This is an optimization exercise on Yosys and OpenROAD, whose aim is small area and a short achievable clock period, not a production implementation. At most, simulation tests tie the RTL to the original design; equivalence was not proved. The series may have gaps, and a smaller design here may also do less where the tests do not look. Only the layout flow was run in runs 8 to 10; the RTL was not checked for function there.

File: run.sh
#!/bin/bash
# synth_recipe.tcl (not shown) runs the flow's synth.tcl, then flattens the netlist and writes it again
# the make line also repeats each setting of config.mk as NAME=value (left out here)
make -C /OpenROAD-flow-scripts/flow DESIGN_CONFIG=/design/flow/config.mk WORK_HOME=/design/flow/orfs CLKGATE_MAP_FILE= SYNTH_SCRIPT=/design/flow/synth_recipe.tcl finish
File: config.mk
export PLATFORM = sky130hd
export DESIGN_NAME = ALU
export DESIGN_NICKNAME = ALU
export VERILOG_FILES = /design/flow/design.v
export SDC_FILE = /design/flow/constraint.sdc
export NUM_CORES = 4
export LEC_CHECK = 0
export CAP_MARGIN = 20
export CORE_MARGIN = 2
export CORE_UTILIZATION = 40
export PLACE_DENSITY = 0.6
export SLEW_MARGIN = 20
File: constraint.sdc
create_clock -name core_clock -period 9.0 [get_ports {clk}]
set_input_delay 1.8000 -clock core_clock [delete_from_list [all_inputs] [get_ports {clk}]]
set_output_delay 1.8000 -clock core_clock [all_outputs]
set_load 0.01 [all_outputs]
File: design.v
module ALU (
    input         clk,         
    input         rst,         
    input         i_vld,       
    input  [31:0] i_a,         
    input  [31:0] i_b,         
    input         opcode,      
    output reg [31:0] o_res,   
    output reg    o_res_vld,   
    output reg    overflow     
);
reg         i_vld_stage1;
reg [31:0]  i_a_stage1, i_b_stage1;
reg         opcode_stage1;
always @(posedge clk or posedge rst) begin
    if (rst) begin
        i_vld_stage1  <= 1'b0;
        i_a_stage1    <= 32'b0;
        i_b_stage1    <= 32'b0;
        opcode_stage1 <= 1'b0;
    end else begin
        i_vld_stage1  <= i_vld;
        i_a_stage1    <= i_a;
        i_b_stage1    <= i_b;
        opcode_stage1 <= opcode;
    end
end
reg         opcode_stage2, opcode_stage3, opcode_stage4;
always @(posedge clk or posedge rst) begin
    if (rst) begin
        opcode_stage2 <= 1'b0;
        opcode_stage3 <= 1'b0;
        opcode_stage4 <= 1'b0;
    end else begin
        opcode_stage2 <= opcode_stage1;
        opcode_stage3 <= opcode_stage2;
        opcode_stage4 <= opcode_stage3;
    end
end
wire [31:0] add_res, mul_res;
wire        add_vld, mul_vld;
wire        add_ovf,  mul_ovf;
adder_32bit adder_inst (
    .clk        (clk),
    .rst        (rst),
    .i_vld      (i_vld_stage1),
    .i_a        (i_a_stage1),
    .i_b        (i_b_stage1),
    .o_res      (add_res),
    .o_res_vld  (add_vld),
    .overflow   (add_ovf)
);
multiplier_32bit multiplier_inst (
    .clk        (clk),
    .rst        (rst),
    .i_vld      (i_vld_stage1),
    .i_a        (i_a_stage1),
    .i_b        (i_b_stage1),
    .o_res      (mul_res),
    .o_res_vld  (mul_vld),
    .overflow   (mul_ovf)
);
always @(posedge clk or posedge rst) begin
    if (rst) begin
        o_res     <= 32'b0;
        o_res_vld <= 1'b0;
        overflow  <= 1'b0;
    end else begin
        case (opcode_stage4)
            1'b0: begin   
                o_res     <= add_res;
                o_res_vld <= add_vld;
                overflow  <= add_ovf;
            end
            1'b1: begin   
                o_res     <= mul_res;
                o_res_vld <= mul_vld;
                overflow  <= mul_ovf;
            end
            default: begin
                o_res     <= 32'b0;
                o_res_vld <= 1'b0;
                overflow  <= 1'b0;
            end
        endcase
    end
end
endmodule
module adder_32bit (
    input         clk,
    input         rst,
    input  [31:0] i_a,
    input  [31:0] i_b,
    input         i_vld,
    output reg [31:0] o_res,
    output reg    o_res_vld,
    output reg    overflow
);
wire        sign_a, sign_b;
wire [7:0]  exp_a, exp_b;
wire [23:0] man_a, man_b;   
assign sign_a = i_a[31];
assign sign_b = i_b[31];
assign exp_a  = i_a[30:23];
assign exp_b  = i_b[30:23];
assign man_a = (exp_a == 8'b0) ? {1'b0, i_a[22:0]} : {1'b1, i_a[22:0]};
assign man_b = (exp_b == 8'b0) ? {1'b0, i_b[22:0]} : {1'b1, i_b[22:0]};
wire is_nan_a  = (exp_a == 8'hFF) && (|i_a[22:0]);
wire is_nan_b  = (exp_b == 8'hFF) && (|i_b[22:0]);
wire is_inf_a  = (exp_a == 8'hFF) && (i_a[22:0] == 23'b0);
wire is_inf_b  = (exp_b == 8'hFF) && (i_b[22:0] == 23'b0);
wire is_zero_a = (i_a[30:0] == 31'b0);
wire is_zero_b = (i_b[30:0] == 31'b0);
reg         i_vld_r;
reg         sign_a_r, sign_b_r;
reg  [7:0]  exp_a_r, exp_b_r;
reg  [23:0] man_a_r, man_b_r;
reg         is_nan_a_r, is_nan_b_r;
reg         is_inf_a_r, is_inf_b_r;
reg         is_zero_a_r, is_zero_b_r;
always @(posedge clk or posedge rst) begin
    if (rst) begin
        i_vld_r     <= 1'b0;
        sign_a_r    <= 1'b0; sign_b_r    <= 1'b0;
        exp_a_r     <= 8'b0; exp_b_r     <= 8'b0;
        man_a_r     <= 24'b0; man_b_r    <= 24'b0;
        is_nan_a_r  <= 1'b0; is_nan_b_r  <= 1'b0;
        is_inf_a_r  <= 1'b0; is_inf_b_r  <= 1'b0;
        is_zero_a_r <= 1'b0; is_zero_b_r <= 1'b0;
    end else begin
        i_vld_r     <= i_vld;
        sign_a_r    <= sign_a;    sign_b_r    <= sign_b;
        exp_a_r     <= exp_a;     exp_b_r     <= exp_b;
        man_a_r     <= man_a;     man_b_r     <= man_b;
        is_nan_a_r  <= is_nan_a;  is_nan_b_r  <= is_nan_b;
        is_inf_a_r  <= is_inf_a;  is_inf_b_r  <= is_inf_b;
        is_zero_a_r <= is_zero_a; is_zero_b_r <= is_zero_b;
    end
end
wire [7:0]  exp_diff;
wire [7:0]  shift_amt;
wire [23:0] man_a_aligned, man_b_aligned;
assign exp_diff = (exp_a_r > exp_b_r) ? (exp_a_r - exp_b_r) : (exp_b_r - exp_a_r);
assign shift_amt = (exp_diff > 8'd23) ? 8'd23 : exp_diff;   
assign man_a_aligned = (exp_a_r > exp_b_r) ? man_a_r : (man_a_r >> shift_amt);
assign man_b_aligned = (exp_a_r > exp_b_r) ? (man_b_r >> shift_amt) : man_b_r;
wire [7:0]  exp_larger = (exp_a_r > exp_b_r) ? exp_a_r : exp_b_r;
wire        op_add_sub;   
wire [24:0] sum_raw;      
wire        sign_sum;
assign op_add_sub = sign_a_r ^ sign_b_r;   
assign sum_raw = (sign_a_r == sign_b_r) ? 
                 {1'b0, man_a_aligned} + {1'b0, man_b_aligned} :   
                 (man_a_aligned >= man_b_aligned) ? 
                 {1'b0, man_a_aligned - man_b_aligned} :           
                 {1'b0, man_b_aligned - man_a_aligned};            
assign sign_sum = (sign_a_r == sign_b_r) ? sign_a_r :            
                  (man_a_aligned >= man_b_aligned) ? sign_a_r :  
                  sign_b_r;                                      
wire        add_nan = is_nan_a_r || is_nan_b_r ||
                      ((is_inf_a_r && is_inf_b_r) && (sign_a_r != sign_b_r));
reg         i_vld_r2;
reg [24:0]  sum_raw_r;
reg         sign_sum_r;
reg [7:0]   exp_larger_r;
reg         is_nan_r, is_inf_r, is_zero_r;
always @(posedge clk or posedge rst) begin
    if (rst) begin
        i_vld_r2    <= 1'b0;
        sum_raw_r   <= 25'b0;
        sign_sum_r  <= 1'b0;
        exp_larger_r <= 8'b0;
        is_nan_r    <= 1'b0;
        is_inf_r    <= 1'b0;
        is_zero_r   <= 1'b0;
    end else begin
        i_vld_r2    <= i_vld_r;
        sum_raw_r   <= sum_raw;
        sign_sum_r  <= sign_sum;
        exp_larger_r <= exp_larger;
        is_nan_r    <= add_nan;
        is_inf_r    <= (is_inf_a_r || is_inf_b_r) && !add_nan;
        is_zero_r   <= is_zero_a_r && is_zero_b_r;
    end
end
reg  [23:0] man_norm;
reg  [7:0]  exp_norm;
reg         overflow_norm;
always @(*) begin
    man_norm    = sum_raw_r[23:0];
    exp_norm    = exp_larger_r;
    overflow_norm = 1'b0;
    if (sum_raw_r[24:0] == 25'b0) begin
        man_norm = 24'b0;
        exp_norm = 8'b0;
    end
    else if (~sum_raw_r[24] && ~sum_raw_r[23]) begin   
        if (sum_raw_r[22]) begin
            man_norm = sum_raw_r[23:0] << 1;
            exp_norm = exp_larger_r - 1;
        end else if (sum_raw_r[21]) begin
            man_norm = sum_raw_r[23:0] << 2;
            exp_norm = exp_larger_r - 2;
        end else if (sum_raw_r[20]) begin
            man_norm = sum_raw_r[23:0] << 3;
            exp_norm = exp_larger_r - 3;
        end else if (sum_raw_r[19]) begin
            man_norm = sum_raw_r[23:0] << 4;
            exp_norm = exp_larger_r - 4;
        end else if (sum_raw_r[18]) begin
            man_norm = sum_raw_r[23:0] << 5;
            exp_norm = exp_larger_r - 5;
        end else if (sum_raw_r[17]) begin
            man_norm = sum_raw_r[23:0] << 6;
            exp_norm = exp_larger_r - 6;
        end else begin
            man_norm = sum_raw_r[23:0] << 7;
            exp_norm = exp_larger_r - 7;
        end
    end
    else if (sum_raw_r[24]) begin
        man_norm = sum_raw_r[24:1];
        exp_norm = exp_larger_r + 1;
        overflow_norm = (exp_norm == 8'hFF);   
    end
    if (exp_norm == 8'hFF) overflow_norm = 1'b1;
end
always @(posedge clk or posedge rst) begin
    if (rst) begin
        o_res     <= 32'b0;
        o_res_vld <= 1'b0;
        overflow  <= 1'b0;
    end else if (i_vld_r2) begin
        if (is_nan_r) begin
            o_res <= 32'h7FC0_0000;   
            overflow <= 1'b1;
        end
        else if (is_inf_r) begin
            o_res <= {sign_sum_r, 8'hFF, 23'b0};   
            overflow <= 1'b1;
        end
        else if (is_zero_r) begin
            o_res <= {sign_sum_r, 31'b0};   
            overflow <= 1'b0;
        end
        else if (overflow_norm) begin
            o_res <= {sign_sum_r, 8'hFF, 23'b0};   
            overflow <= 1'b1;
        end
        else begin
            o_res <= {sign_sum_r, exp_norm, man_norm[22:0]};
            overflow <= 1'b0;
        end
        o_res_vld <= 1'b1;
    end else begin
        o_res_vld <= 1'b0;
        o_res     <= 32'b0;
        overflow  <= 1'b0;
    end
end
endmodule
module multiplier_32bit (
    input         clk,
    input         rst,
    input  [31:0] i_a,
    input  [31:0] i_b,
    input         i_vld,
    output reg [31:0] o_res,
    output reg    o_res_vld,
    output reg    overflow
);
wire        sign_a, sign_b;
wire [7:0]  exp_a, exp_b;
wire [23:0] man_a, man_b;
assign sign_a = i_a[31];
assign sign_b = i_b[31];
assign exp_a  = i_a[30:23];
assign exp_b  = i_b[30:23];
assign man_a  = (exp_a == 8'b0) ? {1'b0, i_a[22:0]} : {1'b1, i_a[22:0]};
assign man_b  = (exp_b == 8'b0) ? {1'b0, i_b[22:0]} : {1'b1, i_b[22:0]};
wire is_nan_a  = (exp_a == 8'hFF) && (|i_a[22:0]);
wire is_nan_b  = (exp_b == 8'hFF) && (|i_b[22:0]);
wire is_inf_a  = (exp_a == 8'hFF) && (i_a[22:0] == 23'b0);
wire is_inf_b  = (exp_b == 8'hFF) && (i_b[22:0] == 23'b0);
wire is_zero_a = (i_a[30:0] == 31'b0);
wire is_zero_b = (i_b[30:0] == 31'b0);
reg         i_vld_r;
reg         sign_a_r, sign_b_r;
reg  [7:0]  exp_a_r, exp_b_r;
reg  [23:0] man_a_r, man_b_r;
reg         is_nan_a_r, is_nan_b_r;
reg         is_inf_a_r, is_inf_b_r;
reg         is_zero_a_r, is_zero_b_r;
always @(posedge clk or posedge rst) begin
    if (rst) begin
        i_vld_r     <= 1'b0;
        sign_a_r    <= 1'b0; sign_b_r    <= 1'b0;
        exp_a_r     <= 8'b0; exp_b_r     <= 8'b0;
        man_a_r     <= 24'b0; man_b_r    <= 24'b0;
        is_nan_a_r  <= 1'b0; is_nan_b_r  <= 1'b0;
        is_inf_a_r  <= 1'b0; is_inf_b_r  <= 1'b0;
        is_zero_a_r <= 1'b0; is_zero_b_r <= 1'b0;
    end else begin
        i_vld_r     <= i_vld;
        sign_a_r    <= sign_a;    sign_b_r    <= sign_b;
        exp_a_r     <= exp_a;     exp_b_r     <= exp_b;
        man_a_r     <= man_a;     man_b_r     <= man_b;
        is_nan_a_r  <= is_nan_a;  is_nan_b_r  <= is_nan_b;
        is_inf_a_r  <= is_inf_a;  is_inf_b_r  <= is_inf_b;
        is_zero_a_r <= is_zero_a; is_zero_b_r <= is_zero_b;
    end
end
wire [47:0] product_raw;   
wire        sign_res;
wire [7:0]  exp_raw;
wire [7:0]  exp_calc;
wire        overflow_calc;
wire [23:0] man_rounded;
wire [22:0] man_final;
assign sign_res = sign_a_r ^ sign_b_r;   
assign product_raw = man_a_r * man_b_r;  
assign exp_raw = exp_a_r + exp_b_r - 8'd127;
wire product_msb = product_raw[47];   
wire [47:0] product_shifted = product_msb ? product_raw >> 1 : product_raw;
assign exp_calc = product_msb ? exp_raw + 1 : exp_raw;
wire guard_bit    = product_shifted[23];
wire sticky_bit   = |product_shifted[22:0];
wire round_up     = guard_bit && (sticky_bit || product_shifted[24]);
assign man_rounded = product_shifted[47:24] + round_up;
wire carry_round = man_rounded[23];   
assign man_final = carry_round ? man_rounded[23:1] : man_rounded[22:0];
wire [7:0] exp_final = carry_round ? exp_calc + 1 : exp_calc;
assign overflow_calc = (exp_final == 8'hFF) || (exp_raw > 8'd254);
wire        mul_nan = is_nan_a_r || is_nan_b_r ||
                      ((is_inf_a_r && is_zero_b_r) || (is_zero_a_r && is_inf_b_r));
reg         i_vld_r2;
reg         sign_res_r;
reg [7:0]   exp_final_r;
reg [22:0]  man_final_r;
reg         overflow_calc_r;
reg         is_nan_r, is_inf_r, is_zero_r;
always @(posedge clk or posedge rst) begin
    if (rst) begin
        i_vld_r2        <= 1'b0;
        sign_res_r      <= 1'b0;
        exp_final_r     <= 8'b0;
        man_final_r     <= 23'b0;
        overflow_calc_r <= 1'b0;
        is_nan_r        <= 1'b0;
        is_inf_r        <= 1'b0;
        is_zero_r       <= 1'b0;
    end else begin
        i_vld_r2        <= i_vld_r;
        sign_res_r      <= sign_res;
        exp_final_r     <= exp_final;
        man_final_r     <= man_final;
        overflow_calc_r <= overflow_calc;
        is_nan_r        <= mul_nan;
        is_inf_r        <= (is_inf_a_r || is_inf_b_r) && !mul_nan;
        is_zero_r       <= is_zero_a_r || is_zero_b_r;
    end
end
always @(posedge clk or posedge rst) begin
    if (rst) begin
        o_res     <= 32'b0;
        o_res_vld <= 1'b0;
        overflow  <= 1'b0;
    end else if (i_vld_r2) begin
        if (is_nan_r) begin
            o_res <= 32'h7FC0_0000;   
            overflow <= 1'b1;
        end
        else if (is_inf_r) begin
            o_res <= {sign_res_r, 8'hFF, 23'b0};   
            overflow <= 1'b1;
        end
        else if (is_zero_r) begin
            o_res <= {sign_res_r, 31'b0};   
            overflow <= 1'b0;
        end
        else if (overflow_calc_r) begin
            o_res <= {sign_res_r, 8'hFF, 23'b0};   
            overflow <= 1'b1;
        end
        else begin
            o_res <= {sign_res_r, exp_final_r, man_final_r};
            overflow <= 1'b0;
        end
        o_res_vld <= 1'b1;
    end else begin
        o_res_vld <= 1'b0;
        o_res     <= 32'b0;
        overflow  <= 1'b0;
    end
end
endmodule
Run 1, full-chip view from the flow's report step:
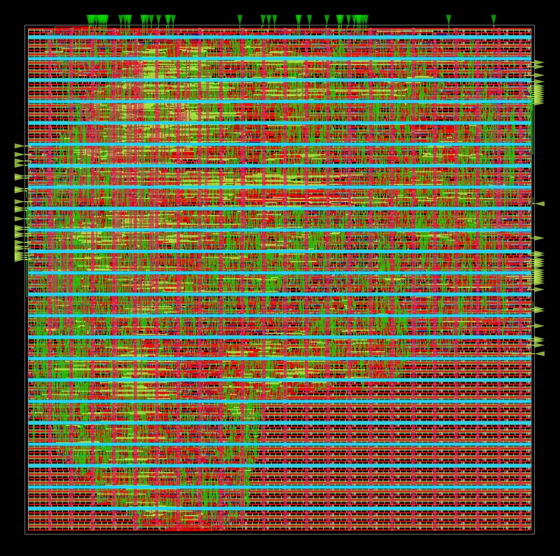
drt total wl: 129300 um
Layout Utilization: 45.37%
die footprint: 0.1045 mm2
FP Rows: 117
Die Span Y: 323.2 um

Run 1, the clock tree on the layout:
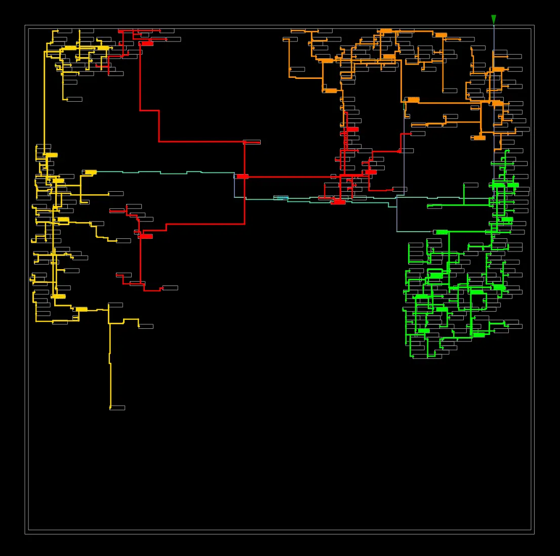
clock sink total: 317
H-tree levels: 2

Run 1, metal 2:
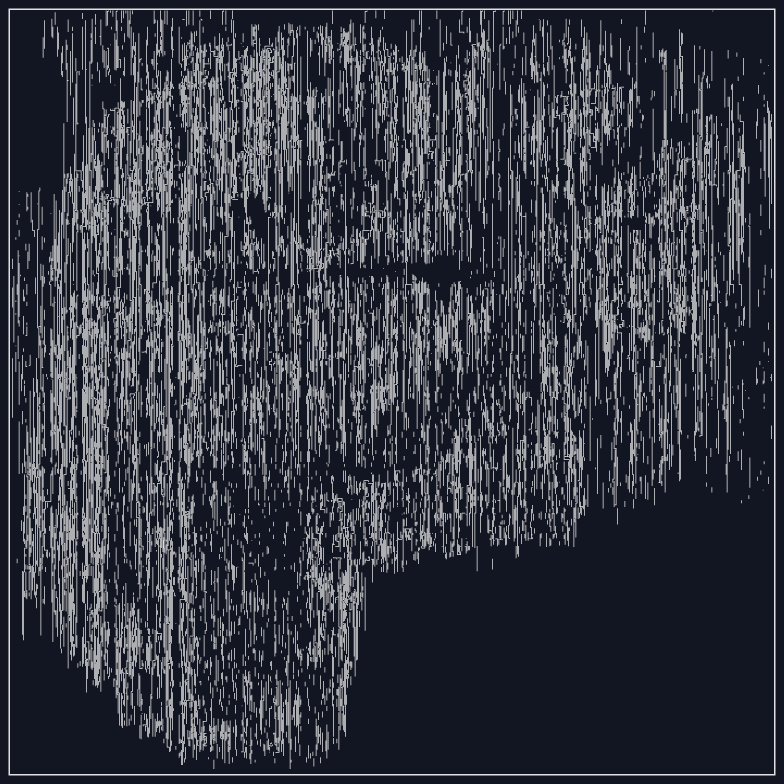
longest straight run: 97.1 um
wire length on this layer: 56.1 mm
vias post-DR: 34230
GRT met2 Usage: 37.71%

Run 1, local utilization:
The die is cut into 32 by 32 equal tiles; dark purple is low, yellow is high, 0 to 100% covered.
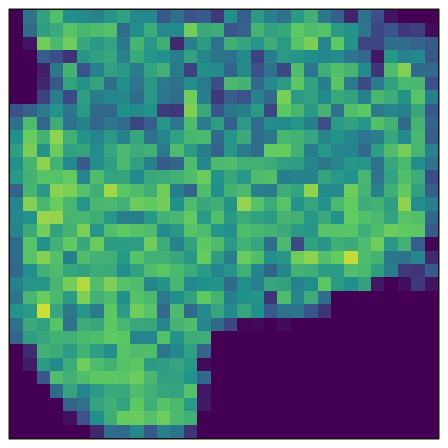
emptiest ninth of the die: south-east
nearly empty tiles: 20%
fullest tile: 92%
core area: 0.1014 mm2
Initial Util: 40.17%

==> results.yml, run 1 <==
outcome:
  outcome: "timing/DRC/antenna clean"
route:
  drtPass1Iterations: 6
  drc: 0
  post_drt_via_cell_ratio: 5.463
  wire_per_inst_um: 20.64
  drt_iter0_markers: 2861
final_layout:
  stdcell_area_mm2: 0.04602
  nets: 5720
  areaGrowthSynthToFinish_pct: 12.93
  mostFrequentLayoutCells: "inv_1 (655), nand2_1 (631), fa_1 (488), and2_1 (337), ha_1 (288)"
  fillers: 9936
  layout-drive-gt1-share_pct: 10.62
synthesis:
  yosysSeqAreaShare_pct: 19.46
  syn_area_per_cell_um2: 8.576
  synth-edff-count: 0
  async_flop_share_pct: 100.0
  synthSimpleGateAreaFrac_pct: 18.88
  synth_compound_area_share_pct: 13.64
  syn_area_mm2: 0.04075
  synth.area.mux_share_pct: 3.810
  netlist_instances: 4752
  synth_top_family_by_area: "adder cells"
  yosysUniqueCellTypes: 105
  synth_area_leader_cell: "fa_1"
  synth.top_cell.area_share_pct: 23.97
  synthFlopType: "dfrtp_1"
  yosys-top-cells-area: "fa_1 (24%), dfrtp_1 (19%), ha_1 (8.9%), inv_1 (6.0%), nand2_1 (5.8%)"
  ys_warn_count: 3
placed_design:
  gp_congestion: 0.9877
  dp_slack_ns: 0.07728
  port_buffers: 101
  dp_hpwl_um: 104300
sta:
  finalClockSkew_ns: 0.04175
  tns_ns: 0
  fin_crit_ns: 8.691
  holdWs_ns: 0.3412
  slew_headroom_pct: 20.98
  tightest_slew_ns: 1.185
  hold_violations: 0
  fin_ws_ns: 0.3094
  finalSetupViolCount: 0
  fmax_ghz: 0.1151
setup_path:
  start_kind: "flip-flop"
  cp_slowest_cell: "fa_1"
  reg2reg_depth: 31
  critical_path_class: "reg -> reg"
  crit_fanout: 14
  max_stage_delay_ns: 0.56
  r2r_end: "multiplier_inst.overflow_calc_r"
  cpMostUsedCell: "fa_1"
  arrival_ns: 9.14
  r2r_start: "adder_inst.man_a_r[9]"
clock_tree:
  clk_pin_slew_worst_paths_ns: 0.07
  clk_latency_ns: 0.60
  cts_tree: "built"
  cts_buffers: 35
grt:
  grt_overflow: 0
  track_usage_pct: 24.94
  grt_pass1_vias: 33880
  grt_start_max_net_pins: 156
  antenna_found_initial: 0
  grt_pass1_wl_um: 201600
flow_run:
  cap_violations: 0
die:
  ioPinCount: 102
hold_path:
  worstHoldEndpoint: "adder_inst.man_b_r[22]"
  min_path_type: "reg -> reg"
  holdPathStages: 0
  min_from: "i_b_stage1[22]"
## run 1: how the worst max path moves through the flow
stage,startpoint,to,cells past startpoint
floorplan,adder_inst.man_a_r[13],multiplier_inst.man_final_r[1],37
global placement,adder_inst.man_b_r[13],multiplier_inst.man_final_r[21],31
detailed placement,adder_inst.man_b_r[6],multiplier_inst.overflow_calc_r,29
CTS,adder_inst.man_b_r[13],multiplier_inst.man_final_r[1],31
global route,adder_inst.man_a_r[9],multiplier_inst.overflow_calc_r,31
finish,adder_inst.man_a_r[9],multiplier_inst.overflow_calc_r,31
## run 1: synth_stat cells (35+ instances only)
master	instances
clkbuf_1	264
nor2_1	255
a21oi_1	253
mux2i_1	91
and2_1	337
mux2_2	57
a31oi_1	37
dfrtp_1	317
and3_1	35
ha_1	289
nand4_1	41
nand3_1	64
inv_1	656
nor3_1	61
a21o_1	43
o21ai_0	157
xnor2_1	74
nand2_1	631
fa_1	488
## run 1: worst max-delay path, delay by kind of cell, from the launching register on
kind,cells,cell delay [ns]
adder cells (fa/ha/maj),8,3.86
multiplexers,1,0.36
AND/OR/NAND/NOR,8,1.40
buffers and inverters,9,1.21
AO/OA/AOI/OAI,4,1.04
flip-flops,1,0.52
XOR/XNOR,1,0.18
## run 1: flip-flops by register name (all words and copies together), names as in the netlist, 8 cells and up
register                     flops
adder_inst.exp_larger_r          8
adder_inst.man_a_r              24
adder_inst.man_b_r              24
adder_inst.o_res                32
adder_inst.sum_raw_r            25
i_a_stage1                      32
i_b_stage1                      32
multiplier_inst.exp_a_r          8
multiplier_inst.exp_b_r          8
multiplier_inst.exp_final_r      8
multiplier_inst.man_final_r     23
multiplier_inst.o_res           32
o_res                           32
## run 1: metrics by stage
step                cells
detailed placement   6198
global placement     6198
CTS                  6256
finish               6266
global route         6264
floorplan            4752
## run 1: area by class of cell
cell class	instances	area, um2	share of cell area [%]
Antenna cell	2	5.005	0.01087
Clock buffer	48	984.7	2.140
Clock inverter	10	112.6	0.2447
Inverter	659	2477	5.383
Multi-Input combinational cell	3459	29290	63.64
Sequential cell	317	7971	17.32
Tap cell	1368	1712	3.719
Timing Repair Buffer	403	3471	7.542
## run 1: timing repair
item | 4_1_cts | 5_1_grt
gates resized for setup | 0 | 60
hold buffers | 0 | 0
buffers inserted | 0 | 7
hold endpoints to repair | 0 | 0
setup endpoints to repair | 0 | 38
## run 1: metal layers
| metal | global-route usage [%] | share of wire, % | vias to the layer above |
|---|---|---|---|
| li1 | - | - | 15710 |
| met1 | 35.94 | 45 | 16960 |
| met2 | 37.71 | 43 | 1357 |
| met3 | 4.445 | 7.8 | 215 |
| met4 | 8.413 | 3.7 | 0 |
| met5 | 0 | 0 | - |
## run 1: logic make-up after synthesis
family | count (synthesis)
flip-flops | 317
multiplexers | 148
buffers and inverters | 977
AO/OA/AOI/OAI | 845
XOR/XNOR | 105
AND/OR/NAND/NOR | 1583
adder cells (fa/ha/maj) | 777
--- run 2: outline of the changes from run 1 ---
design.v: 396 -> 2263 lines; modules unchanged: 0
  ALU: edited, 88 -> 2263 lines
  removed: adder_32bit, multiplier_32bit
==> run 2 against run 1 <==
- worst hold slack got worse by 0.016 ns
- critical endpoint is now p3[22]
- critical path type unchanged
- via count rose by 2.0%
- synthesized cell count shrank 4.0%
- still clean on timing, DRC and antenna
==> results.yml, run 2 <==
final_layout:
  fin_util_pct: 44.20
  largest_register: "t2"
  largest_reg_flops: 179
  areaGrowthSynthToFinish_pct: 9.747
  nets: 4906
  layout-drive-gt1-share_pct: 6.922
  mostFrequentLayoutCells: "a21oi_1 (424), nor2_1 (418), dfxtp_1 (394), inv_1 (372), o21ai_0 (339)"
synthesis:
  netlist_instances: 4560
  async_flop_share_pct: 0.9346
  yosysMostFrequentCell: "nor2_1"
  yosysSeqAreaShare_pct: 23.34
  yosysUniqueCellTypes: 87
  synth_area_leader_cell: "dfxtp_1"
  syn_area_per_cell_um2: 8.071
  synth_common_cells: "nor2_1 (430), a21oi_1 (424), dfxtp_1 (424)"
  synth-edff-count: 0
  ys_warn_count: 1
  synth.top_cell.area_share_pct: 23.06
  yosys-top-cells-area: "dfxtp_1 (23%), fa_1 (14%), ha_1 (6.4%), a21oi_1 (5.8%), o21ai_0 (4.6%)"
  syn_area_mm2: 0.03680
  synthFlopType: "dfxtp_1"
route:
  drtPass1Iterations: 10
  wire_per_inst_um: 24.85
  drt_iter0_markers: 4374
  drc: 0
setup_path:
  critical_path_class: "reg -> reg"
  r2r_end: "p3[22]"
  crit_start: "t2[71]"
  cp-endpoint: "p3[22]"
  reg2reg_depth: 16
  start_kind: "flip-flop"
  crit_fanout: 7
die:
  ioPinCount: 102
  die_y_um: 307.3
  die-area_mm2: 0.09445
  core_area_mm2: 0.09139
grt:
  antenna_found_initial: 3
  grt_pass1_wl_um: 210500
  grt_pass1_vias: 33500
  grt_overflow: 0
clock_tree:
  cts_tree: "built"
  cts_setup_buffers: 0
  clk_pin_slew_worst_paths_ns: 0.06
  clk_latency_ns: 0.65
  cts_buffers: 48
  ctsResizeCount: 0
  cts.hold.buffers_added: 0
  htreeDepth: 2
hold_path:
  min_path_type: "reg -> reg"
sta:
  finalClockSkew_ns: 0.05925
  holdWs_ns: 0.3255
  fmax_ghz: 0.1757
  fin_crit_ns: 5.691
  tightest_slew_ns: 1.184
  hold_violations: 0
  slew_headroom_pct: 20.95
  finalSetupViolCount: 0
placed_design:
  port_buffers: 101
  gp_congestion: 0.9702
flow_run:
  cap_violations: 0
outcome:
  outcome: "timing/DRC/antenna clean"
-- run 2: area by class of cell --
class	instances	area (um2)
fill	9066	51000
tap	1186	1484
antenna	1	2.502
inverter	383	1438
clock buffer	69	1370
sequential	428	8628
multi-input combinational	3300	25160
timing repair buffer	235	2017
clock inverter	20	289.0
-- run 2: cell families after synthesis --
| kind of cell | synth area share [%] |
|---|---|
| AO/OA/AOI/OAI | 27.40 |
| AND/OR/NAND/NOR | 11.30 |
| adder cells (fa/ha/maj) | 20.41 |
| XOR/XNOR | 4.352 |
| buffers and inverters | 8.510 |
| multiplexers | 4.695 |
| flip-flops | 23.34 |
-- run 2: worst min path at each step --
stage                  start       end  slack (ns)  cells after the start
floorplan           expL2[0]  expL3[0]        0.31                      0
global placement    expm2[1]  expm3[1]        0.31                      0
detailed placement  expL2[0]  expL3[0]        0.31                      0
CTS                 expL2[0]  expL3[0]        0.33                      0
global route        expL2[0]  expL3[0]        0.33                      0
finish              expL2[1]  expL3[1]        0.33                      0
-- run 2: worst max-delay path: stages (launching register included) --
cell	delay [ns]
dfxtp_1	0.32
inv_1	0.05
fa_1	0.51
fa_1	0.58
inv_1	0.06
ha_1	0.39
a21oi_1	0.22
o21ai_0	0.12
a31oi_1	0.18
nand2_1	0.09
a311oi_1	0.74
o31ai_1	0.29
a221oi_1	0.55
o21ai_0	0.42
a211oi_1	0.64
mux2i_1	0.25
o2111ai_1	0.13
-- run 2: layer usage --
metal  part of all wire [%]  wire (um)  GRT usage (%)  vias to the layer above
li1                       -          -              -                    15780
met1                     39      54780          36.98                    16590
met2                     44      60990          45.24                     2037
met3                     10      14550          6.552                      509
met4                    6.7       9344          17.14                        4
met5                  0.017         24              0                        -
-- run 2: stage by stage --
stage          cells  instance area, um2  setup slack [ns]
3_5_place_dp    5532               38730             3.542
6_report        5622               40390             3.309
4_1_cts         5621               40390             3.516
5_1_grt         5622               40390             3.045
2_1_floorplan   4560               36800             4.353
3_3_place_gp    5532               38720             3.592
Run 2, metal 2:
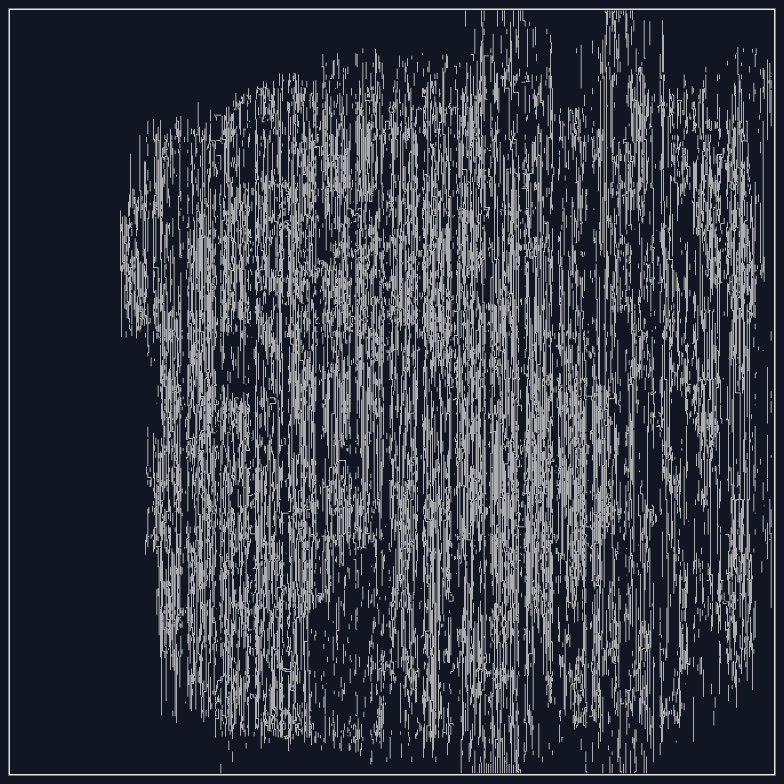
share of all routed wire: 44%
main direction: vertical
drt total wl: 139700 um
vias post-DR: 34920

Run 2, full-chip view from the flow's report step:
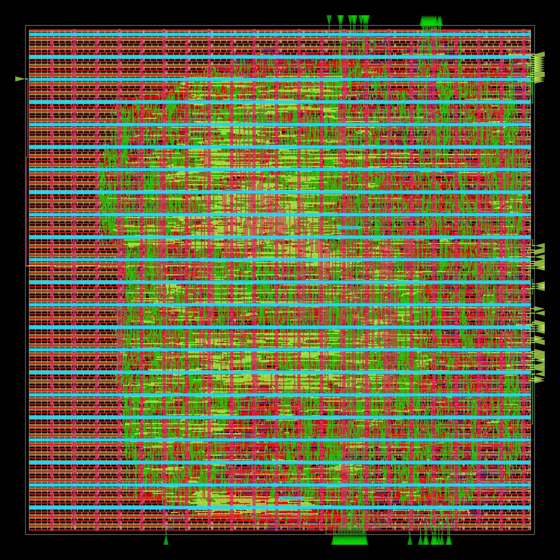
Finished Layout Cells: 5622
FP Rows: 111

Run 2, the clock tree on the layout:
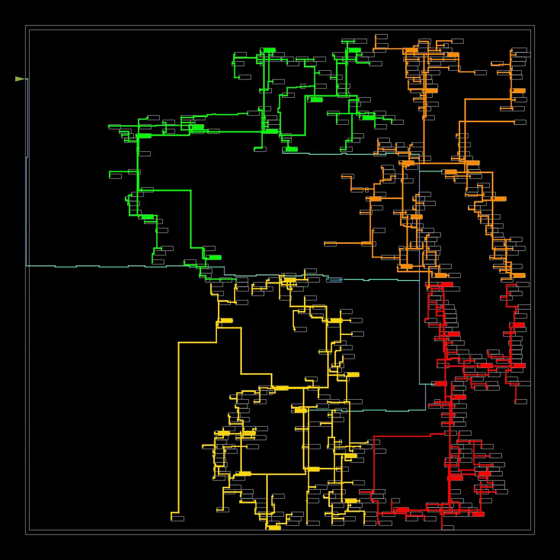
clock sink total: 428
CTS root buffer: clkbuf_16

==> run 3: changes to the inputs <==
--- a/config.mk
+++ b/config.mk
@@ -9,4 +9,5 @@
 export CORE_MARGIN = 2
 export CORE_UTILIZATION = 40
 export PLACE_DENSITY = 0.6
+export SETUP_SLACK_MARGIN = 5
 export SLEW_MARGIN = 20
Run 3, full-chip view from the flow's report step:
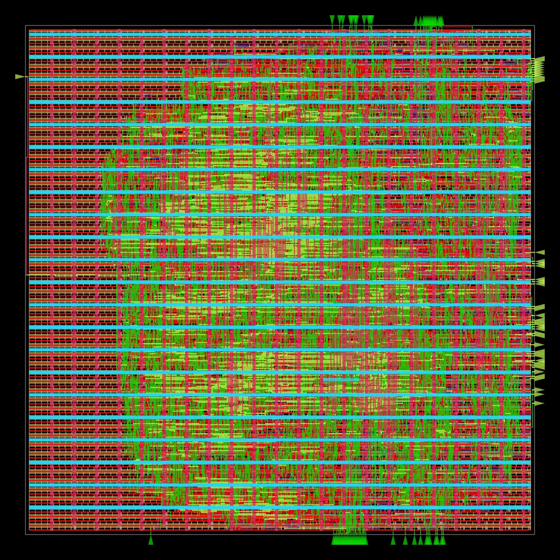
I/O pin total: 102
Layout Utilization: 46.77%
die footprint: 0.09445 mm2
Design Area, Final: 0.04274 mm2

Run 3, the clock tree on the layout:
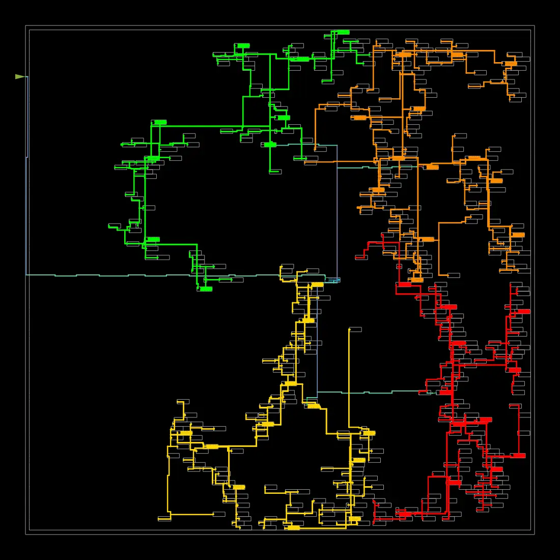
Num CTS Buffers: 47
Seq cells: 428

Run 3, metal 2:
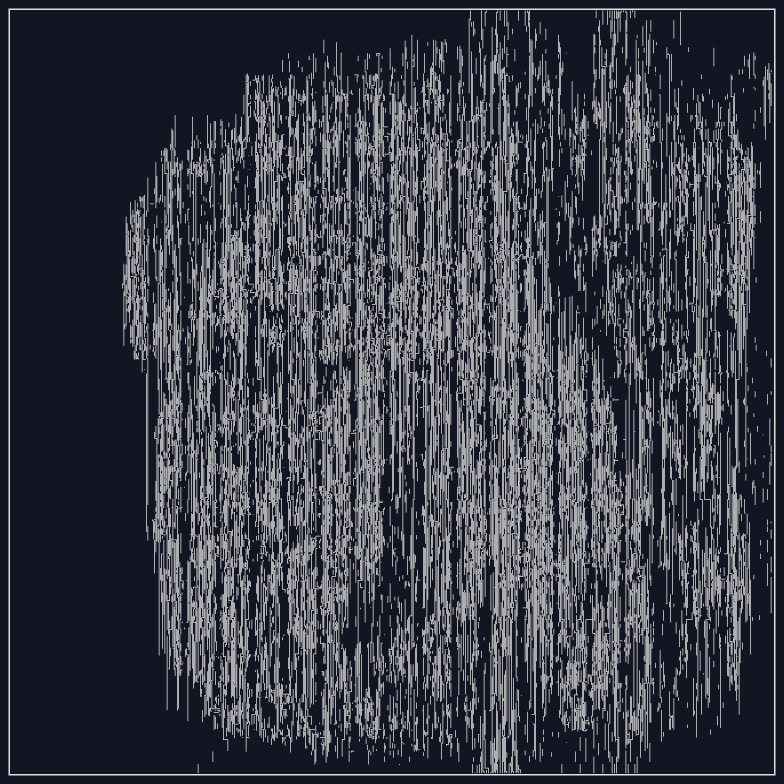
share of all routed wire: 44%
wire length on this layer: 64.1 mm
longest straight run: 105 um
main direction: vertical
nets with wire on the layer: 3845
drt total wl: 144600 um
GRT met2 Usage: 46.73%
vias post-DR: 35710

==> run 3 against run 2 <==
- clock-buffer cell count increased by 1
- clock skew decreased by 0.037 ns
- sequential share of layout area decreased by 1.1 points
- non-clock buffer count increased by 106
- via count increased by 2.3%
- largest cell class unchanged
==> results.yml, run 3 <==
outcome:
  outcome: "timing/DRC/antenna clean"
sta:
  finalClockSkew_ns: 0.02261
  hold_violations: 0
  tightest_slew_ns: 1.035
  slew_headroom_pct: 30.82
  fmax_ghz: 0.2177
die:
  die_y_um: 307.3
  rows: 111
  core_area_mm2: 0.09139
final_layout:
  areaGrowthSynthToFinish_pct: 16.14
  fillers: 8758
  multi_input_area_mm2: 0.02633
  largest_register: "t2"
  largest_reg_flops: 179
setup_path:
  critPathTopFamily: "simple AND/OR/NAND/NOR gates"
  cp_slowest_cell: "or4_1"
  reg2reg_depth: 18
  max_stage_delay_ns: 0.52
  path_cells: "nor3_4 > buf_4 > nand2_1 > nor3_4 > nor2_1 > xnor2_1 > ha_1 > o21a_1 > o21a_1 > o21ai_1 > o21ba_4 > o31ai_4 > xor2_1 > or4_1 > or4_1 > or4_1 > or4b_4 > nor4b_2"
  crit_fanout: 4
  start_kind: "flip-flop"
  critical_path_class: "reg -> reg"
synthesis:
  synth.top_cell.area_share_pct: 23.06
  synth-edff-count: 0
  synthFlopType: "dfxtp_1"
  yosysSeqAreaShare_pct: 23.34
  syn_area_per_cell_um2: 8.071
  netlist_instances: 4560
  yosysUniqueCellTypes: 87
  yosys-top-cells-area: "dfxtp_1 (23%), fa_1 (14%), ha_1 (6.4%), a21oi_1 (5.8%), o21ai_0 (4.6%)"
route:
  drtPass1Iterations: 13
  drc: 0
grt:
  antenna_found_initial: 5
  grt_pass1_wl_um: 213100
  grt_overflow: 0
hold_path:
  min_path_type: "reg -> reg"
  min_from: "op2"
clock_tree:
  cts.hold.buffers_added: 0
  htreeDepth: 2
  cts.sinks: 428
placed_design:
  gp_congestion: 0.9595
==> run 3: final cells by class <==
type | instances | area share, %
repair buffers | 341 | 7.354
clock inverters | 17 | 0.5064
well taps | 1186 | 3.472
clock buffers | 70 | 3.381
inverters | 383 | 3.408
diodes | 1 | 0.005855
multi-input cells | 3301 | 61.60
flip-flops and latches | 428 | 20.28
==> run 3: how the worst max path moves through the flow <==
stage | start | to | slack [ns] | depth (start not counted)
3_3_place_gp | sub2 | sz3 | 4.11 | 13
6_report | S2[4] | sz3 | 4.41 | 18
3_5_place_dp | sub2 | sz3 | 4.00 | 13
2_1_floorplan | S2[0] | sz3 | 4.65 | 16
4_1_cts | S2[0] | sz3 | 4.43 | 15
5_1_grt | S2[4] | sz3 | 4.21 | 18
==> run 3: stage by stage <==
step	cells	cell area, um2	hold WS [ns]	worst slack [ns]
after floorplan	4560	36860	0.3096	4.654
after global placement	5525	38730	0.3098	4.108
after detailed placement	5525	38730	0.3121	3.998
after CTS	5655	41450	0.3264	4.426
after global routing	5726	42740	0.3283	4.213
final	5727	42740	0.3256	4.406
==> run 3: repair_timing <==
| action | CTS | global route |
|---|---|---|
| setup buffers | 39 | 63 |
| gates cloned | 4 | 8 |
| pin swaps | 54 | 89 |
| resized for setup | 130 | 157 |
| endpoints found under the hold margin | 0 | 0 |
| setup endpoints to repair | 161 | 124 |
==> run 3: routing by layer <==
layer / part of all wire (%) / vias to the layer above / GRT usage [%]
met5: 0.013 / - / 0
met4: 6.3 / 2 / 15.31
met3: 10 / 534 / 7.295
met2: 44 / 2206 / 46.73
met1: 39 / 16980 / 36.99
li1: - / 15990 / -
==> run 3: cells by family (layout without fill, tap and decap cells) <==
family,Yosys count,count (layout),synth area share [%]
AOI/OAI and AO/OA,1565,1566,27.40
xor gates and xnor gates,182,182,4.352
adders and majority gates,450,450,20.41
buffers and inverters,832,811,8.510
DFF,428,428,23.34
muxes,160,160,4.695
other,0,1,0
and+or+nand+nor,943,943,11.30
==> run 4: changes to the inputs <==
--- a/config.mk
+++ b/config.mk
@@ -5,6 +5,7 @@
 export SDC_FILE = /design/flow/constraint.sdc
 export NUM_CORES = 4
 export LEC_CHECK = 0
+export ABC_AREA = 1
 export CAP_MARGIN = 20
 export CORE_MARGIN = 2
 export CORE_UTILIZATION = 40
Run 4, metal 2:
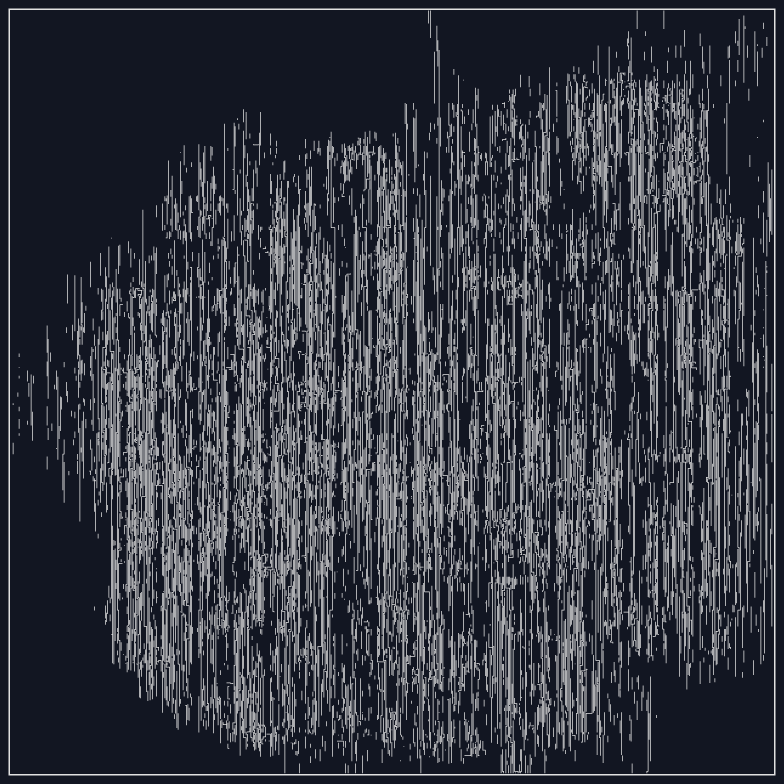
main direction: vertical
nets with wire on the layer: 3661
longest straight run: 114 um
share of all routed wire: 44%

Run 4, local utilization:
The die is cut into 29 by 29 equal tiles; dark purple is low, yellow is high, 0 to 100% covered.
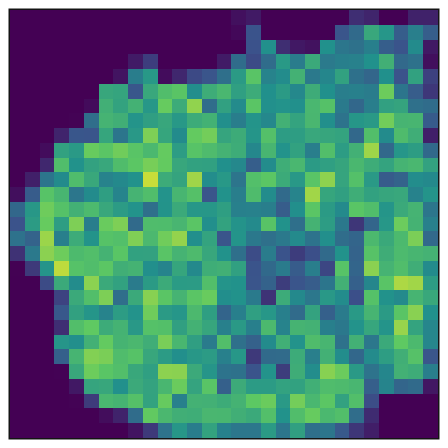
tiles over 75% full: 6.8%
fullest tile: 92%
emptiest ninth of the die: north-west
mean over tiles: 42%
nearly empty tiles: 19%

Run 4, the clock tree on the layout:
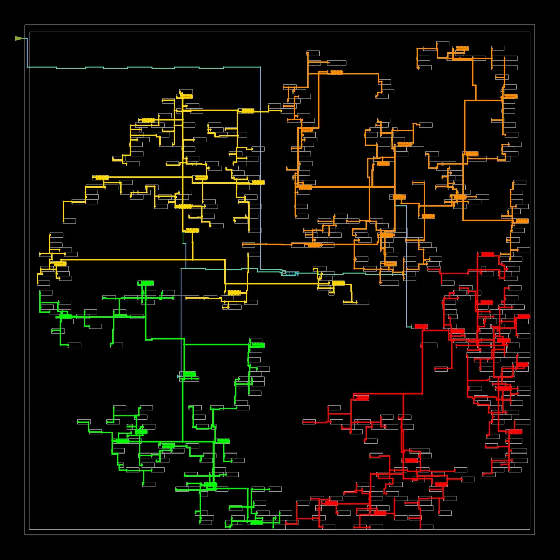
Num CTS Buffers: 51

==> run 4 against run 3 <==
- clock-buffer cell count unchanged
- critical path depth down 8
- cell count down 9.6%
- die area down 11%
- highest routed layer unchanged
- still clean
- cell area down 14%
- largest cell class unchanged
- non-clock buffer count down 175
- flip-flop and latch count unchanged
- global-route usage down 1.9 points
- maximum frequency up 14%
==> results.yml, run 4 <==
final_layout:
  nets: 4584
  areaGrowthSynthToFinish_pct: 12.61
  n_antenna_cell: 0
  fillers: 7970
  final_common_cell: "nand2_1"
  largest_reg_flops: 179
  largest_register: "t2"
  mostFrequentLayoutCells: "nand2_1 (584), inv_1 (524), dfxtp_1 (421), xor2_1 (371), o22ai_1 (281)"
  layout-drive-gt1-share_pct: 7.046
  fin_util_pct: 45.57
synthesis:
  yosysSeqAreaShare_pct: 26.35
  synthFlopType: "dfxtp_1"
  synth-edff-count: 0
  yosys-top-cells-area: "dfxtp_1 (26%), fa_1 (16%), xor2_1 (10%), ha_1 (7.3%), nand2_1 (6.7%)"
  netlist_instances: 4059
  synth_area_leader_cell: "dfxtp_1"
  syn_area_per_cell_um2: 8.031
  yosysMostFrequentCell: "nand2_1"
  syn_area_mm2: 0.03260
  ys_seq_elements: 428
  yosysUniqueCellTypes: 63
  async_flop_share_pct: 0.9346
  synth_common_cells: "nand2_1 (586), inv_1 (528), dfxtp_1 (424)"
  syn-num-nets: 4569
  synth.top_cell.area_share_pct: 26.04
setup_path:
  crit_fanout: 12
  cp_slowest_cell: "dfxtp_1"
  reg2reg_depth: 10
  critical_path_class: "reg -> reg"
  path_cells: "nor2_1 > nor2_1 > clkinvlp_4 > buf_4 > o22ai_1 > xor2_1 > fa_1 > fa_1 > inv_1 > fa_1"
  r2r_start: "b1[14]"
  cpMostUsedCell: "fa_1"
  start_kind: "flip-flop"
  arrival_ns: 4.51
  reg2reg_setup_slack_ns: 4.97
  max_stage_delay_ns: 0.69
  end_kind: "flip-flop"
  r2r_end: "t2[86]"
  crit_required_ns: 9.49
grt:
  gr-usage-met2_pct: 43.73
  grt_pass1_wl_um: 174500
  gr-usage-met3_pct: 6.315
  grt_start_max_net_pins: 54
  grt_pass1_vias: 28590
  busiest_layer: "met2"
  grt_overflow: 0
  track_usage_pct: 27.51
  antenna_found_initial: 2
  grtUsageMet1_pct: 35.91
clock_tree:
  clock_path_buffers: 3
  cts.sinks: 428
  cts.hold.buffers_added: 0
  cts_tree: "built"
  cts_root_buf: "clkbuf_16"
  clk_pin_slew_worst_paths_ns: 0.06
  htreeDepth: 2
  clk_latency_ns: 0.63
route:
  drtPass1Iterations: 7
  post_drt_via_cell_ratio: 5.612
  ant_nets: 0
  wire_per_inst_um: 22.45
  drc: 0
  drt_iter0_markers: 3077
  wl_um: 116200
  vias: 29050
die:
  initial_core_util_pct: 40.47
  rows: 104
  die-area_mm2: 0.08379
  die_width_um: 289.5
  core_area_mm2: 0.08055
  die_y_um: 289.5
  ioPinCount: 102
sta:
  fin_ws_ns: 4.974
  slew_headroom_pct: 19.89
  tightest_slew_ns: 1.200
  hold_violations: 0
  finalSetupViolCount: 0
  finalClockSkew_ns: 0.01609
  fmax_ghz: 0.2484
  final.period_utilization_pct: 44.73
  rsz0062_at_grt: "true"
  maxSlewViolCount: 0
  fin_crit_ns: 4.026
placed_design:
  gp_congestion: 0.9763
  port_buffers: 101
  dp_slack_ns: 4.248
  dp_hpwl_um: 81320
hold_path:
  worstHoldEndpoint: "expm3[7]"
  holdPathStages: 0
  min_path_type: "reg -> reg"
  min_from: "expm2[7]"
flow_run:
  cap_violations: 0
outcome:
  outcome: "timing/DRC/antenna clean"
==> run 4: cell types whose count changed in the layout (fill, tap and decap cells not counted), sizes merged, moves of 184 or more <==
cell,previous run,this run
nand2,238,594
xor2,61,371
a21oi,425,193
o22ai,58,281
a22oi,195,5
nand3,44,228
==> run 4: stage by stage <==
| stage | instances | cell area (um2) | hold WS, ns |
|---|---|---|---|
| after floorplan | 4059 | 32600 | 0.3096 |
| after global placement | 5067 | 34570 | 0.3107 |
| after detailed placement | 5067 | 34570 | 0.3121 |
| after CTS | 5164 | 36460 | 0.3261 |
| after global routing | 5176 | 36710 | 0.3272 |
| final | 5176 | 36710 | 0.3249 |
==> run 4: how the worst max path moves through the flow <==
stage | endpoint | start | slack, ns | cells past startpoint
5_1_grt | t2[118] | b1[10] | 4.87 | 11
6_report | t2[86] | b1[14] | 4.97 | 10
2_1_floorplan | t2[106] | b1[15] | 5.61 | 10
3_5_place_dp | S2[9] | b1[23] | 4.25 | 17
4_1_cts | t2[114] | a1[24] | 5.00 | 10
3_3_place_gp | L2[3] | b1[23] | 4.35 | 17
==> run 4: routing by layer <==
| metal | share of wire [%] | vias to the layer above |
|---|---|---|
| met4 | 4.9 | 4 |
| li1 | - | 13330 |
| met5 | 0.019 | - |
| met3 | 10 | 355 |
| met1 | 41 | 13820 |
| met2 | 44 | 1538 |
==> run 4: layout make-up <==
type | instances | area (um2) | area share (%)
clock buffers | 70 | 1489 | 4.056
well taps | 1060 | 1326 | 3.613
repair buffers | 166 | 1539 | 4.193
clock inverters | 25 | 354.1 | 0.9647
multi-input cells | 2849 | 21200 | 57.75
repair inverters | 2 | 15.01 | 0.04091
flip-flops and latches | 428 | 8592 | 23.41
inverters | 576 | 2193 | 5.976
==> run 4: kinds of logic (layout without fill, tap and decap cells) <==
| family | after synthesis | in the layout | synth area share (%) |
|---|---|---|---|
| adders and majority gates | 442 | 442 | 22.79 |
| buffers and inverters | 787 | 839 | 9.351 |
| muxes | 4 | 4 | 0.1228 |
| AOI/OAI and AO/OA | 795 | 798 | 14.51 |
| and+or+nand+nor | 1189 | 1191 | 15.75 |
| xor gates and xnor gates | 414 | 414 | 11.12 |
| DFF | 428 | 428 | 26.35 |
==> run 4: worst max-delay path, delay by kind of cell, from the launching register on <==
kind            cells  cell delay (ns)
simple gates        2             0.82
compound gates      1             0.20
xor+xnor            1             0.21
flops               1             0.69
buf+inv             3             0.48
fa+ha+maj           3             1.49
==> run 4: repair_timing <==
item | in CTS | in global routing
endpoints found under the setup margin | 90 | 122
cloned | 2 | 5
pin swaps | 2 | 2
setup buffers | 0 | 6
gates resized for setup | 11 | 42
==> run 5: changes to the inputs <==
--- a/config.mk
+++ b/config.mk
@@ -8,7 +8,7 @@
 export ABC_AREA = 1
 export CAP_MARGIN = 20
 export CORE_MARGIN = 2
-export CORE_UTILIZATION = 40
-export PLACE_DENSITY = 0.6
+export CORE_UTILIZATION = 55
+export PLACE_DENSITY = 0.7
 export SETUP_SLACK_MARGIN = 5
 export SLEW_MARGIN = 20
Run 5, the clock tree on the layout:
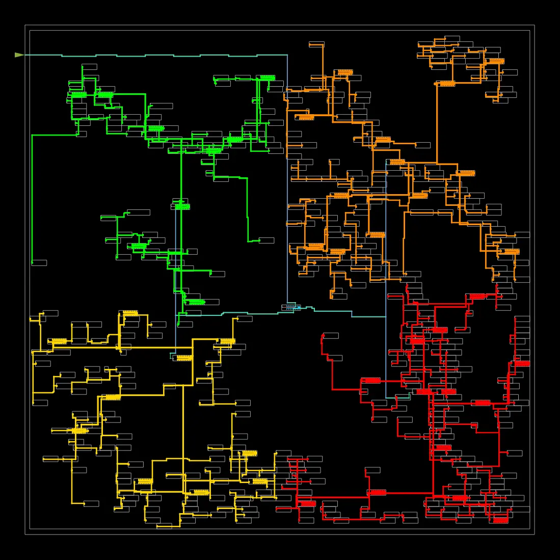
Num CTS Buffers: 46

Run 5, wire density map:
The bar under the picture is 50 um long. The die is cut into 25 by 25 equal tiles; dark purple is low, yellow is high, scaled to the fullest tile. Values are wire area over tile area, all layers added.
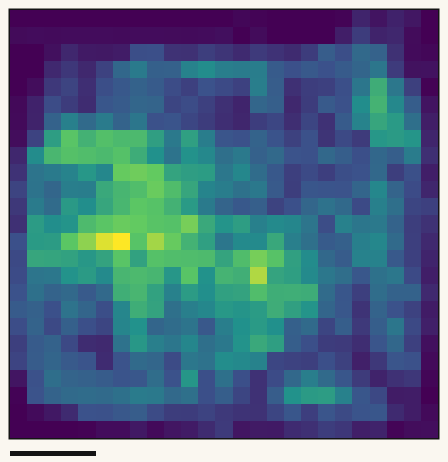
mean over tiles: 0.31
nearly empty tiles: 7.0%
tiles over half the peak: 20%
fullest tile: 1.0
vias post-DR: 29130
routed length per instance: 22.03 um
drt total wl: 107600 um
gr usage total: 34.87%

==> run 5 against run 4 <==
- still clean on timing, DRC and antenna
- synthesized cell count unchanged
- flip-flop and latch count unchanged
- non-clock buffer count up 7
- clock-buffer cell count down 9
- critical path type unchanged
- largest cell class unchanged
==> results.yml, run 5 <==
grt:
  grt_pass1_wl_um: 163200
  grt_overflow: 0
  grt_start_max_net_pins: 77
  antenna_found_initial: 0
  grt_pass1_vias: 28670
setup_path:
  critical_path_class: "reg -> reg"
  max_stage_delay_ns: 0.77
  critPathTopFamily: "adder cells"
  cp_slowest_cell: "clkinvlp_2"
  end_kind: "flip-flop"
  reg2reg_depth: 11
  arrival_ns: 4.56
  crit_buf_inv: 4
  start_kind: "flip-flop"
  r2r_start: "b1[13]"
  r2r_end: "t2[74]"
  crit_required_ns: 9.48
  crit_fanout: 16
synthesis:
  yosysUniqueCellTypes: 63
  async_flop_share_pct: 0.9346
  ys_seq_elements: 428
  synth_common_cells: "nand2_1 (586), inv_1 (528), dfxtp_1 (424)"
  yosysSeqAreaShare_pct: 26.35
  synth-edff-count: 0
  syn_area_per_cell_um2: 8.031
  netlist_instances: 4059
  synth_area_leader_cell: "dfxtp_1"
  synth.top_cell.area_share_pct: 26.04
  synthFlopType: "dfxtp_1"
placed_design:
  gp_congestion: 1.034
  port_buffers: 101
  dp_slack_ns: 4.141
  dp_cells: 4781
  dp_hpwl_um: 74440
outcome:
  outcome: "timing/DRC/antenna clean"
die:
  rows: 89
  die_width_um: 247.4
  core_area_mm2: 0.05880
  initial_core_util_pct: 55.44
  die-area_mm2: 0.06123
  ioPinCount: 102
sta:
  fin_ws_ns: 4.922
  finalSetupViolCount: 0
  rsz0062_at_grt: "true"
  hold_violations: 0
  finalClockSkew_ns: 0.02086
  slew_headroom_pct: 22.82
  fin_crit_ns: 4.078
  tightest_slew_ns: 1.151
  fmax_ghz: 0.2452
route:
  ant_nets: 0
  drc: 0
  drt_iter0_markers: 2982
  post_drt_via_cell_ratio: 5.962
final_layout:
  final_common_cell: "nand2_1"
  n_antenna_cell: 0
  nets: 4587
  layout-drive-gt1-share_pct: 7.148
  largest_register: "t2"
  largest_reg_flops: 179
clock_tree:
  htreeDepth: 2
  cts.sinks: 428
  clock_path_buffers: 3
  cts_tree: "built"
  clk_pin_slew_worst_paths_ns: 0.07
flow_run:
  cap_violations: 0
hold_path:
  min_from: "nan2"
  worstHoldEndpoint: "nan3"
  min_path_type: "reg -> reg"
Run 5, metal 2:
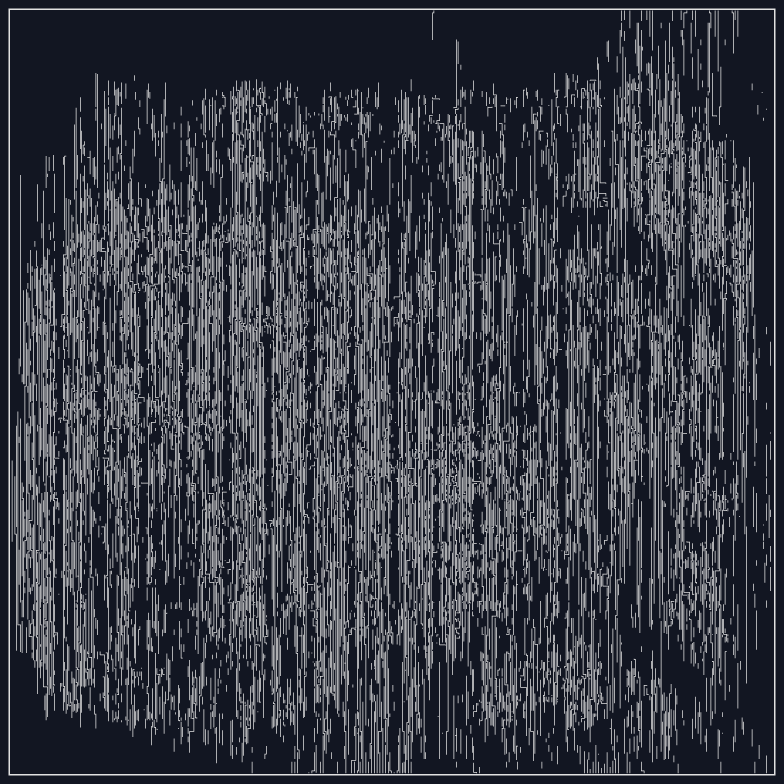
main direction: vertical
share of all routed wire: 44%
GRT met2 Usage: 55.50%

## run 5: cell count changes in the layout (fill, tap and decap cells not counted), sizes merged
cell,before,now
clkbuf,70,62
inv,546,549
a21oi,193,192
bufinv,6,7
buf,65,71
o21ai,202,203
clkinvlp,16,11
## run 5: metrics by stage
step / hold WS [ns] / util (%) / cell area, um2
after floorplan: 0.3096 / - / 32600
after global routing: 0.3245 / 61.76 / 36310
after global placement: 0.3107 / 58.15 / 34190
after CTS: 0.3195 / 61.16 / 35960
final: 0.3147 / 61.76 / 36310
after detailed placement: 0.3121 / 58.16 / 34190
## run 5: cell families after synthesis
kind of cell | Yosys count | share of synthesized area (%)
fa+ha+maj | 442 | 22.79
compound gates | 795 | 14.51
xor+xnor | 414 | 11.12
buf+inv | 787 | 9.351
flops | 428 | 26.35
mux | 4 | 0.1228
simple gates | 1189 | 15.75
## run 5: repair_timing
| item | in CTS | in global routing |
|---|---|---|
| hold buffers | 0 | 0 |
| gates cloned | 1 | 8 |
| pin swaps | 3 | 10 |
| resized for setup | 23 | 36 |
| buffers inserted | 1 | 9 |
| endpoints found under the setup margin | 82 | 106 |
## run 5: worst max path at each step
stage                     slack (ns)      end    from  depth (start not counted)
after global routing            4.87      sz3   S2[0]                         22
after detailed placement        4.14   p3[21]  t2[75]                         15
final                           4.92   t2[74]  b1[13]                         11
after floorplan                 5.61  t2[106]  b1[15]                         10
after CTS                       5.02   p3[21]  t2[75]                         15
after global placement          4.11   p3[21]  t2[71]                         15
## run 5: final cells by class
type	instances	area [um2]	share of cell area (%)
Timing Repair Buffer	173	1629	4.486
Tap cell	773	967.2	2.663
Inverter	576	2191	6.033
Multi-Input combinational cell	2849	21240	58.50
Clock buffer	61	1318	3.628
Clock inverter	23	354.1	0.9751
Timing Repair inverter	3	17.52	0.04824
Sequential cell	428	8593	23.66
## run 5: per-layer routing
layer  vias up  wire length [um]  track usage (%)
li1      13330                 -                -
met1     13600             40270            42.46
met2      1717             47440            55.50
met3       476             11560            7.677
met4         0              8368            23.25
met5         -                 0                0
Run 5, local utilization:
The die is cut into 25 by 25 equal tiles; dark purple is low, yellow is high, 0 to 100% covered.
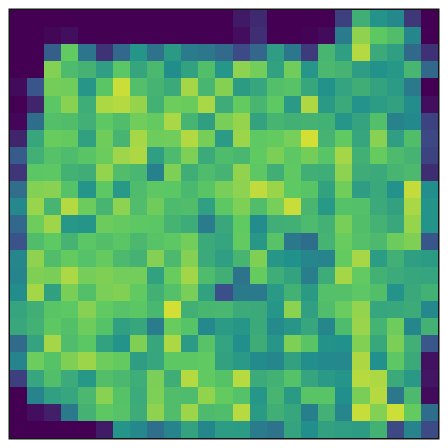

==> run 6: changes to the inputs <==
--- a/config.mk
+++ b/config.mk
@@ -8,7 +8,8 @@
 export ABC_AREA = 1
 export CAP_MARGIN = 20
 export CORE_MARGIN = 2
-export CORE_UTILIZATION = 55
-export PLACE_DENSITY = 0.7
+export CORE_UTILIZATION = 40
+export CTS_BUF_LIST = sky130_fd_sc_hd__clkbuf_4 sky130_fd_sc_hd__clkbuf_8
+export PLACE_DENSITY = 0.6
 export SETUP_SLACK_MARGIN = 5
 export SLEW_MARGIN = 20
Run 6, local utilization:
The die is cut into 29 by 29 equal tiles; dark purple is low, yellow is high, 0 to 100% covered.
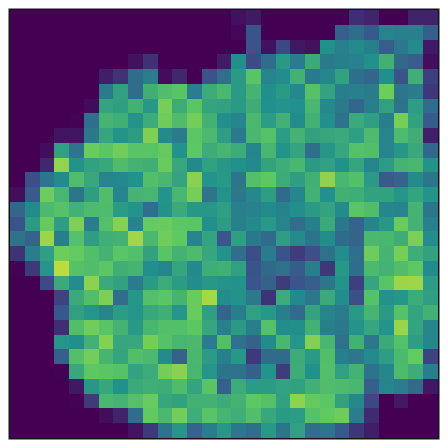
mean over tiles: 42%
tiles over 75% full: 6.4%
emptiest ninth of the die: north-west
fullest tile: 90%

Run 6, metal 2:
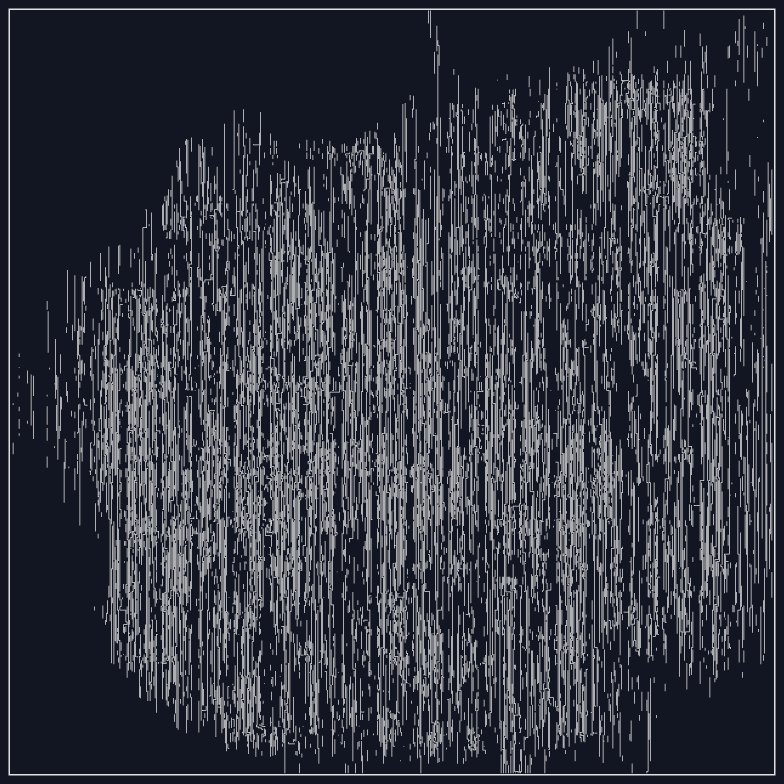
main direction: vertical
wire length on this layer: 51.6 mm
nets with wire on the layer: 3685
longest straight run: 114 um
GRT met2 Usage: 43.83%
vias post-DR: 29250
drt total wl: 117500 um

Run 6, wire density map:
The bar under the picture is 100 um long. The die is cut into 29 by 29 equal tiles; dark purple is low, yellow is high, scaled to the fullest tile. Values are wire area over tile area, all layers added.
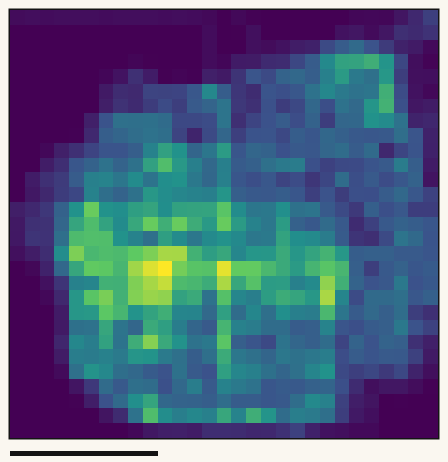
tiles over half the peak: 17%
emptiest ninth of the die: north-west
densest ninth of the die: center
nearly empty tiles: 18%
fullest tile: 0.86
mean over tiles: 0.24

==> run 6 against run 5 <==
- synthesized cell count unchanged
- first-iteration DRC count decreased by 3.5%
- routed wire length increased by 9.1%
- core utilization decreased by 16 points
==> results.yml, run 6 <==
outcome:
  outcome: "timing/DRC/antenna clean"
synthesis:
  ys_warn_count: 1
  yosys-top-cells-area: "dfxtp_1 (26%), fa_1 (16%), xor2_1 (10%), ha_1 (7.3%), nand2_1 (6.7%)"
  synth.top_cell.area_share_pct: 26.04
  yosysMostFrequentCell: "nand2_1"
  async_flop_share_pct: 0.9346
  syn_area_mm2: 0.03260
  synth_area_leader_cell: "dfxtp_1"
  synthFlopType: "dfxtp_1"
  yosysUniqueCellTypes: 63
  yosysSeqAreaShare_pct: 26.35
  synth-edff-count: 0
  syn_area_per_cell_um2: 8.031
  synth_common_cells: "nand2_1 (586), inv_1 (528), dfxtp_1 (424)"
  syn-num-nets: 4569
  netlist_instances: 4059
  ys_seq_elements: 428
grt:
  grt_overflow: 0
  grt_pass1_vias: 28920
  grt_start_max_net_pins: 54
  track_usage_pct: 27.78
  antenna_found_initial: 3
  grt_pass1_wl_um: 175600
setup_path:
  crit_required_ns: 9.57
  start_kind: "flip-flop"
  critPathTopFamily: "adder cells"
  critical_path_class: "reg -> reg"
  arrival_ns: 4.62
  cp_slowest_cell: "a21oi_4"
  max_stage_delay_ns: 0.83
  cpMostUsedCell: "fa_1"
  crit_fanout: 23
  crit_buf_inv: 3
  end_kind: "flip-flop"
  path_cells: "buf_4 > nor2_1 > a21oi_4 > o22ai_1 > xor2_1 > fa_1 > inv_1 > fa_1 > inv_1 > fa_1"
clock_tree:
  cts_root_buf: "clkbuf_8"
  clock_path_buffers: 3
  cts_buffers: 79
  clk_latency_ns: 0.73
  cts_tree: "built"
  htreeDepth: 3
  clk_pin_slew_worst_paths_ns: 0.06
  cts.sinks: 428
  cts.hold.buffers_added: 0
final_layout:
  largest_register: "t2"
  mostFrequentLayoutCells: "nand2_1 (584), inv_1 (524), dfxtp_1 (421), xor2_1 (371), o22ai_1 (281)"
  fin_cells: 5232
  final_common_cell: "nand2_1"
  nets: 4617
  areaGrowthSynthToFinish_pct: 12.33
  fillers: 8001
  layout-drive-gt1-share_pct: 8.373
  largest_reg_flops: 179
sta:
  rsz0062_at_grt: "true"
  final.period_utilization_pct: 45.04
  fmax_ghz: 0.2467
  tns_ns: 0
  tightest_slew_ns: 1.183
  maxSlewViolCount: 0
  finalSetupViolCount: 0
  fin_crit_ns: 4.054
  finalClockSkew_ns: 0.06073
  hold_violations: 0
  slew_headroom_pct: 21.05
  fin_ws_ns: 4.946
die:
  die_width_um: 289.5
  die_y_um: 289.5
  core_area_mm2: 0.08055
  ioPinCount: 102
  rows: 104
  initial_core_util_pct: 40.47
  die-area_mm2: 0.08379
placed_design:
  gp_congestion: 0.9763
  dp_cells: 5067
  dp_hpwl_um: 81320
  port_buffers: 101
  dp_slack_ns: 4.248
flow_run:
  cap_violations: 0
route:
  drt_iter0_markers: 2878
  wire_per_inst_um: 22.46
  ant_nets: 0
  drc: 0
  post_drt_via_cell_ratio: 5.591
  drtPass1Iterations: 6
hold_path:
  min_path_type: "reg -> reg"
[run 6: cell counts after synthesis]
No cell type changed its count.
[run 6: final timing paths]
path | from | slack (ns) | endpoint | cells past startpoint
max | b1[7] | 4.95 | t2[118] | 10
min | expm2[7] | 0.32 | expm3[7] | 0
max reg2reg | b1[7] | 4.95 | t2[118] | 10
min reg2reg | expm2[7] | 0.32 | expm3[7] | 0
max in group asynchronous | rst | 7.56 | vld1 | 2
min in group asynchronous | rst | 1.30 | o_res_vld | 2
[run 6: logic make-up (layout without fill, tap and decap cells)]
family	after synthesis	after routing	synth area share [%]
DFF	428	428	26.35
xor gates and xnor gates	414	414	11.12
buffers and inverters	787	890	9.351
AOI/OAI and AO/OA	795	799	14.51
adders and majority gates	442	442	22.79
other	0	4	0
muxes	4	4	0.1228
and+or+nand+nor	1189	1191	15.75
[run 6: area by class of cell]
type                       count  area, um2  area share [%]
timing repair buffer         169       1562           4.264
tap                         1060       1326           3.622
multi-input combinational   2850      21210           57.93
timing repair inverter         3      22.52         0.06151
sequential                   428       8592           23.46
clock buffer                 115       1495           4.083
antenna                        4      10.01         0.02734
clock inverter                27      203.9          0.5570
inverter                     576       2193           5.990
[run 6: repair_timing]
| action | CTS | global route |
|---|---|---|
| pin swaps | 2 | 2 |
| setup buffers | 0 | 9 |
| resized for setup | 11 | 43 |
| cloned | 2 | 7 |
| setup endpoints to repair | 88 | 126 |
[run 6: routing by layer]
| metal | track usage [%] | vias to the layer above | wire, um |
|---|---|---|---|
| met3 | 6.913 | 360 | 11890 |
| met1 | 35.87 | 13870 | 48120 |
| li1 | - | 13430 | - |
| met5 | 0 | - | 8 |
| met2 | 43.83 | 1589 | 51650 |
| met4 | 12.46 | 2 | 5820 |
[run 6: through the flow]
step,hold slack (ns),cell area (um2),util (%)
floorplan,0.3096,32600,-
global placement,0.3107,34570,42.91
detailed placement,0.3121,34570,42.91
CTS,0.3267,36320,45.09
global route,0.3294,36610,45.45
finish,0.3249,36620,45.46
==> run 7: changes to the inputs <==
==> flow/run.sh (new file) <==
#!/bin/bash
# Standard ORFS layout, with timing repair aiming for a shorter period than
# the clock constraint: repair_timing's setup margin is raised so that the
# resizer keeps working on paths that already meet the 9 ns clock.
set -euo pipefail
MARGIN=$(cat flow/margin.txt)
bash standard.sh synth > synth.log 2>&1
bash standard.sh SETUP_SLACK_MARGIN=$MARGIN finish > layout.log 2>&1
==> flow/margin.txt (new file) <==
5.6
==> standard.sh (new file) <==
#!/bin/bash
# synth_recipe.tcl (not shown) runs the flow's synth.tcl, then flattens the netlist and writes it again
# the make line also repeats each setting of config.mk as NAME=value (left out here)
make -C /OpenROAD-flow-scripts/flow DESIGN_CONFIG=/design/flow/config.mk WORK_HOME=/design/flow/orfs CLKGATE_MAP_FILE= SYNTH_SCRIPT=/design/flow/synth_recipe.tcl "${@:-finish}"
==> config.mk (replaced) <==
export PLATFORM = sky130hd
export DESIGN_NAME = ALU
export DESIGN_NICKNAME = ALU
export VERILOG_FILES = /design/flow/design.v
export SDC_FILE = /design/flow/constraint.sdc
export NUM_CORES = 4
export LEC_CHECK = 0
export ABC_AREA = 1
export CAP_MARGIN = 20
export CORE_MARGIN = 2
export CORE_UTILIZATION = 55
export PLACE_DENSITY = 0.7
export SLEW_MARGIN = 20
removed: run.sh
==> run 7 against run 6 <==
- non-clock buffer count is 97 higher
- clock-buffer cell count is 54 lower
- maximum frequency is 2.0% higher
- worst setup slack better by 0.079 ns
- routed wire length is 2.2% lower
- highest routed layer unchanged
==> results.yml, run 7 <==
synthesis:
  async_flop_share_pct: 0.9346
  netlist_instances: 4059
  synth_common_cells: "nand2_1 (586), inv_1 (528), dfxtp_1 (424)"
  syn-num-nets: 4569
  ys_warn_count: 1
  yosysSeqAreaShare_pct: 26.35
  ys_seq_elements: 428
  synthFlopType: "dfxtp_1"
  synth-edff-count: 0
  syn_area_per_cell_um2: 8.031
  synth_area_leader_cell: "dfxtp_1"
  yosys-top-cells-area: "dfxtp_1 (26%), fa_1 (16%), xor2_1 (10%), ha_1 (7.3%), nand2_1 (6.7%)"
  synth.top_cell.area_share_pct: 26.04
  yosysUniqueCellTypes: 63
sta:
  fin_crit_ns: 3.975
  rsz0062_at_grt: "true"
  slew_headroom_pct: 35.97
  tightest_slew_ns: 0.9569
  tns_ns: 0
  fmax_ghz: 0.2516
final_layout:
  nets: 4687
  largest_reg_flops: 179
  n_antenna_cell: 0
  areaGrowthSynthToFinish_pct: 18.89
  mostFrequentLayoutCells: "nand2_1 (559), inv_1 (505), dfxtp_1 (398), xor2_1 (366), o22ai_1 (279)"
  final_common_cell: "nand2_1"
  largest_register: "t2"
  layout-drive-gt1-share_pct: 14.86
clock_tree:
  cts_buffers: 46
  cts.hold.buffers_added: 0
  clk_latency_ns: 0.61
  cts_root_buf: "clkbuf_16"
  cts.sinks: 428
  htreeDepth: 2
  cts_tree: "built"
  clock_path_buffers: 3
  clk_pin_slew_worst_paths_ns: 0.07
setup_path:
  start_kind: "flip-flop"
  reg2reg_setup_slack_ns: 5.02
  end_kind: "flip-flop"
  arrival_ns: 4.51
  crit_fanout: 3
  crit_required_ns: 9.53
grt:
  track_usage_pct: 36.65
  antenna_found_initial: 1
  grt_start_max_net_pins: 51
  grt_pass1_wl_um: 170400
flow_run:
  cap_violations: 0
die:
  core_area_mm2: 0.05880
  ioPinCount: 102
  rows: 89
placed_design:
  dp_hpwl_um: 74440
  gp_congestion: 1.034
outcome:
  outcome: "timing/DRC/antenna clean"
route:
  wire_per_inst_um: 23.03
  drtPass1Iterations: 8
  drt_iter0_markers: 3324
  drc: 0
  vias: 30290
==> run 7: changes by cell type in the layout (fill, tap and decap cells not counted), moves of 20 or more <==
cell | previous run | this run
ha_4 | 0 | 25
a21oi_1 | 170 | 137
clkbuf_16 | 0 | 49
nor2_1 | 224 | 198
nand3_2 | 1 | 21
o21ai_0 | 170 | 147
buf_4 | 64 | 124
nand3_1 | 226 | 205
clkbuf_8 | 101 | 11
a21oi_2 | 18 | 48
dfxtp_1 | 421 | 398
nand2_1 | 584 | 559
ha_1 | 186 | 156
==> run 7: logic make-up (layout without fill, tap and decap cells) <==
group,after synthesis,count (layout),synth area share (%)
adder cells (fa/ha/maj),442,442,22.79
buffers and inverters,787,931,9.351
XOR/XNOR,414,414,11.12
multiplexers,4,4,0.1228
AND/OR/NAND/NOR,1189,1193,15.75
AO/OA/AOI/OAI,795,801,14.51
flip-flops,428,428,26.35
==> run 7: per-layer routing <==
layer	vias up	global-route usage [%]	wire length (um)
li1	13560	-	-
met1	14150	44.09	41390
met2	2008	57.72	50480
met3	569	9.429	13700
met4	2	24.87	9265
met5	-	0.1590	14
==> run 7: final cells by class <==
type	instances	area (um2)	area share, %
multi-input cells	2854	22540	58.17
flip-flops and latches	428	8641	22.30
repair buffers	266	2650	6.838
inverters	576	2252	5.811
clock buffers	61	1318	3.400
well taps	773	967.2	2.496
clock inverters	23	354.1	0.9137
repair inverters	5	30.03	0.07748
==> run 7: path summary, 6_finish.rpt <==
kind	startpoint	end	cells after the start
worst max-delay path	t2[67]	p3[13]	15
worst min-delay path	nan2	nan3	0
worst max register to register	t2[67]	p3[13]	15
worst min register to register	nan2	nan3	0
max in group asynchronous	rst	o_res_vld	2
min in group asynchronous	rst	vld3	2
==> run 7: what timing repair did <==
item                                    CTS  global route
gates cloned                             18             5
pin swaps                                41            82
setup buffers                            40            58
resized for setup                       197           253
endpoints found under the setup margin  201           166
endpoints found under the hold margin     0             0
==> run 7: through the flow <==
| stage | util, % | std cells | worst slack, ns | hold WS, ns |
|---|---|---|---|---|
| after floorplan | - | 4059 | 5.612 | 0.3096 |
| after global placement | 58.15 | 4781 | 4.108 | 0.3107 |
| after detailed placement | 58.16 | 4781 | 4.141 | 0.3121 |
| after CTS | 63.31 | 4923 | 5.316 | 0.3195 |
| after global routing | 65.91 | 4986 | 5.072 | 0.3245 |
| final | 65.91 | 4986 | 5.025 | 0.3159 |
==> run 7: worst max-delay path: stages, from the launching register on <==
cell	delay [ns]
dfxtp_1	0.33
inv_1	0.08
fa_1	0.49
fa_1	0.58
inv_2	0.06
ha_4	0.28
nand2_4	0.10
nor2_4	0.28
nand2_4	0.11
nor4_4	0.57
a21oi_2	0.17
o21bai_2	0.23
a21oi_4	0.11
o21ai_4	0.20
buf_4	0.15
xor2_1	0.14
Run 7, ports around the boundary:
Pins as bars across the die edge, other pins in gray.
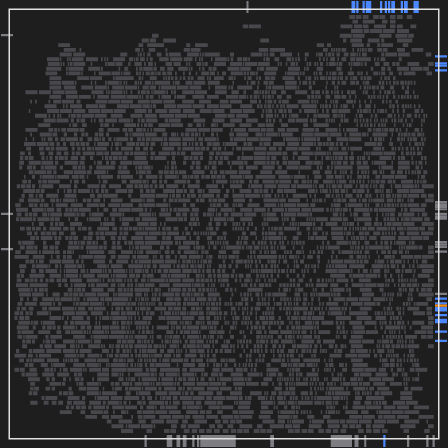
| color | port | pins | direction | edge |
|---|---|---|---|---|
| blue | o_res | 32 | output | 18 north, 13 east, 1 south |
| orange | overflow | 1 | output | east |
Port Buffer Count: 101
Die X: 247.4 um
Die Span Y: 247.4 um

Run 7, metal 2:
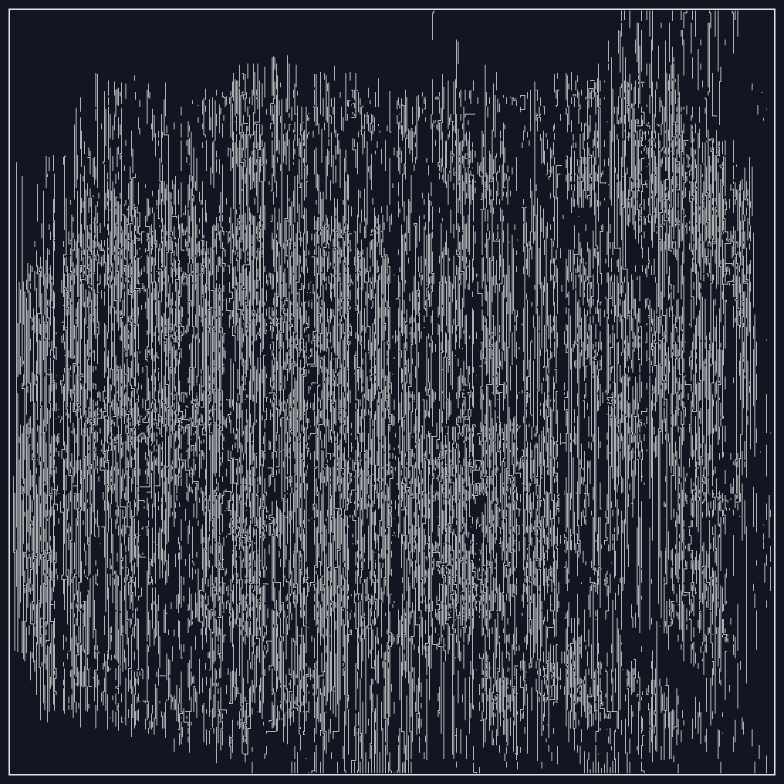
main direction: vertical
longest straight run: 118 um

Run 7, full-chip view from the flow's report step:
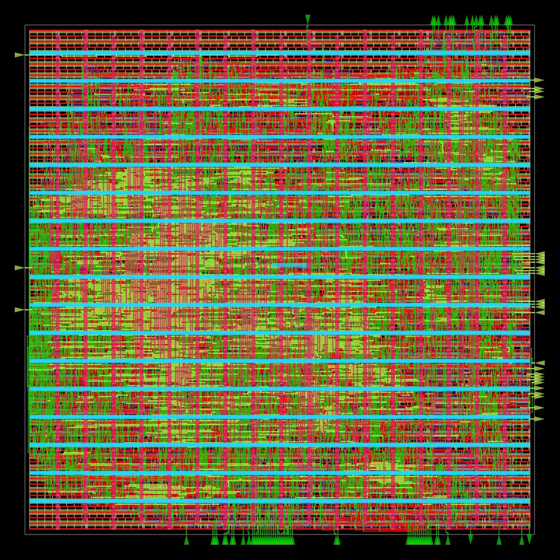
die footprint: 0.06123 mm2
Layout Utilization: 65.91%

==> run 8: too many edits to list; what changed since run 7 <==
design.v: 2263 -> 2208 lines; modules unchanged: 0
  ALU: edited, 2263 -> 2208 lines
==> run.sh (new file) <==
#!/bin/bash
# synth_recipe.tcl (not shown) runs the flow's synth.tcl, then flattens the netlist and writes it again
# the make line also repeats each setting of config.mk as NAME=value (left out here)
make -C /OpenROAD-flow-scripts/flow DESIGN_CONFIG=/design/flow/config.mk WORK_HOME=/design/flow/orfs CLKGATE_MAP_FILE= SYNTH_SCRIPT=/design/flow/synth_recipe.tcl finish
--- a/config.mk
+++ b/config.mk
@@ -9,5 +9,6 @@
 export CAP_MARGIN = 20
 export CORE_MARGIN = 2
-export CORE_UTILIZATION = 55
-export PLACE_DENSITY = 0.7
+export CORE_UTILIZATION = 40
+export PLACE_DENSITY = 0.6
+export SETUP_SLACK_MARGIN = 5
 export SLEW_MARGIN = 20
removed: flow/run.sh
removed: flow/margin.txt
removed: standard.sh
==> run 8 against run 7 <==
- maximum frequency rose by 3.2%
- critical endpoint is now S2[16]
- clock skew rose by 0.010 ns
==> results.yml, run 8 <==
final_layout:
  final_common_cell: "inv_1"
  mostFrequentLayoutCells: "inv_1 (717), nand2_1 (707), dfxtp_1 (454), xor2_1 (379), o22ai_1 (282)"
  areaGrowthSynthToFinish_pct: 11.23
  largest_reg_flops: 179
  layout-drive-gt1-share_pct: 5.279
  nets: 5058
  largest_register: "t2"
  fin_cells: 5711
  n_antenna_cell: 0
grt:
  grt_overflow: 0
  grt_start_max_net_pins: 75
  antenna_found_initial: 2
  grt_pass1_wl_um: 178400
die:
  ioPinCount: 102
  core_area_mm2: 0.08797
  rows: 109
  die_width_um: 301.4
  initial_core_util_pct: 40.21
  die-area_mm2: 0.09083
clock_tree:
  clk_latency_ns: 0.63
  cts_root_buf: "clkbuf_16"
  clk_pin_slew_worst_paths_ns: 0.07
  cts_buffers: 54
  cts.sinks: 460
  htreeDepth: 2
  cts_tree: "built"
  clock_path_buffers: 3
synthesis:
  synth_common_cells: "inv_1 (718), nand2_1 (707), dfxtp_1 (456)"
  netlist_instances: 4508
  synth_top_family_by_area: "adder cells"
  ys_warn_count: 1
  synth.top_cell.area_share_pct: 25.81
  synth_compound_area_share_pct: 14.44
  synthFlopType: "dfxtp_1"
  yosysSeqAreaShare_pct: 26.09
  yosys-top-cells-area: "dfxtp_1 (26%), fa_1 (14%), xor2_1 (9.4%), ha_1 (8.3%), inv_1 (7.6%)"
  synth-xor-area-share_pct: 9.879
  ys_seq_elements: 460
  synth.area.mux_share_pct: 1.199
  synth-adder-area-share_pct: 22.69
  synth-edff-count: 0
  yosysMostFrequentCell: "inv_1"
  syn-num-nets: 5065
  synthSimpleGateAreaFrac_pct: 15.14
  synth_area_leader_cell: "dfxtp_1"
  syn_area_per_cell_um2: 7.847
  async_flop_share_pct: 0.8696
  yosysUniqueCellTypes: 61
setup_path:
  start_kind: "flip-flop"
  crit_fanout: 51
  crit_required_ns: 9.46
  reg2reg_setup_slack_ns: 5.15
  arrival_ns: 4.31
  end_kind: "flip-flop"
sta:
  tightest_slew_ns: 1.196
  slew_headroom_pct: 20.19
  fmax_ghz: 0.2597
  holdWs_ns: 0.3244
  maxSlewViolCount: 0
  fin_crit_ns: 3.850
  tns_ns: 0
  rsz0062_at_grt: "false"
route:
  drt_iter0_markers: 3362
  wl_met2_um: 48980
  wl_met3_um: 10360
  m1WireLength_um: 52970
  top_layer_used: "met5"
  drc: 0
  drtPass1Iterations: 6
outcome:
  outcome: "timing/DRC/antenna clean"
placed_design:
  gp_congestion: 0.9444
  dp_cells: 5607
  port_buffers: 101
  dp_hpwl_um: 86960
flow_run:
  cap_violations: 0
hold_path:
  min_path_type: "reg -> reg"
run 8: cell types whose count changed after synthesis, sizes merged, moves of 32 or more:
cell / delta
dfxtp: +32
nand2: +133
ha: +46
nand3: -107
inv: +182
o21ai: +90
nor2: +43
run 8: worst max-delay path, cell delays in order, from the launching register on:
cell and delay (ns):
dfxtp_1 0.95, inv_2 0.54, ha_1 0.46, nand4_1 0.11, nor4_1 0.28, nand2_1 0.08
nand4_1 0.10, nand2_1 0.06, buf_4 0.27, inv_2 0.58, o21ai_0 0.20
run 8: layer usage:
metal  vias up  track usage [%]
li1      14500                -
met2      1387            38.26
met5         -                0
met4         4            8.162
met1     14270            36.73
met3       243            5.137
run 8: cell families (layout without fill, tap and decap cells):
| kind of cell | Yosys count | after routing |
|---|---|---|
| AND/OR/NAND/NOR | 1265 | 1265 |
| buffers and inverters | 970 | 1008 |
| adder cells (fa/ha/maj) | 489 | 489 |
| flip-flops | 460 | 460 |
| multiplexers | 41 | 41 |
| XOR/XNOR | 399 | 399 |
| AO/OA/AOI/OAI | 884 | 884 |
run 8: worst paths after layout:
| path | start | end | depth (start not counted) |
|---|---|---|---|
| setup / recovery | b1[13] | S2[16] | 10 |
| hold / removal | expL2[2] | expL3[2] | 0 |
| setup reg to reg | b1[13] | S2[16] | 10 |
| hold reg to reg | expL2[2] | expL3[2] | 0 |
| max in group asynchronous | rst | o_res_vld | 2 |
| min in group asynchronous | rst | vld1 | 2 |
run 8: what timing repair did:
action                     CTS  global route
gates resized for setup      0             2
buffers inserted             0             0
setup endpoints to repair    0            20
hold buffers                 0             0
run 8: area by class of cell:
type | count | area, um2
Clock buffer | 69 | 1529
Fill cell | 8842 | 48620
Multi-Input combinational cell | 3078 | 22420
Inverter | 755 | 2843
Clock inverter | 32 | 430.4
Sequential cell | 460 | 9234
Tap cell | 1165 | 1458
Timing Repair Buffer | 152 | 1436
run 8: metrics by stage:
| step | util, % | worst slack (ns) |
|---|---|---|
| after floorplan | - | 5.409 |
| final | 44.73 | 5.150 |
| after global placement | 42.42 | 4.579 |
| after detailed placement | 42.42 | 4.562 |
| after global routing | 44.73 | 5.047 |
| after CTS | 44.65 | 5.204 |
Run 8, metal 2:
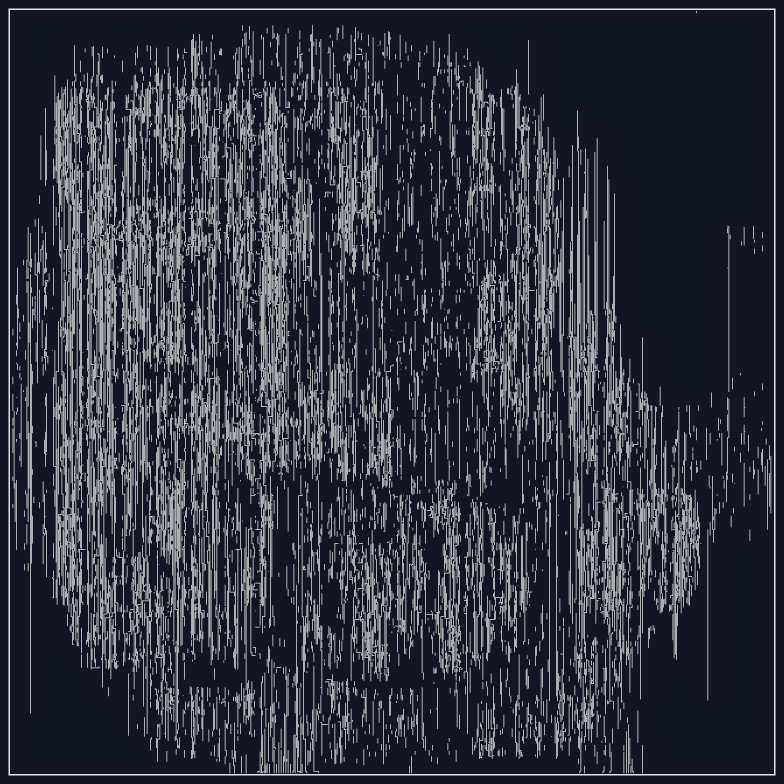
main direction: vertical
share of all routed wire: 42%

Run 8, full-chip view from the flow's report step:
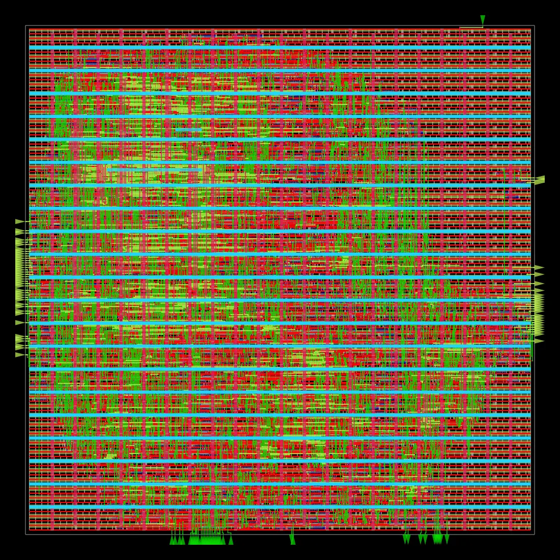
Layout Utilization: 44.73%
Die Span Y: 301.4 um
drt total wl: 116300 um
Design Area, Final: 0.03935 mm2

Run 8, wire density map:
The bar under the picture is 100 um long. The die is cut into 30 by 30 equal tiles; dark purple is low, yellow is high, scaled to the fullest tile. Values are wire area over tile area, all layers added.
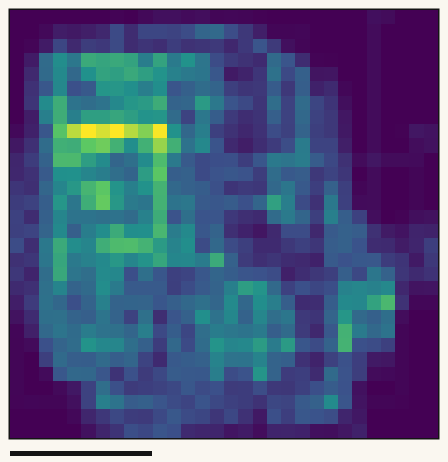
densest ninth of the die: west
tiles over half the peak: 9.9%
mean over tiles: 0.21
nearly empty tiles: 18%
emptiest ninth of the die: north-east
routed length per instance: 20.37 um
gr usage total: 25.56%
vias post-DR: 30400

## Run 9: large edit since run 8, in outline
design.v: 2208 -> 2374 lines; modules unchanged: 0
  ALU: edited, 2208 -> 2374 lines
Run 9, metal 2:
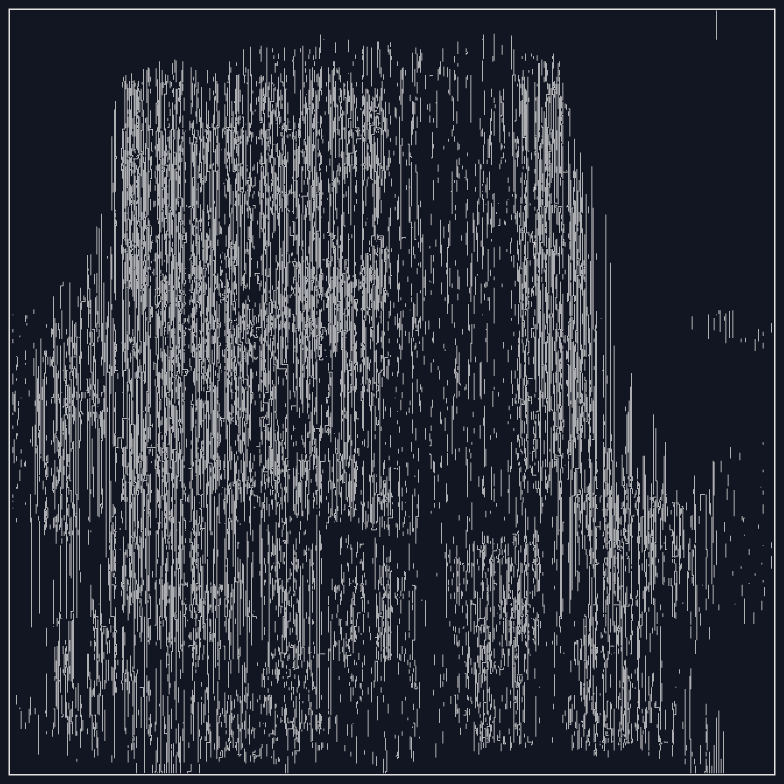
share of all routed wire: 42%
wire length on this layer: 46.3 mm
nets with wire on the layer: 3749
main direction: vertical
vias post-DR: 28990
drt total wl: 109300 um

Run 9, ports around the boundary:
Pins as bars across the die edge, other pins in gray.
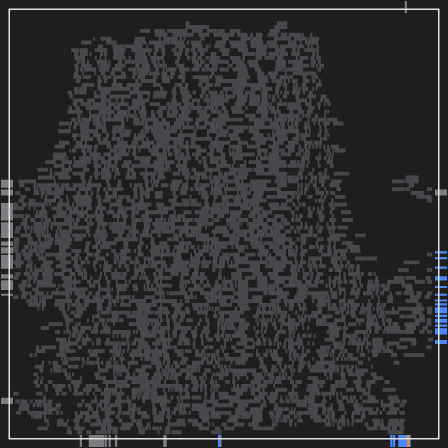
| color | port | pins | direction | edge |
|---|---|---|---|---|
| orange | overflow | 1 | output | south |
| blue | o_res | 32 | output | 21 east, 11 south |
all pins by edge: 47 west, 30 south, 24 east, 1 north
Die Span Y: 301.7 um
Die X: 301.7 um

Run 9, local utilization:
The die is cut into 30 by 30 equal tiles; dark purple is low, yellow is high, 0 to 100% covered.
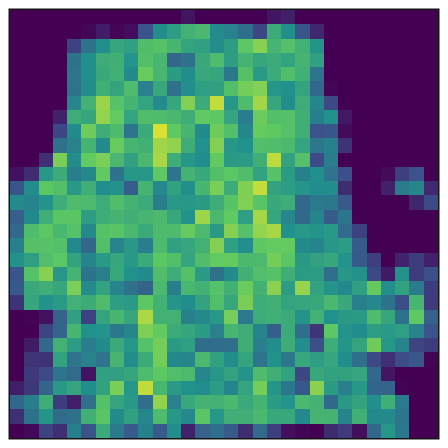
emptiest ninth of the die: north-east
densest ninth of the die: center
fullest tile: 95%
nearly empty tiles: 21%
mean over tiles: 42%
tiles over 75% full: 7.2%
Initial Util: 40.23%
Layout Utilization: 44.84%
core area: 0.08810 mm2

==> run 9 against run 8 <==
- register-to-register slack hardly changed
- clock-buffer cell count is 6 higher
- worst hold slack got worse by 0.013 ns
- still clean on timing, DRC and antenna
- cell count fell by 4.9%
==> results.yml, run 9 <==
setup_path:
  crit_fanout: 23
  start_kind: "flip-flop"
  cp_slowest_cell: "clkinvlp_4"
  crit_buf_inv: 3
  max_stage_delay_ns: 0.63
grt:
  grt_pass1_wl_um: 168400
  grt_start_max_net_pins: 102
  track_usage_pct: 23.84
  antenna_found_initial: 1
  grt_overflow: 0
final_layout:
  largest_register: "t2"
  multi_input_area_mm2: 0.02179
  mostFrequentLayoutCells: "inv_1 (616), nand2_1 (569), dfxtp_1 (510), xor2_1 (380), o22ai_1 (287)"
clock_tree:
  htreeDepth: 2
  cts_root_buf: "clkbuf_16"
  cts_tree: "built"
  clk_pin_slew_worst_paths_ns: 0.06
  clk_latency_ns: 0.67
  cts.sinks: 517
placed_design:
  dp_hpwl_um: 79760
  port_buffers: 101
synthesis:
  synth_area_leader_cell: "dfxtp_1"
  synth_common_cells: "inv_1 (617), nand2_1 (569), dfxtp_1 (512)"
  yosysUniqueCellTypes: 63
  syn_area_per_cell_um2: 8.381
  ys_warn_count: 1
  yosysMostFrequentCell: "inv_1"
  netlist_instances: 4229
sta:
  fin_crit_ns: 3.853
  fmax_ghz: 0.2595
  rsz0062_at_grt: "false"
  maxSlewViolCount: 0
hold_path:
  min_path_type: "reg -> reg"
route:
  wire_per_inst_um: 20.12
  drc: 0
die:
  ioPinCount: 102
outcome:
  outcome: "timing/DRC/antenna clean"
run 9: worst paths after layout:
check                          start        end  slack, ns  cells after the start
min                             inf2       inf3       0.31                      0
max reg2reg                benc1[11]     t2[66]       5.15                      9
max                        benc1[11]     t2[66]       5.15                      9
min reg2reg                     inf2       inf3       0.31                      0
min in group asynchronous        rst  o_res_vld       1.37                      2
max in group asynchronous        rst       vld3       7.46                      2
run 9: final cells by class:
cell class	instances	share of cell area (%)
Sequential cell	517	26.27
Clock inverter	31	1.017
Multi-Input combinational cell	2849	55.16
Timing Repair Buffer	141	3.471
Antenna cell	1	0.006335
Inverter	654	6.275
Clock buffer	75	4.111
Tap cell	1165	3.690
run 9: worst register-to-register path: cells and delay by family (launching register included):
| kind | cells | cell delay, ns |
|---|---|---|
| compound gates | 1 | 0.46 |
| xor+xnor | 1 | 0.22 |
| fa+ha+maj | 4 | 1.92 |
| buf+inv | 3 | 0.72 |
| flops | 1 | 0.45 |
run 9: repair_timing:
action	4_1_cts	5_1_grt
buffers inserted	0	0
setup endpoints to repair	48	41
resized for setup	4	11
run 9: layer usage:
layer  share of wire (%)  routed length, um  GRT usage, %  up-vias
met3                 9.3              10220         5.490      307
met1                  44              48400         32.88    13550
li1                    -                  -             -    13770
met2                  42              46260         36.16     1359
met5               0.012                 13             0        -
met4                 4.1               4451         9.123        2
run 9: metrics by stage:
stage	worst slack, ns	instance area, um2	hold WS, ns	instances
after floorplan	5.233	35440	0.3096	4229
after global placement	4.348	37340	0.3105	5322
after detailed placement	4.366	37340	0.3121	5322
after CTS	5.006	39370	0.2989	5428
after global routing	5.014	39500	0.3129	5432
final	5.147	39500	0.3114	5433
run 9: cells by family after synthesis:
| kind of cell | count (synthesis) | synth area share (%) |
|---|---|---|
| muxes | 27 | 0.7625 |
| xor gates and xnor gates | 408 | 10.08 |
| adders and majority gates | 502 | 23.14 |
| DFF | 517 | 29.27 |
| AOI/OAI and AO/OA | 835 | 13.80 |
| buffers and inverters | 863 | 9.327 |
| and+or+nand+nor | 1077 | 13.62 |
==> run 10: too many edits to list; what changed since run 9 <==
design.v: 2374 -> 2380 lines; modules unchanged: 0
  ALU: edited, 2374 -> 2380 lines
Run 10, metal 2:
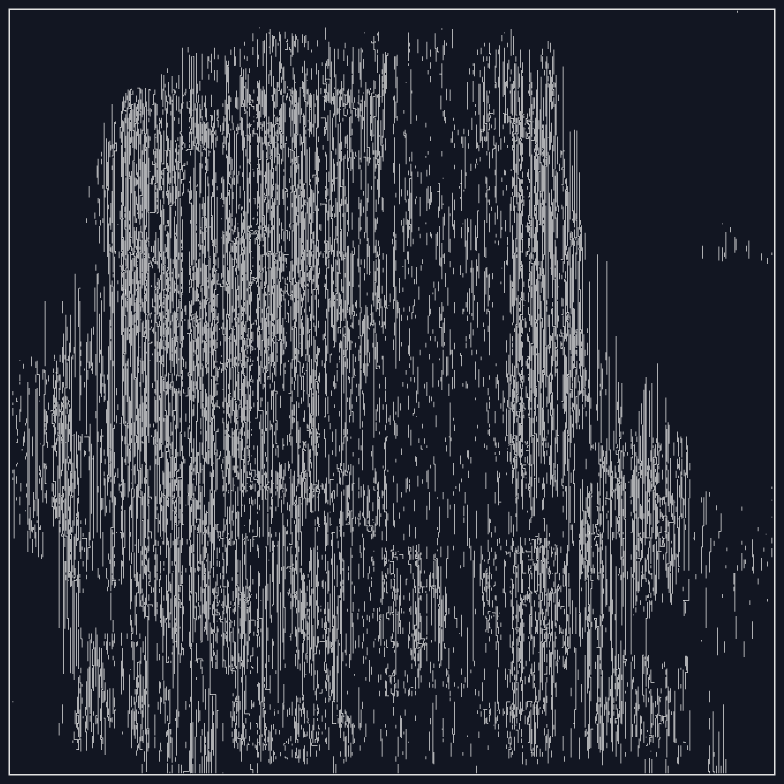
nets with wire on the layer: 3774
wire length on this layer: 47.8 mm

Run 10, full-chip view from the flow's report step:
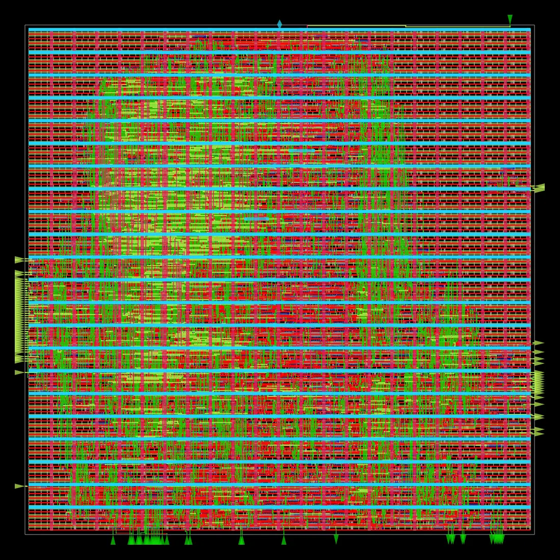
Finished Layout Cells: 5556
Die Span Y: 304.7 um
FP Rows: 110

Run 10, the clock tree on the layout:
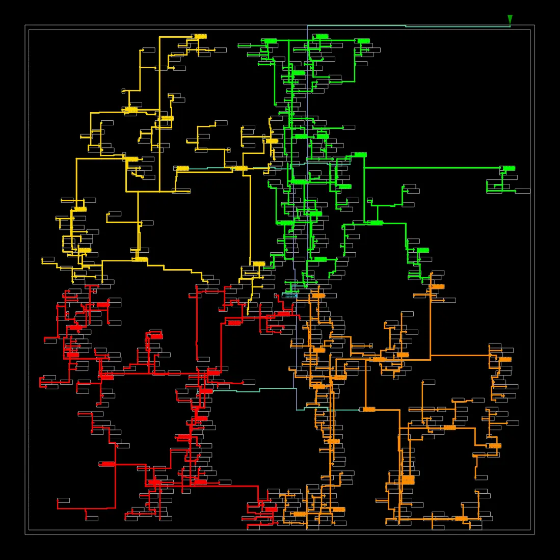
clock sink total: 551
Num CTS Buffers: 59
Seq cells: 551

==> run 10 against run 9 <==
- clock-buffer cell count rose by 1
- cell area rose by 1.8%
- synthesized cell count rose by 2.6%
- sequential share of layout area rose by 1.2 points
- register-to-register slack improved by 0.12 ns
- via count rose by 1.7%
- critical path type is now in -> reg
- largest cell class unchanged
==> results.yml, run 10 <==
synthesis:
  ys_warn_count: 1
  syn_area_mm2: 0.03616
  yosysMostFrequentCell: "inv_1"
  synthFlopType: "dfxtp_1"
  yosysSeqAreaShare_pct: 30.57
  synth_compound_area_share_pct: 13.76
  synth_common_cells: "inv_1 (661), nand2_1 (610), dfxtp_1 (546)"
  ys_seq_elements: 551
  netlist_instances: 4341
  yosys-top-cells-area: "dfxtp_1 (30%), fa_1 (14%), xor2_1 (9.6%), ha_1 (8.4%), inv_1 (6.9%)"
  synth-adder-area-share_pct: 22.44
  synth-xor-area-share_pct: 10.12
  synth-edff-count: 0
  yosysUniqueCellTypes: 62
  synthSimpleGateAreaFrac_pct: 13.00
  synth_area_leader_cell: "dfxtp_1"
  synth_top_family_by_area: "adder cells"
  synth.area.mux_share_pct: 0.4740
  syn_area_per_cell_um2: 8.330
  async_flop_share_pct: 0.9074
die:
  die-area_mm2: 0.09282
  core_area_mm2: 0.08974
  ioPinCount: 102
  die_width_um: 304.7
  initial_core_util_pct: 40.30
route:
  ant_nets: 0
  wl_um: 111000
  drtPass1Iterations: 6
  vias: 29480
  wire_per_inst_um: 19.98
  drc: 0
  post_drt_via_cell_ratio: 5.305
  drt_iter0_markers: 2642
final_layout:
  areaGrowthSynthToFinish_pct: 11.22
  layout.area.seq_mm2: 0.01106
  final_common_cell: "inv_1"
  largest_register: "t2"
  n_antenna_cell: 0
  multi_input_area_mm2: 0.02163
  largest_reg_flops: 159
  layout-drive-gt1-share_pct: 4.680
  nets: 4895
  fillers: 8840
  reg.largest.list: "t2: 159 flops, t3: 92 flops"
  mostFrequentLayoutCells: "inv_1 (661), nand2_1 (609), dfxtp_1 (545), xor2_1 (396), o22ai_1 (288)"
sta:
  tightest_slew_ns: 1.185
  rsz0062_at_grt: "false"
  maxSlewViolCount: 0
  finalClockSkew_ns: 0.02395
  fmax_ghz: 0.2664
  tns_ns: 0
  slew_headroom_pct: 20.50
  hold_violations: 0
  fin_crit_ns: 3.754
  finalSetupViolCount: 0
placed_design:
  port_buffers: 101
  gp_congestion: 0.9119
  dp_hpwl_um: 82080
  dp_cells: 5446
setup_path:
  start_kind: "input pin"
  crit_fanout: 9
  end_kind: "flip-flop"
  crit_required_ns: 9.54
  arrival_ns: 4.30
clock_tree:
  cts_tree: "built"
  clk_pin_slew_worst_paths_ns: 0.06
  clk_latency_ns: 0.66
  htreeDepth: 2
  cts_root_buf: "clkbuf_16"
grt:
  grt_pass1_wl_um: 171300
  grt_overflow: 0
  antenna_found_initial: 4
  grt_start_max_net_pins: 59
  track_usage_pct: 23.55
hold_path:
  min_path_type: "reg -> reg"
outcome:
  outcome: "timing/DRC/antenna clean"
-- run 10: cell families after synthesis --
kind of cell             count (synthesis)
AO/OA/AOI/OAI                          845
XOR/XNOR                               418
adder cells (fa/ha/maj)                496
buffers and inverters                  908
flip-flops                             551
multiplexers                            17
AND/OR/NAND/NOR                       1106
-- run 10: final timing paths --
check | start | to | slack [ns] | cells past startpoint
setup / recovery | i_a[23] | sh5[2] | 5.25 | 13
min in group asynchronous | rst | o_res_vld | 1.36 | 2
max in group asynchronous | rst | vld4 | 7.47 | 2
hold reg to reg | sign3 | sign4 | 0.32 | 0
hold / removal | sign3 | sign4 | 0.32 | 0
setup reg to reg | b1[5] | t2[31] | 5.27 | 7
-- run 10: timing repair --
action,in CTS,in global routing
endpoints found under the setup margin,1,4
cloned,0,0
setup buffers,0,0
gates resized for setup,1,3
hold buffers,0,0
-- run 10: layout make-up --
cell class	count	share of cell area (%)
Multi-Input combinational cell	2882	53.78
Sequential cell	551	27.49
Inverter	693	6.471
Clock buffer	76	4.103
Tap cell	1176	3.659
Timing Repair Buffer	144	3.316
Clock inverter	34	1.179
-- run 10: through the flow --
stage                     util [%]  area [um2]  worst slack [ns]  hold slack [ns]
after floorplan                  -       36160             5.206           0.3096
after global placement       42.44       38090             4.261           0.3112
after detailed placement     42.44       38090             4.313           0.3121
after CTS                    44.81       40210             5.105           0.3060
after global routing         44.82       40220             5.097           0.3140
final                        44.82       40220             5.246           0.3214
-- run 10: critical path, stage by stage --
cell             delay (ns)
clkdlybuf4s50_1        0.52
inv_1                  0.06
ha_1                   0.22
fa_1                   0.42
o21ai_1                0.23
nand2_1                0.09
nand2_2                0.14
clkinv_2               0.15
nand2_1                0.10
nand2_1                0.05
nor2_1                 0.10
nand3_1                0.12
or2_2                  0.29
-- run 10: metal layers --
metal | vias up | GRT usage, % | wire, um
li1 | 14040 | - | -
met3 | 291 | 5.486 | 9622
met1 | 13810 | 31.89 | 49110
met5 | - | 0 | 26
met4 | 4 | 9.187 | 4419
met2 | 1328 | 36.33 | 47820

## Gallery

Local utilization.
Plate I
The die is cut into 31 by 31 equal tiles; dark purple is low, yellow is high, 0 to 100% covered.
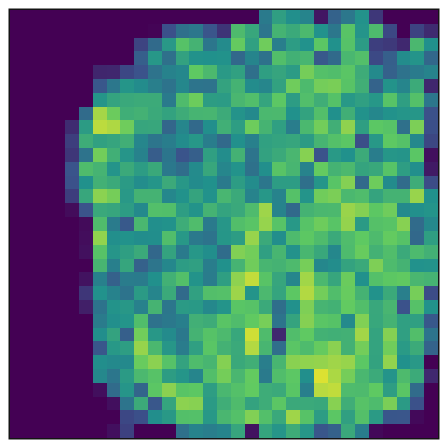
Plate II
The die is cut into 30 by 30 equal tiles; dark purple is low, yellow is high, 0 to 100% covered.
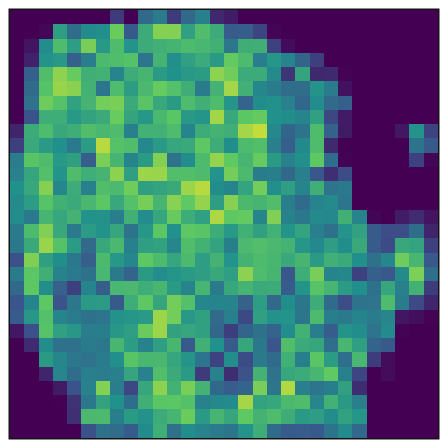
Plate III
The die is cut into 30 by 30 equal tiles; dark purple is low, yellow is high, 0 to 100% covered.
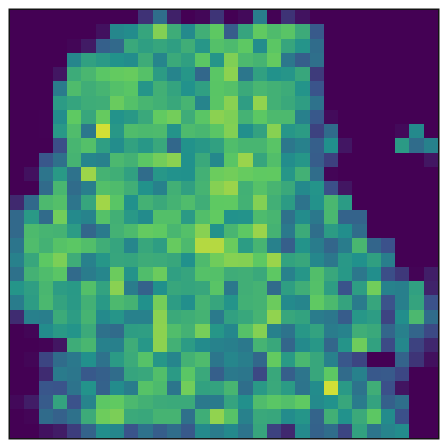
Plate IV
The die is cut into 25 by 25 equal tiles; dark purple is low, yellow is high, 0 to 100% covered.
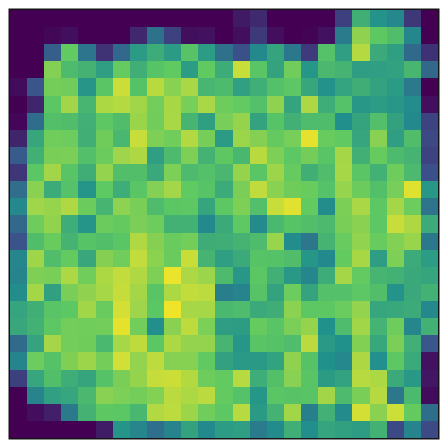
run 3: Plate I
run 10: Plate III
run 7: Plate IV
run 8: Plate II
Of these, highest utilization: Plate IV

Key to Plate IV:
nearly empty tiles: 6.7%
fullest tile: 98%
mean over tiles: 62%
tiles over 75% full: 36%


==> gallery <==
The clock tree on the layout.
image #1
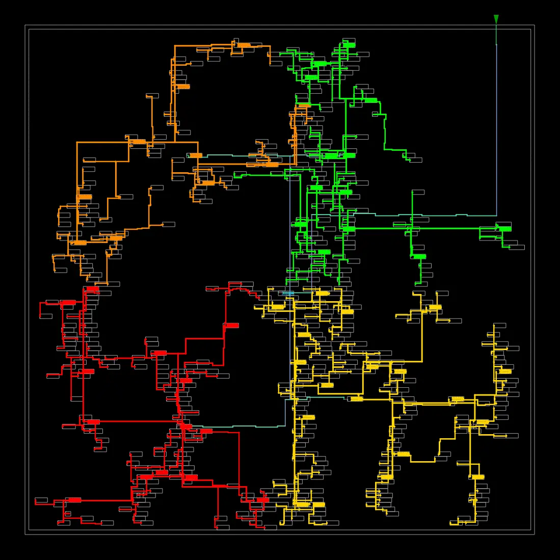
image #2
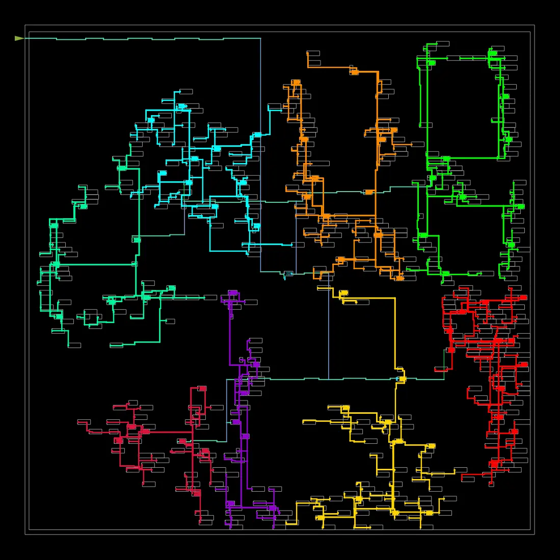
image #3
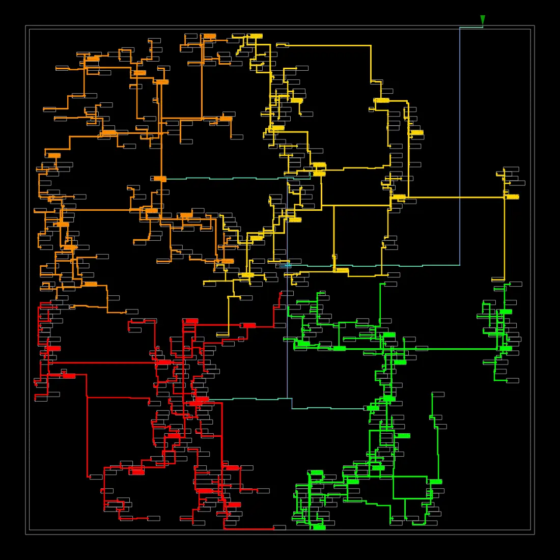
image #4
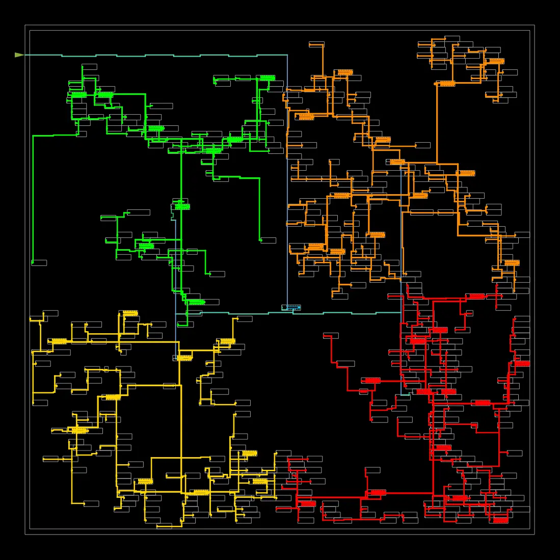
- run 9 = image #1
- run 8 = image #3
- run 7 = image #4
- run 6 = image #2

-- static timing again, ports no longer ideal --
How much do the figures lean on ideal ports? The routed layouts below were timed once more, with nothing changed but the port constraints.
Step 1 sets driving cells, clkbuf_16 on the clock port and buf_2 on the other inputs (assumed; they add their load-dependent delay and slew).
Step 2 times the ports against the registers' clock, not the clock port: input delays grow and output delays shrink by t, the midpoint of the rising clock arrivals with the driver on.
Three values: ideal ports, drivers, drivers and shift; two values: the first two.
run | t, ns | setup slack, ns | latest minus earliest clock arrival (ns) | worst register clock-pin slew, ns | worst slew at a driven data input, ns
run 1 | 0.642 | 0.309 / 0.309 / 0.309 | 0.043 / 0.042 | 0.07 / 0.07 | 0.05
run 2 | 0.682 | 3.309 / 3.309 / 3.309 | 0.059 / 0.059 | 0.08 / 0.08 | 0.14
run 3 | 0.677 | 4.406 / 4.406 / 4.406 | 0.023 / 0.024 | 0.07 / 0.07 | 0.11
run 4 | 0.688 | 4.974 / 4.974 / 4.974 | 0.017 / 0.017 | 0.07 / 0.07 | 0.07
run 5 | 0.659 | 4.922 / 4.922 / 4.922 | 0.024 / 0.024 | 0.07 / 0.07 | 0.07
run 6 | 0.760 | 4.946 / 4.946 / 4.946 | 0.061 / 0.061 | 0.07 / 0.07 | 0.07
run 7 | 0.659 | 5.025 / 5.025 / 5.025 | 0.025 / 0.025 | 0.07 / 0.07 | 0.07
run 8 | 0.674 | 5.150 / 5.150 / 4.668 | 0.041 / 0.042 | 0.07 / 0.07 | 0.09
run 9 | 0.704 | 5.147 / 5.147 / 4.518 | 0.053 / 0.052 | 0.07 / 0.07 | 0.08
run 10 | 0.710 | 5.246 / 5.266 / 4.570 | 0.033 / 0.033 | 0.07 / 0.07 | 0.09
After both steps every run listed still meets setup and hold. The setup slack of run 10, which loses most, moves by +0.020 ns with the drivers and by -0.676 ns with both steps.
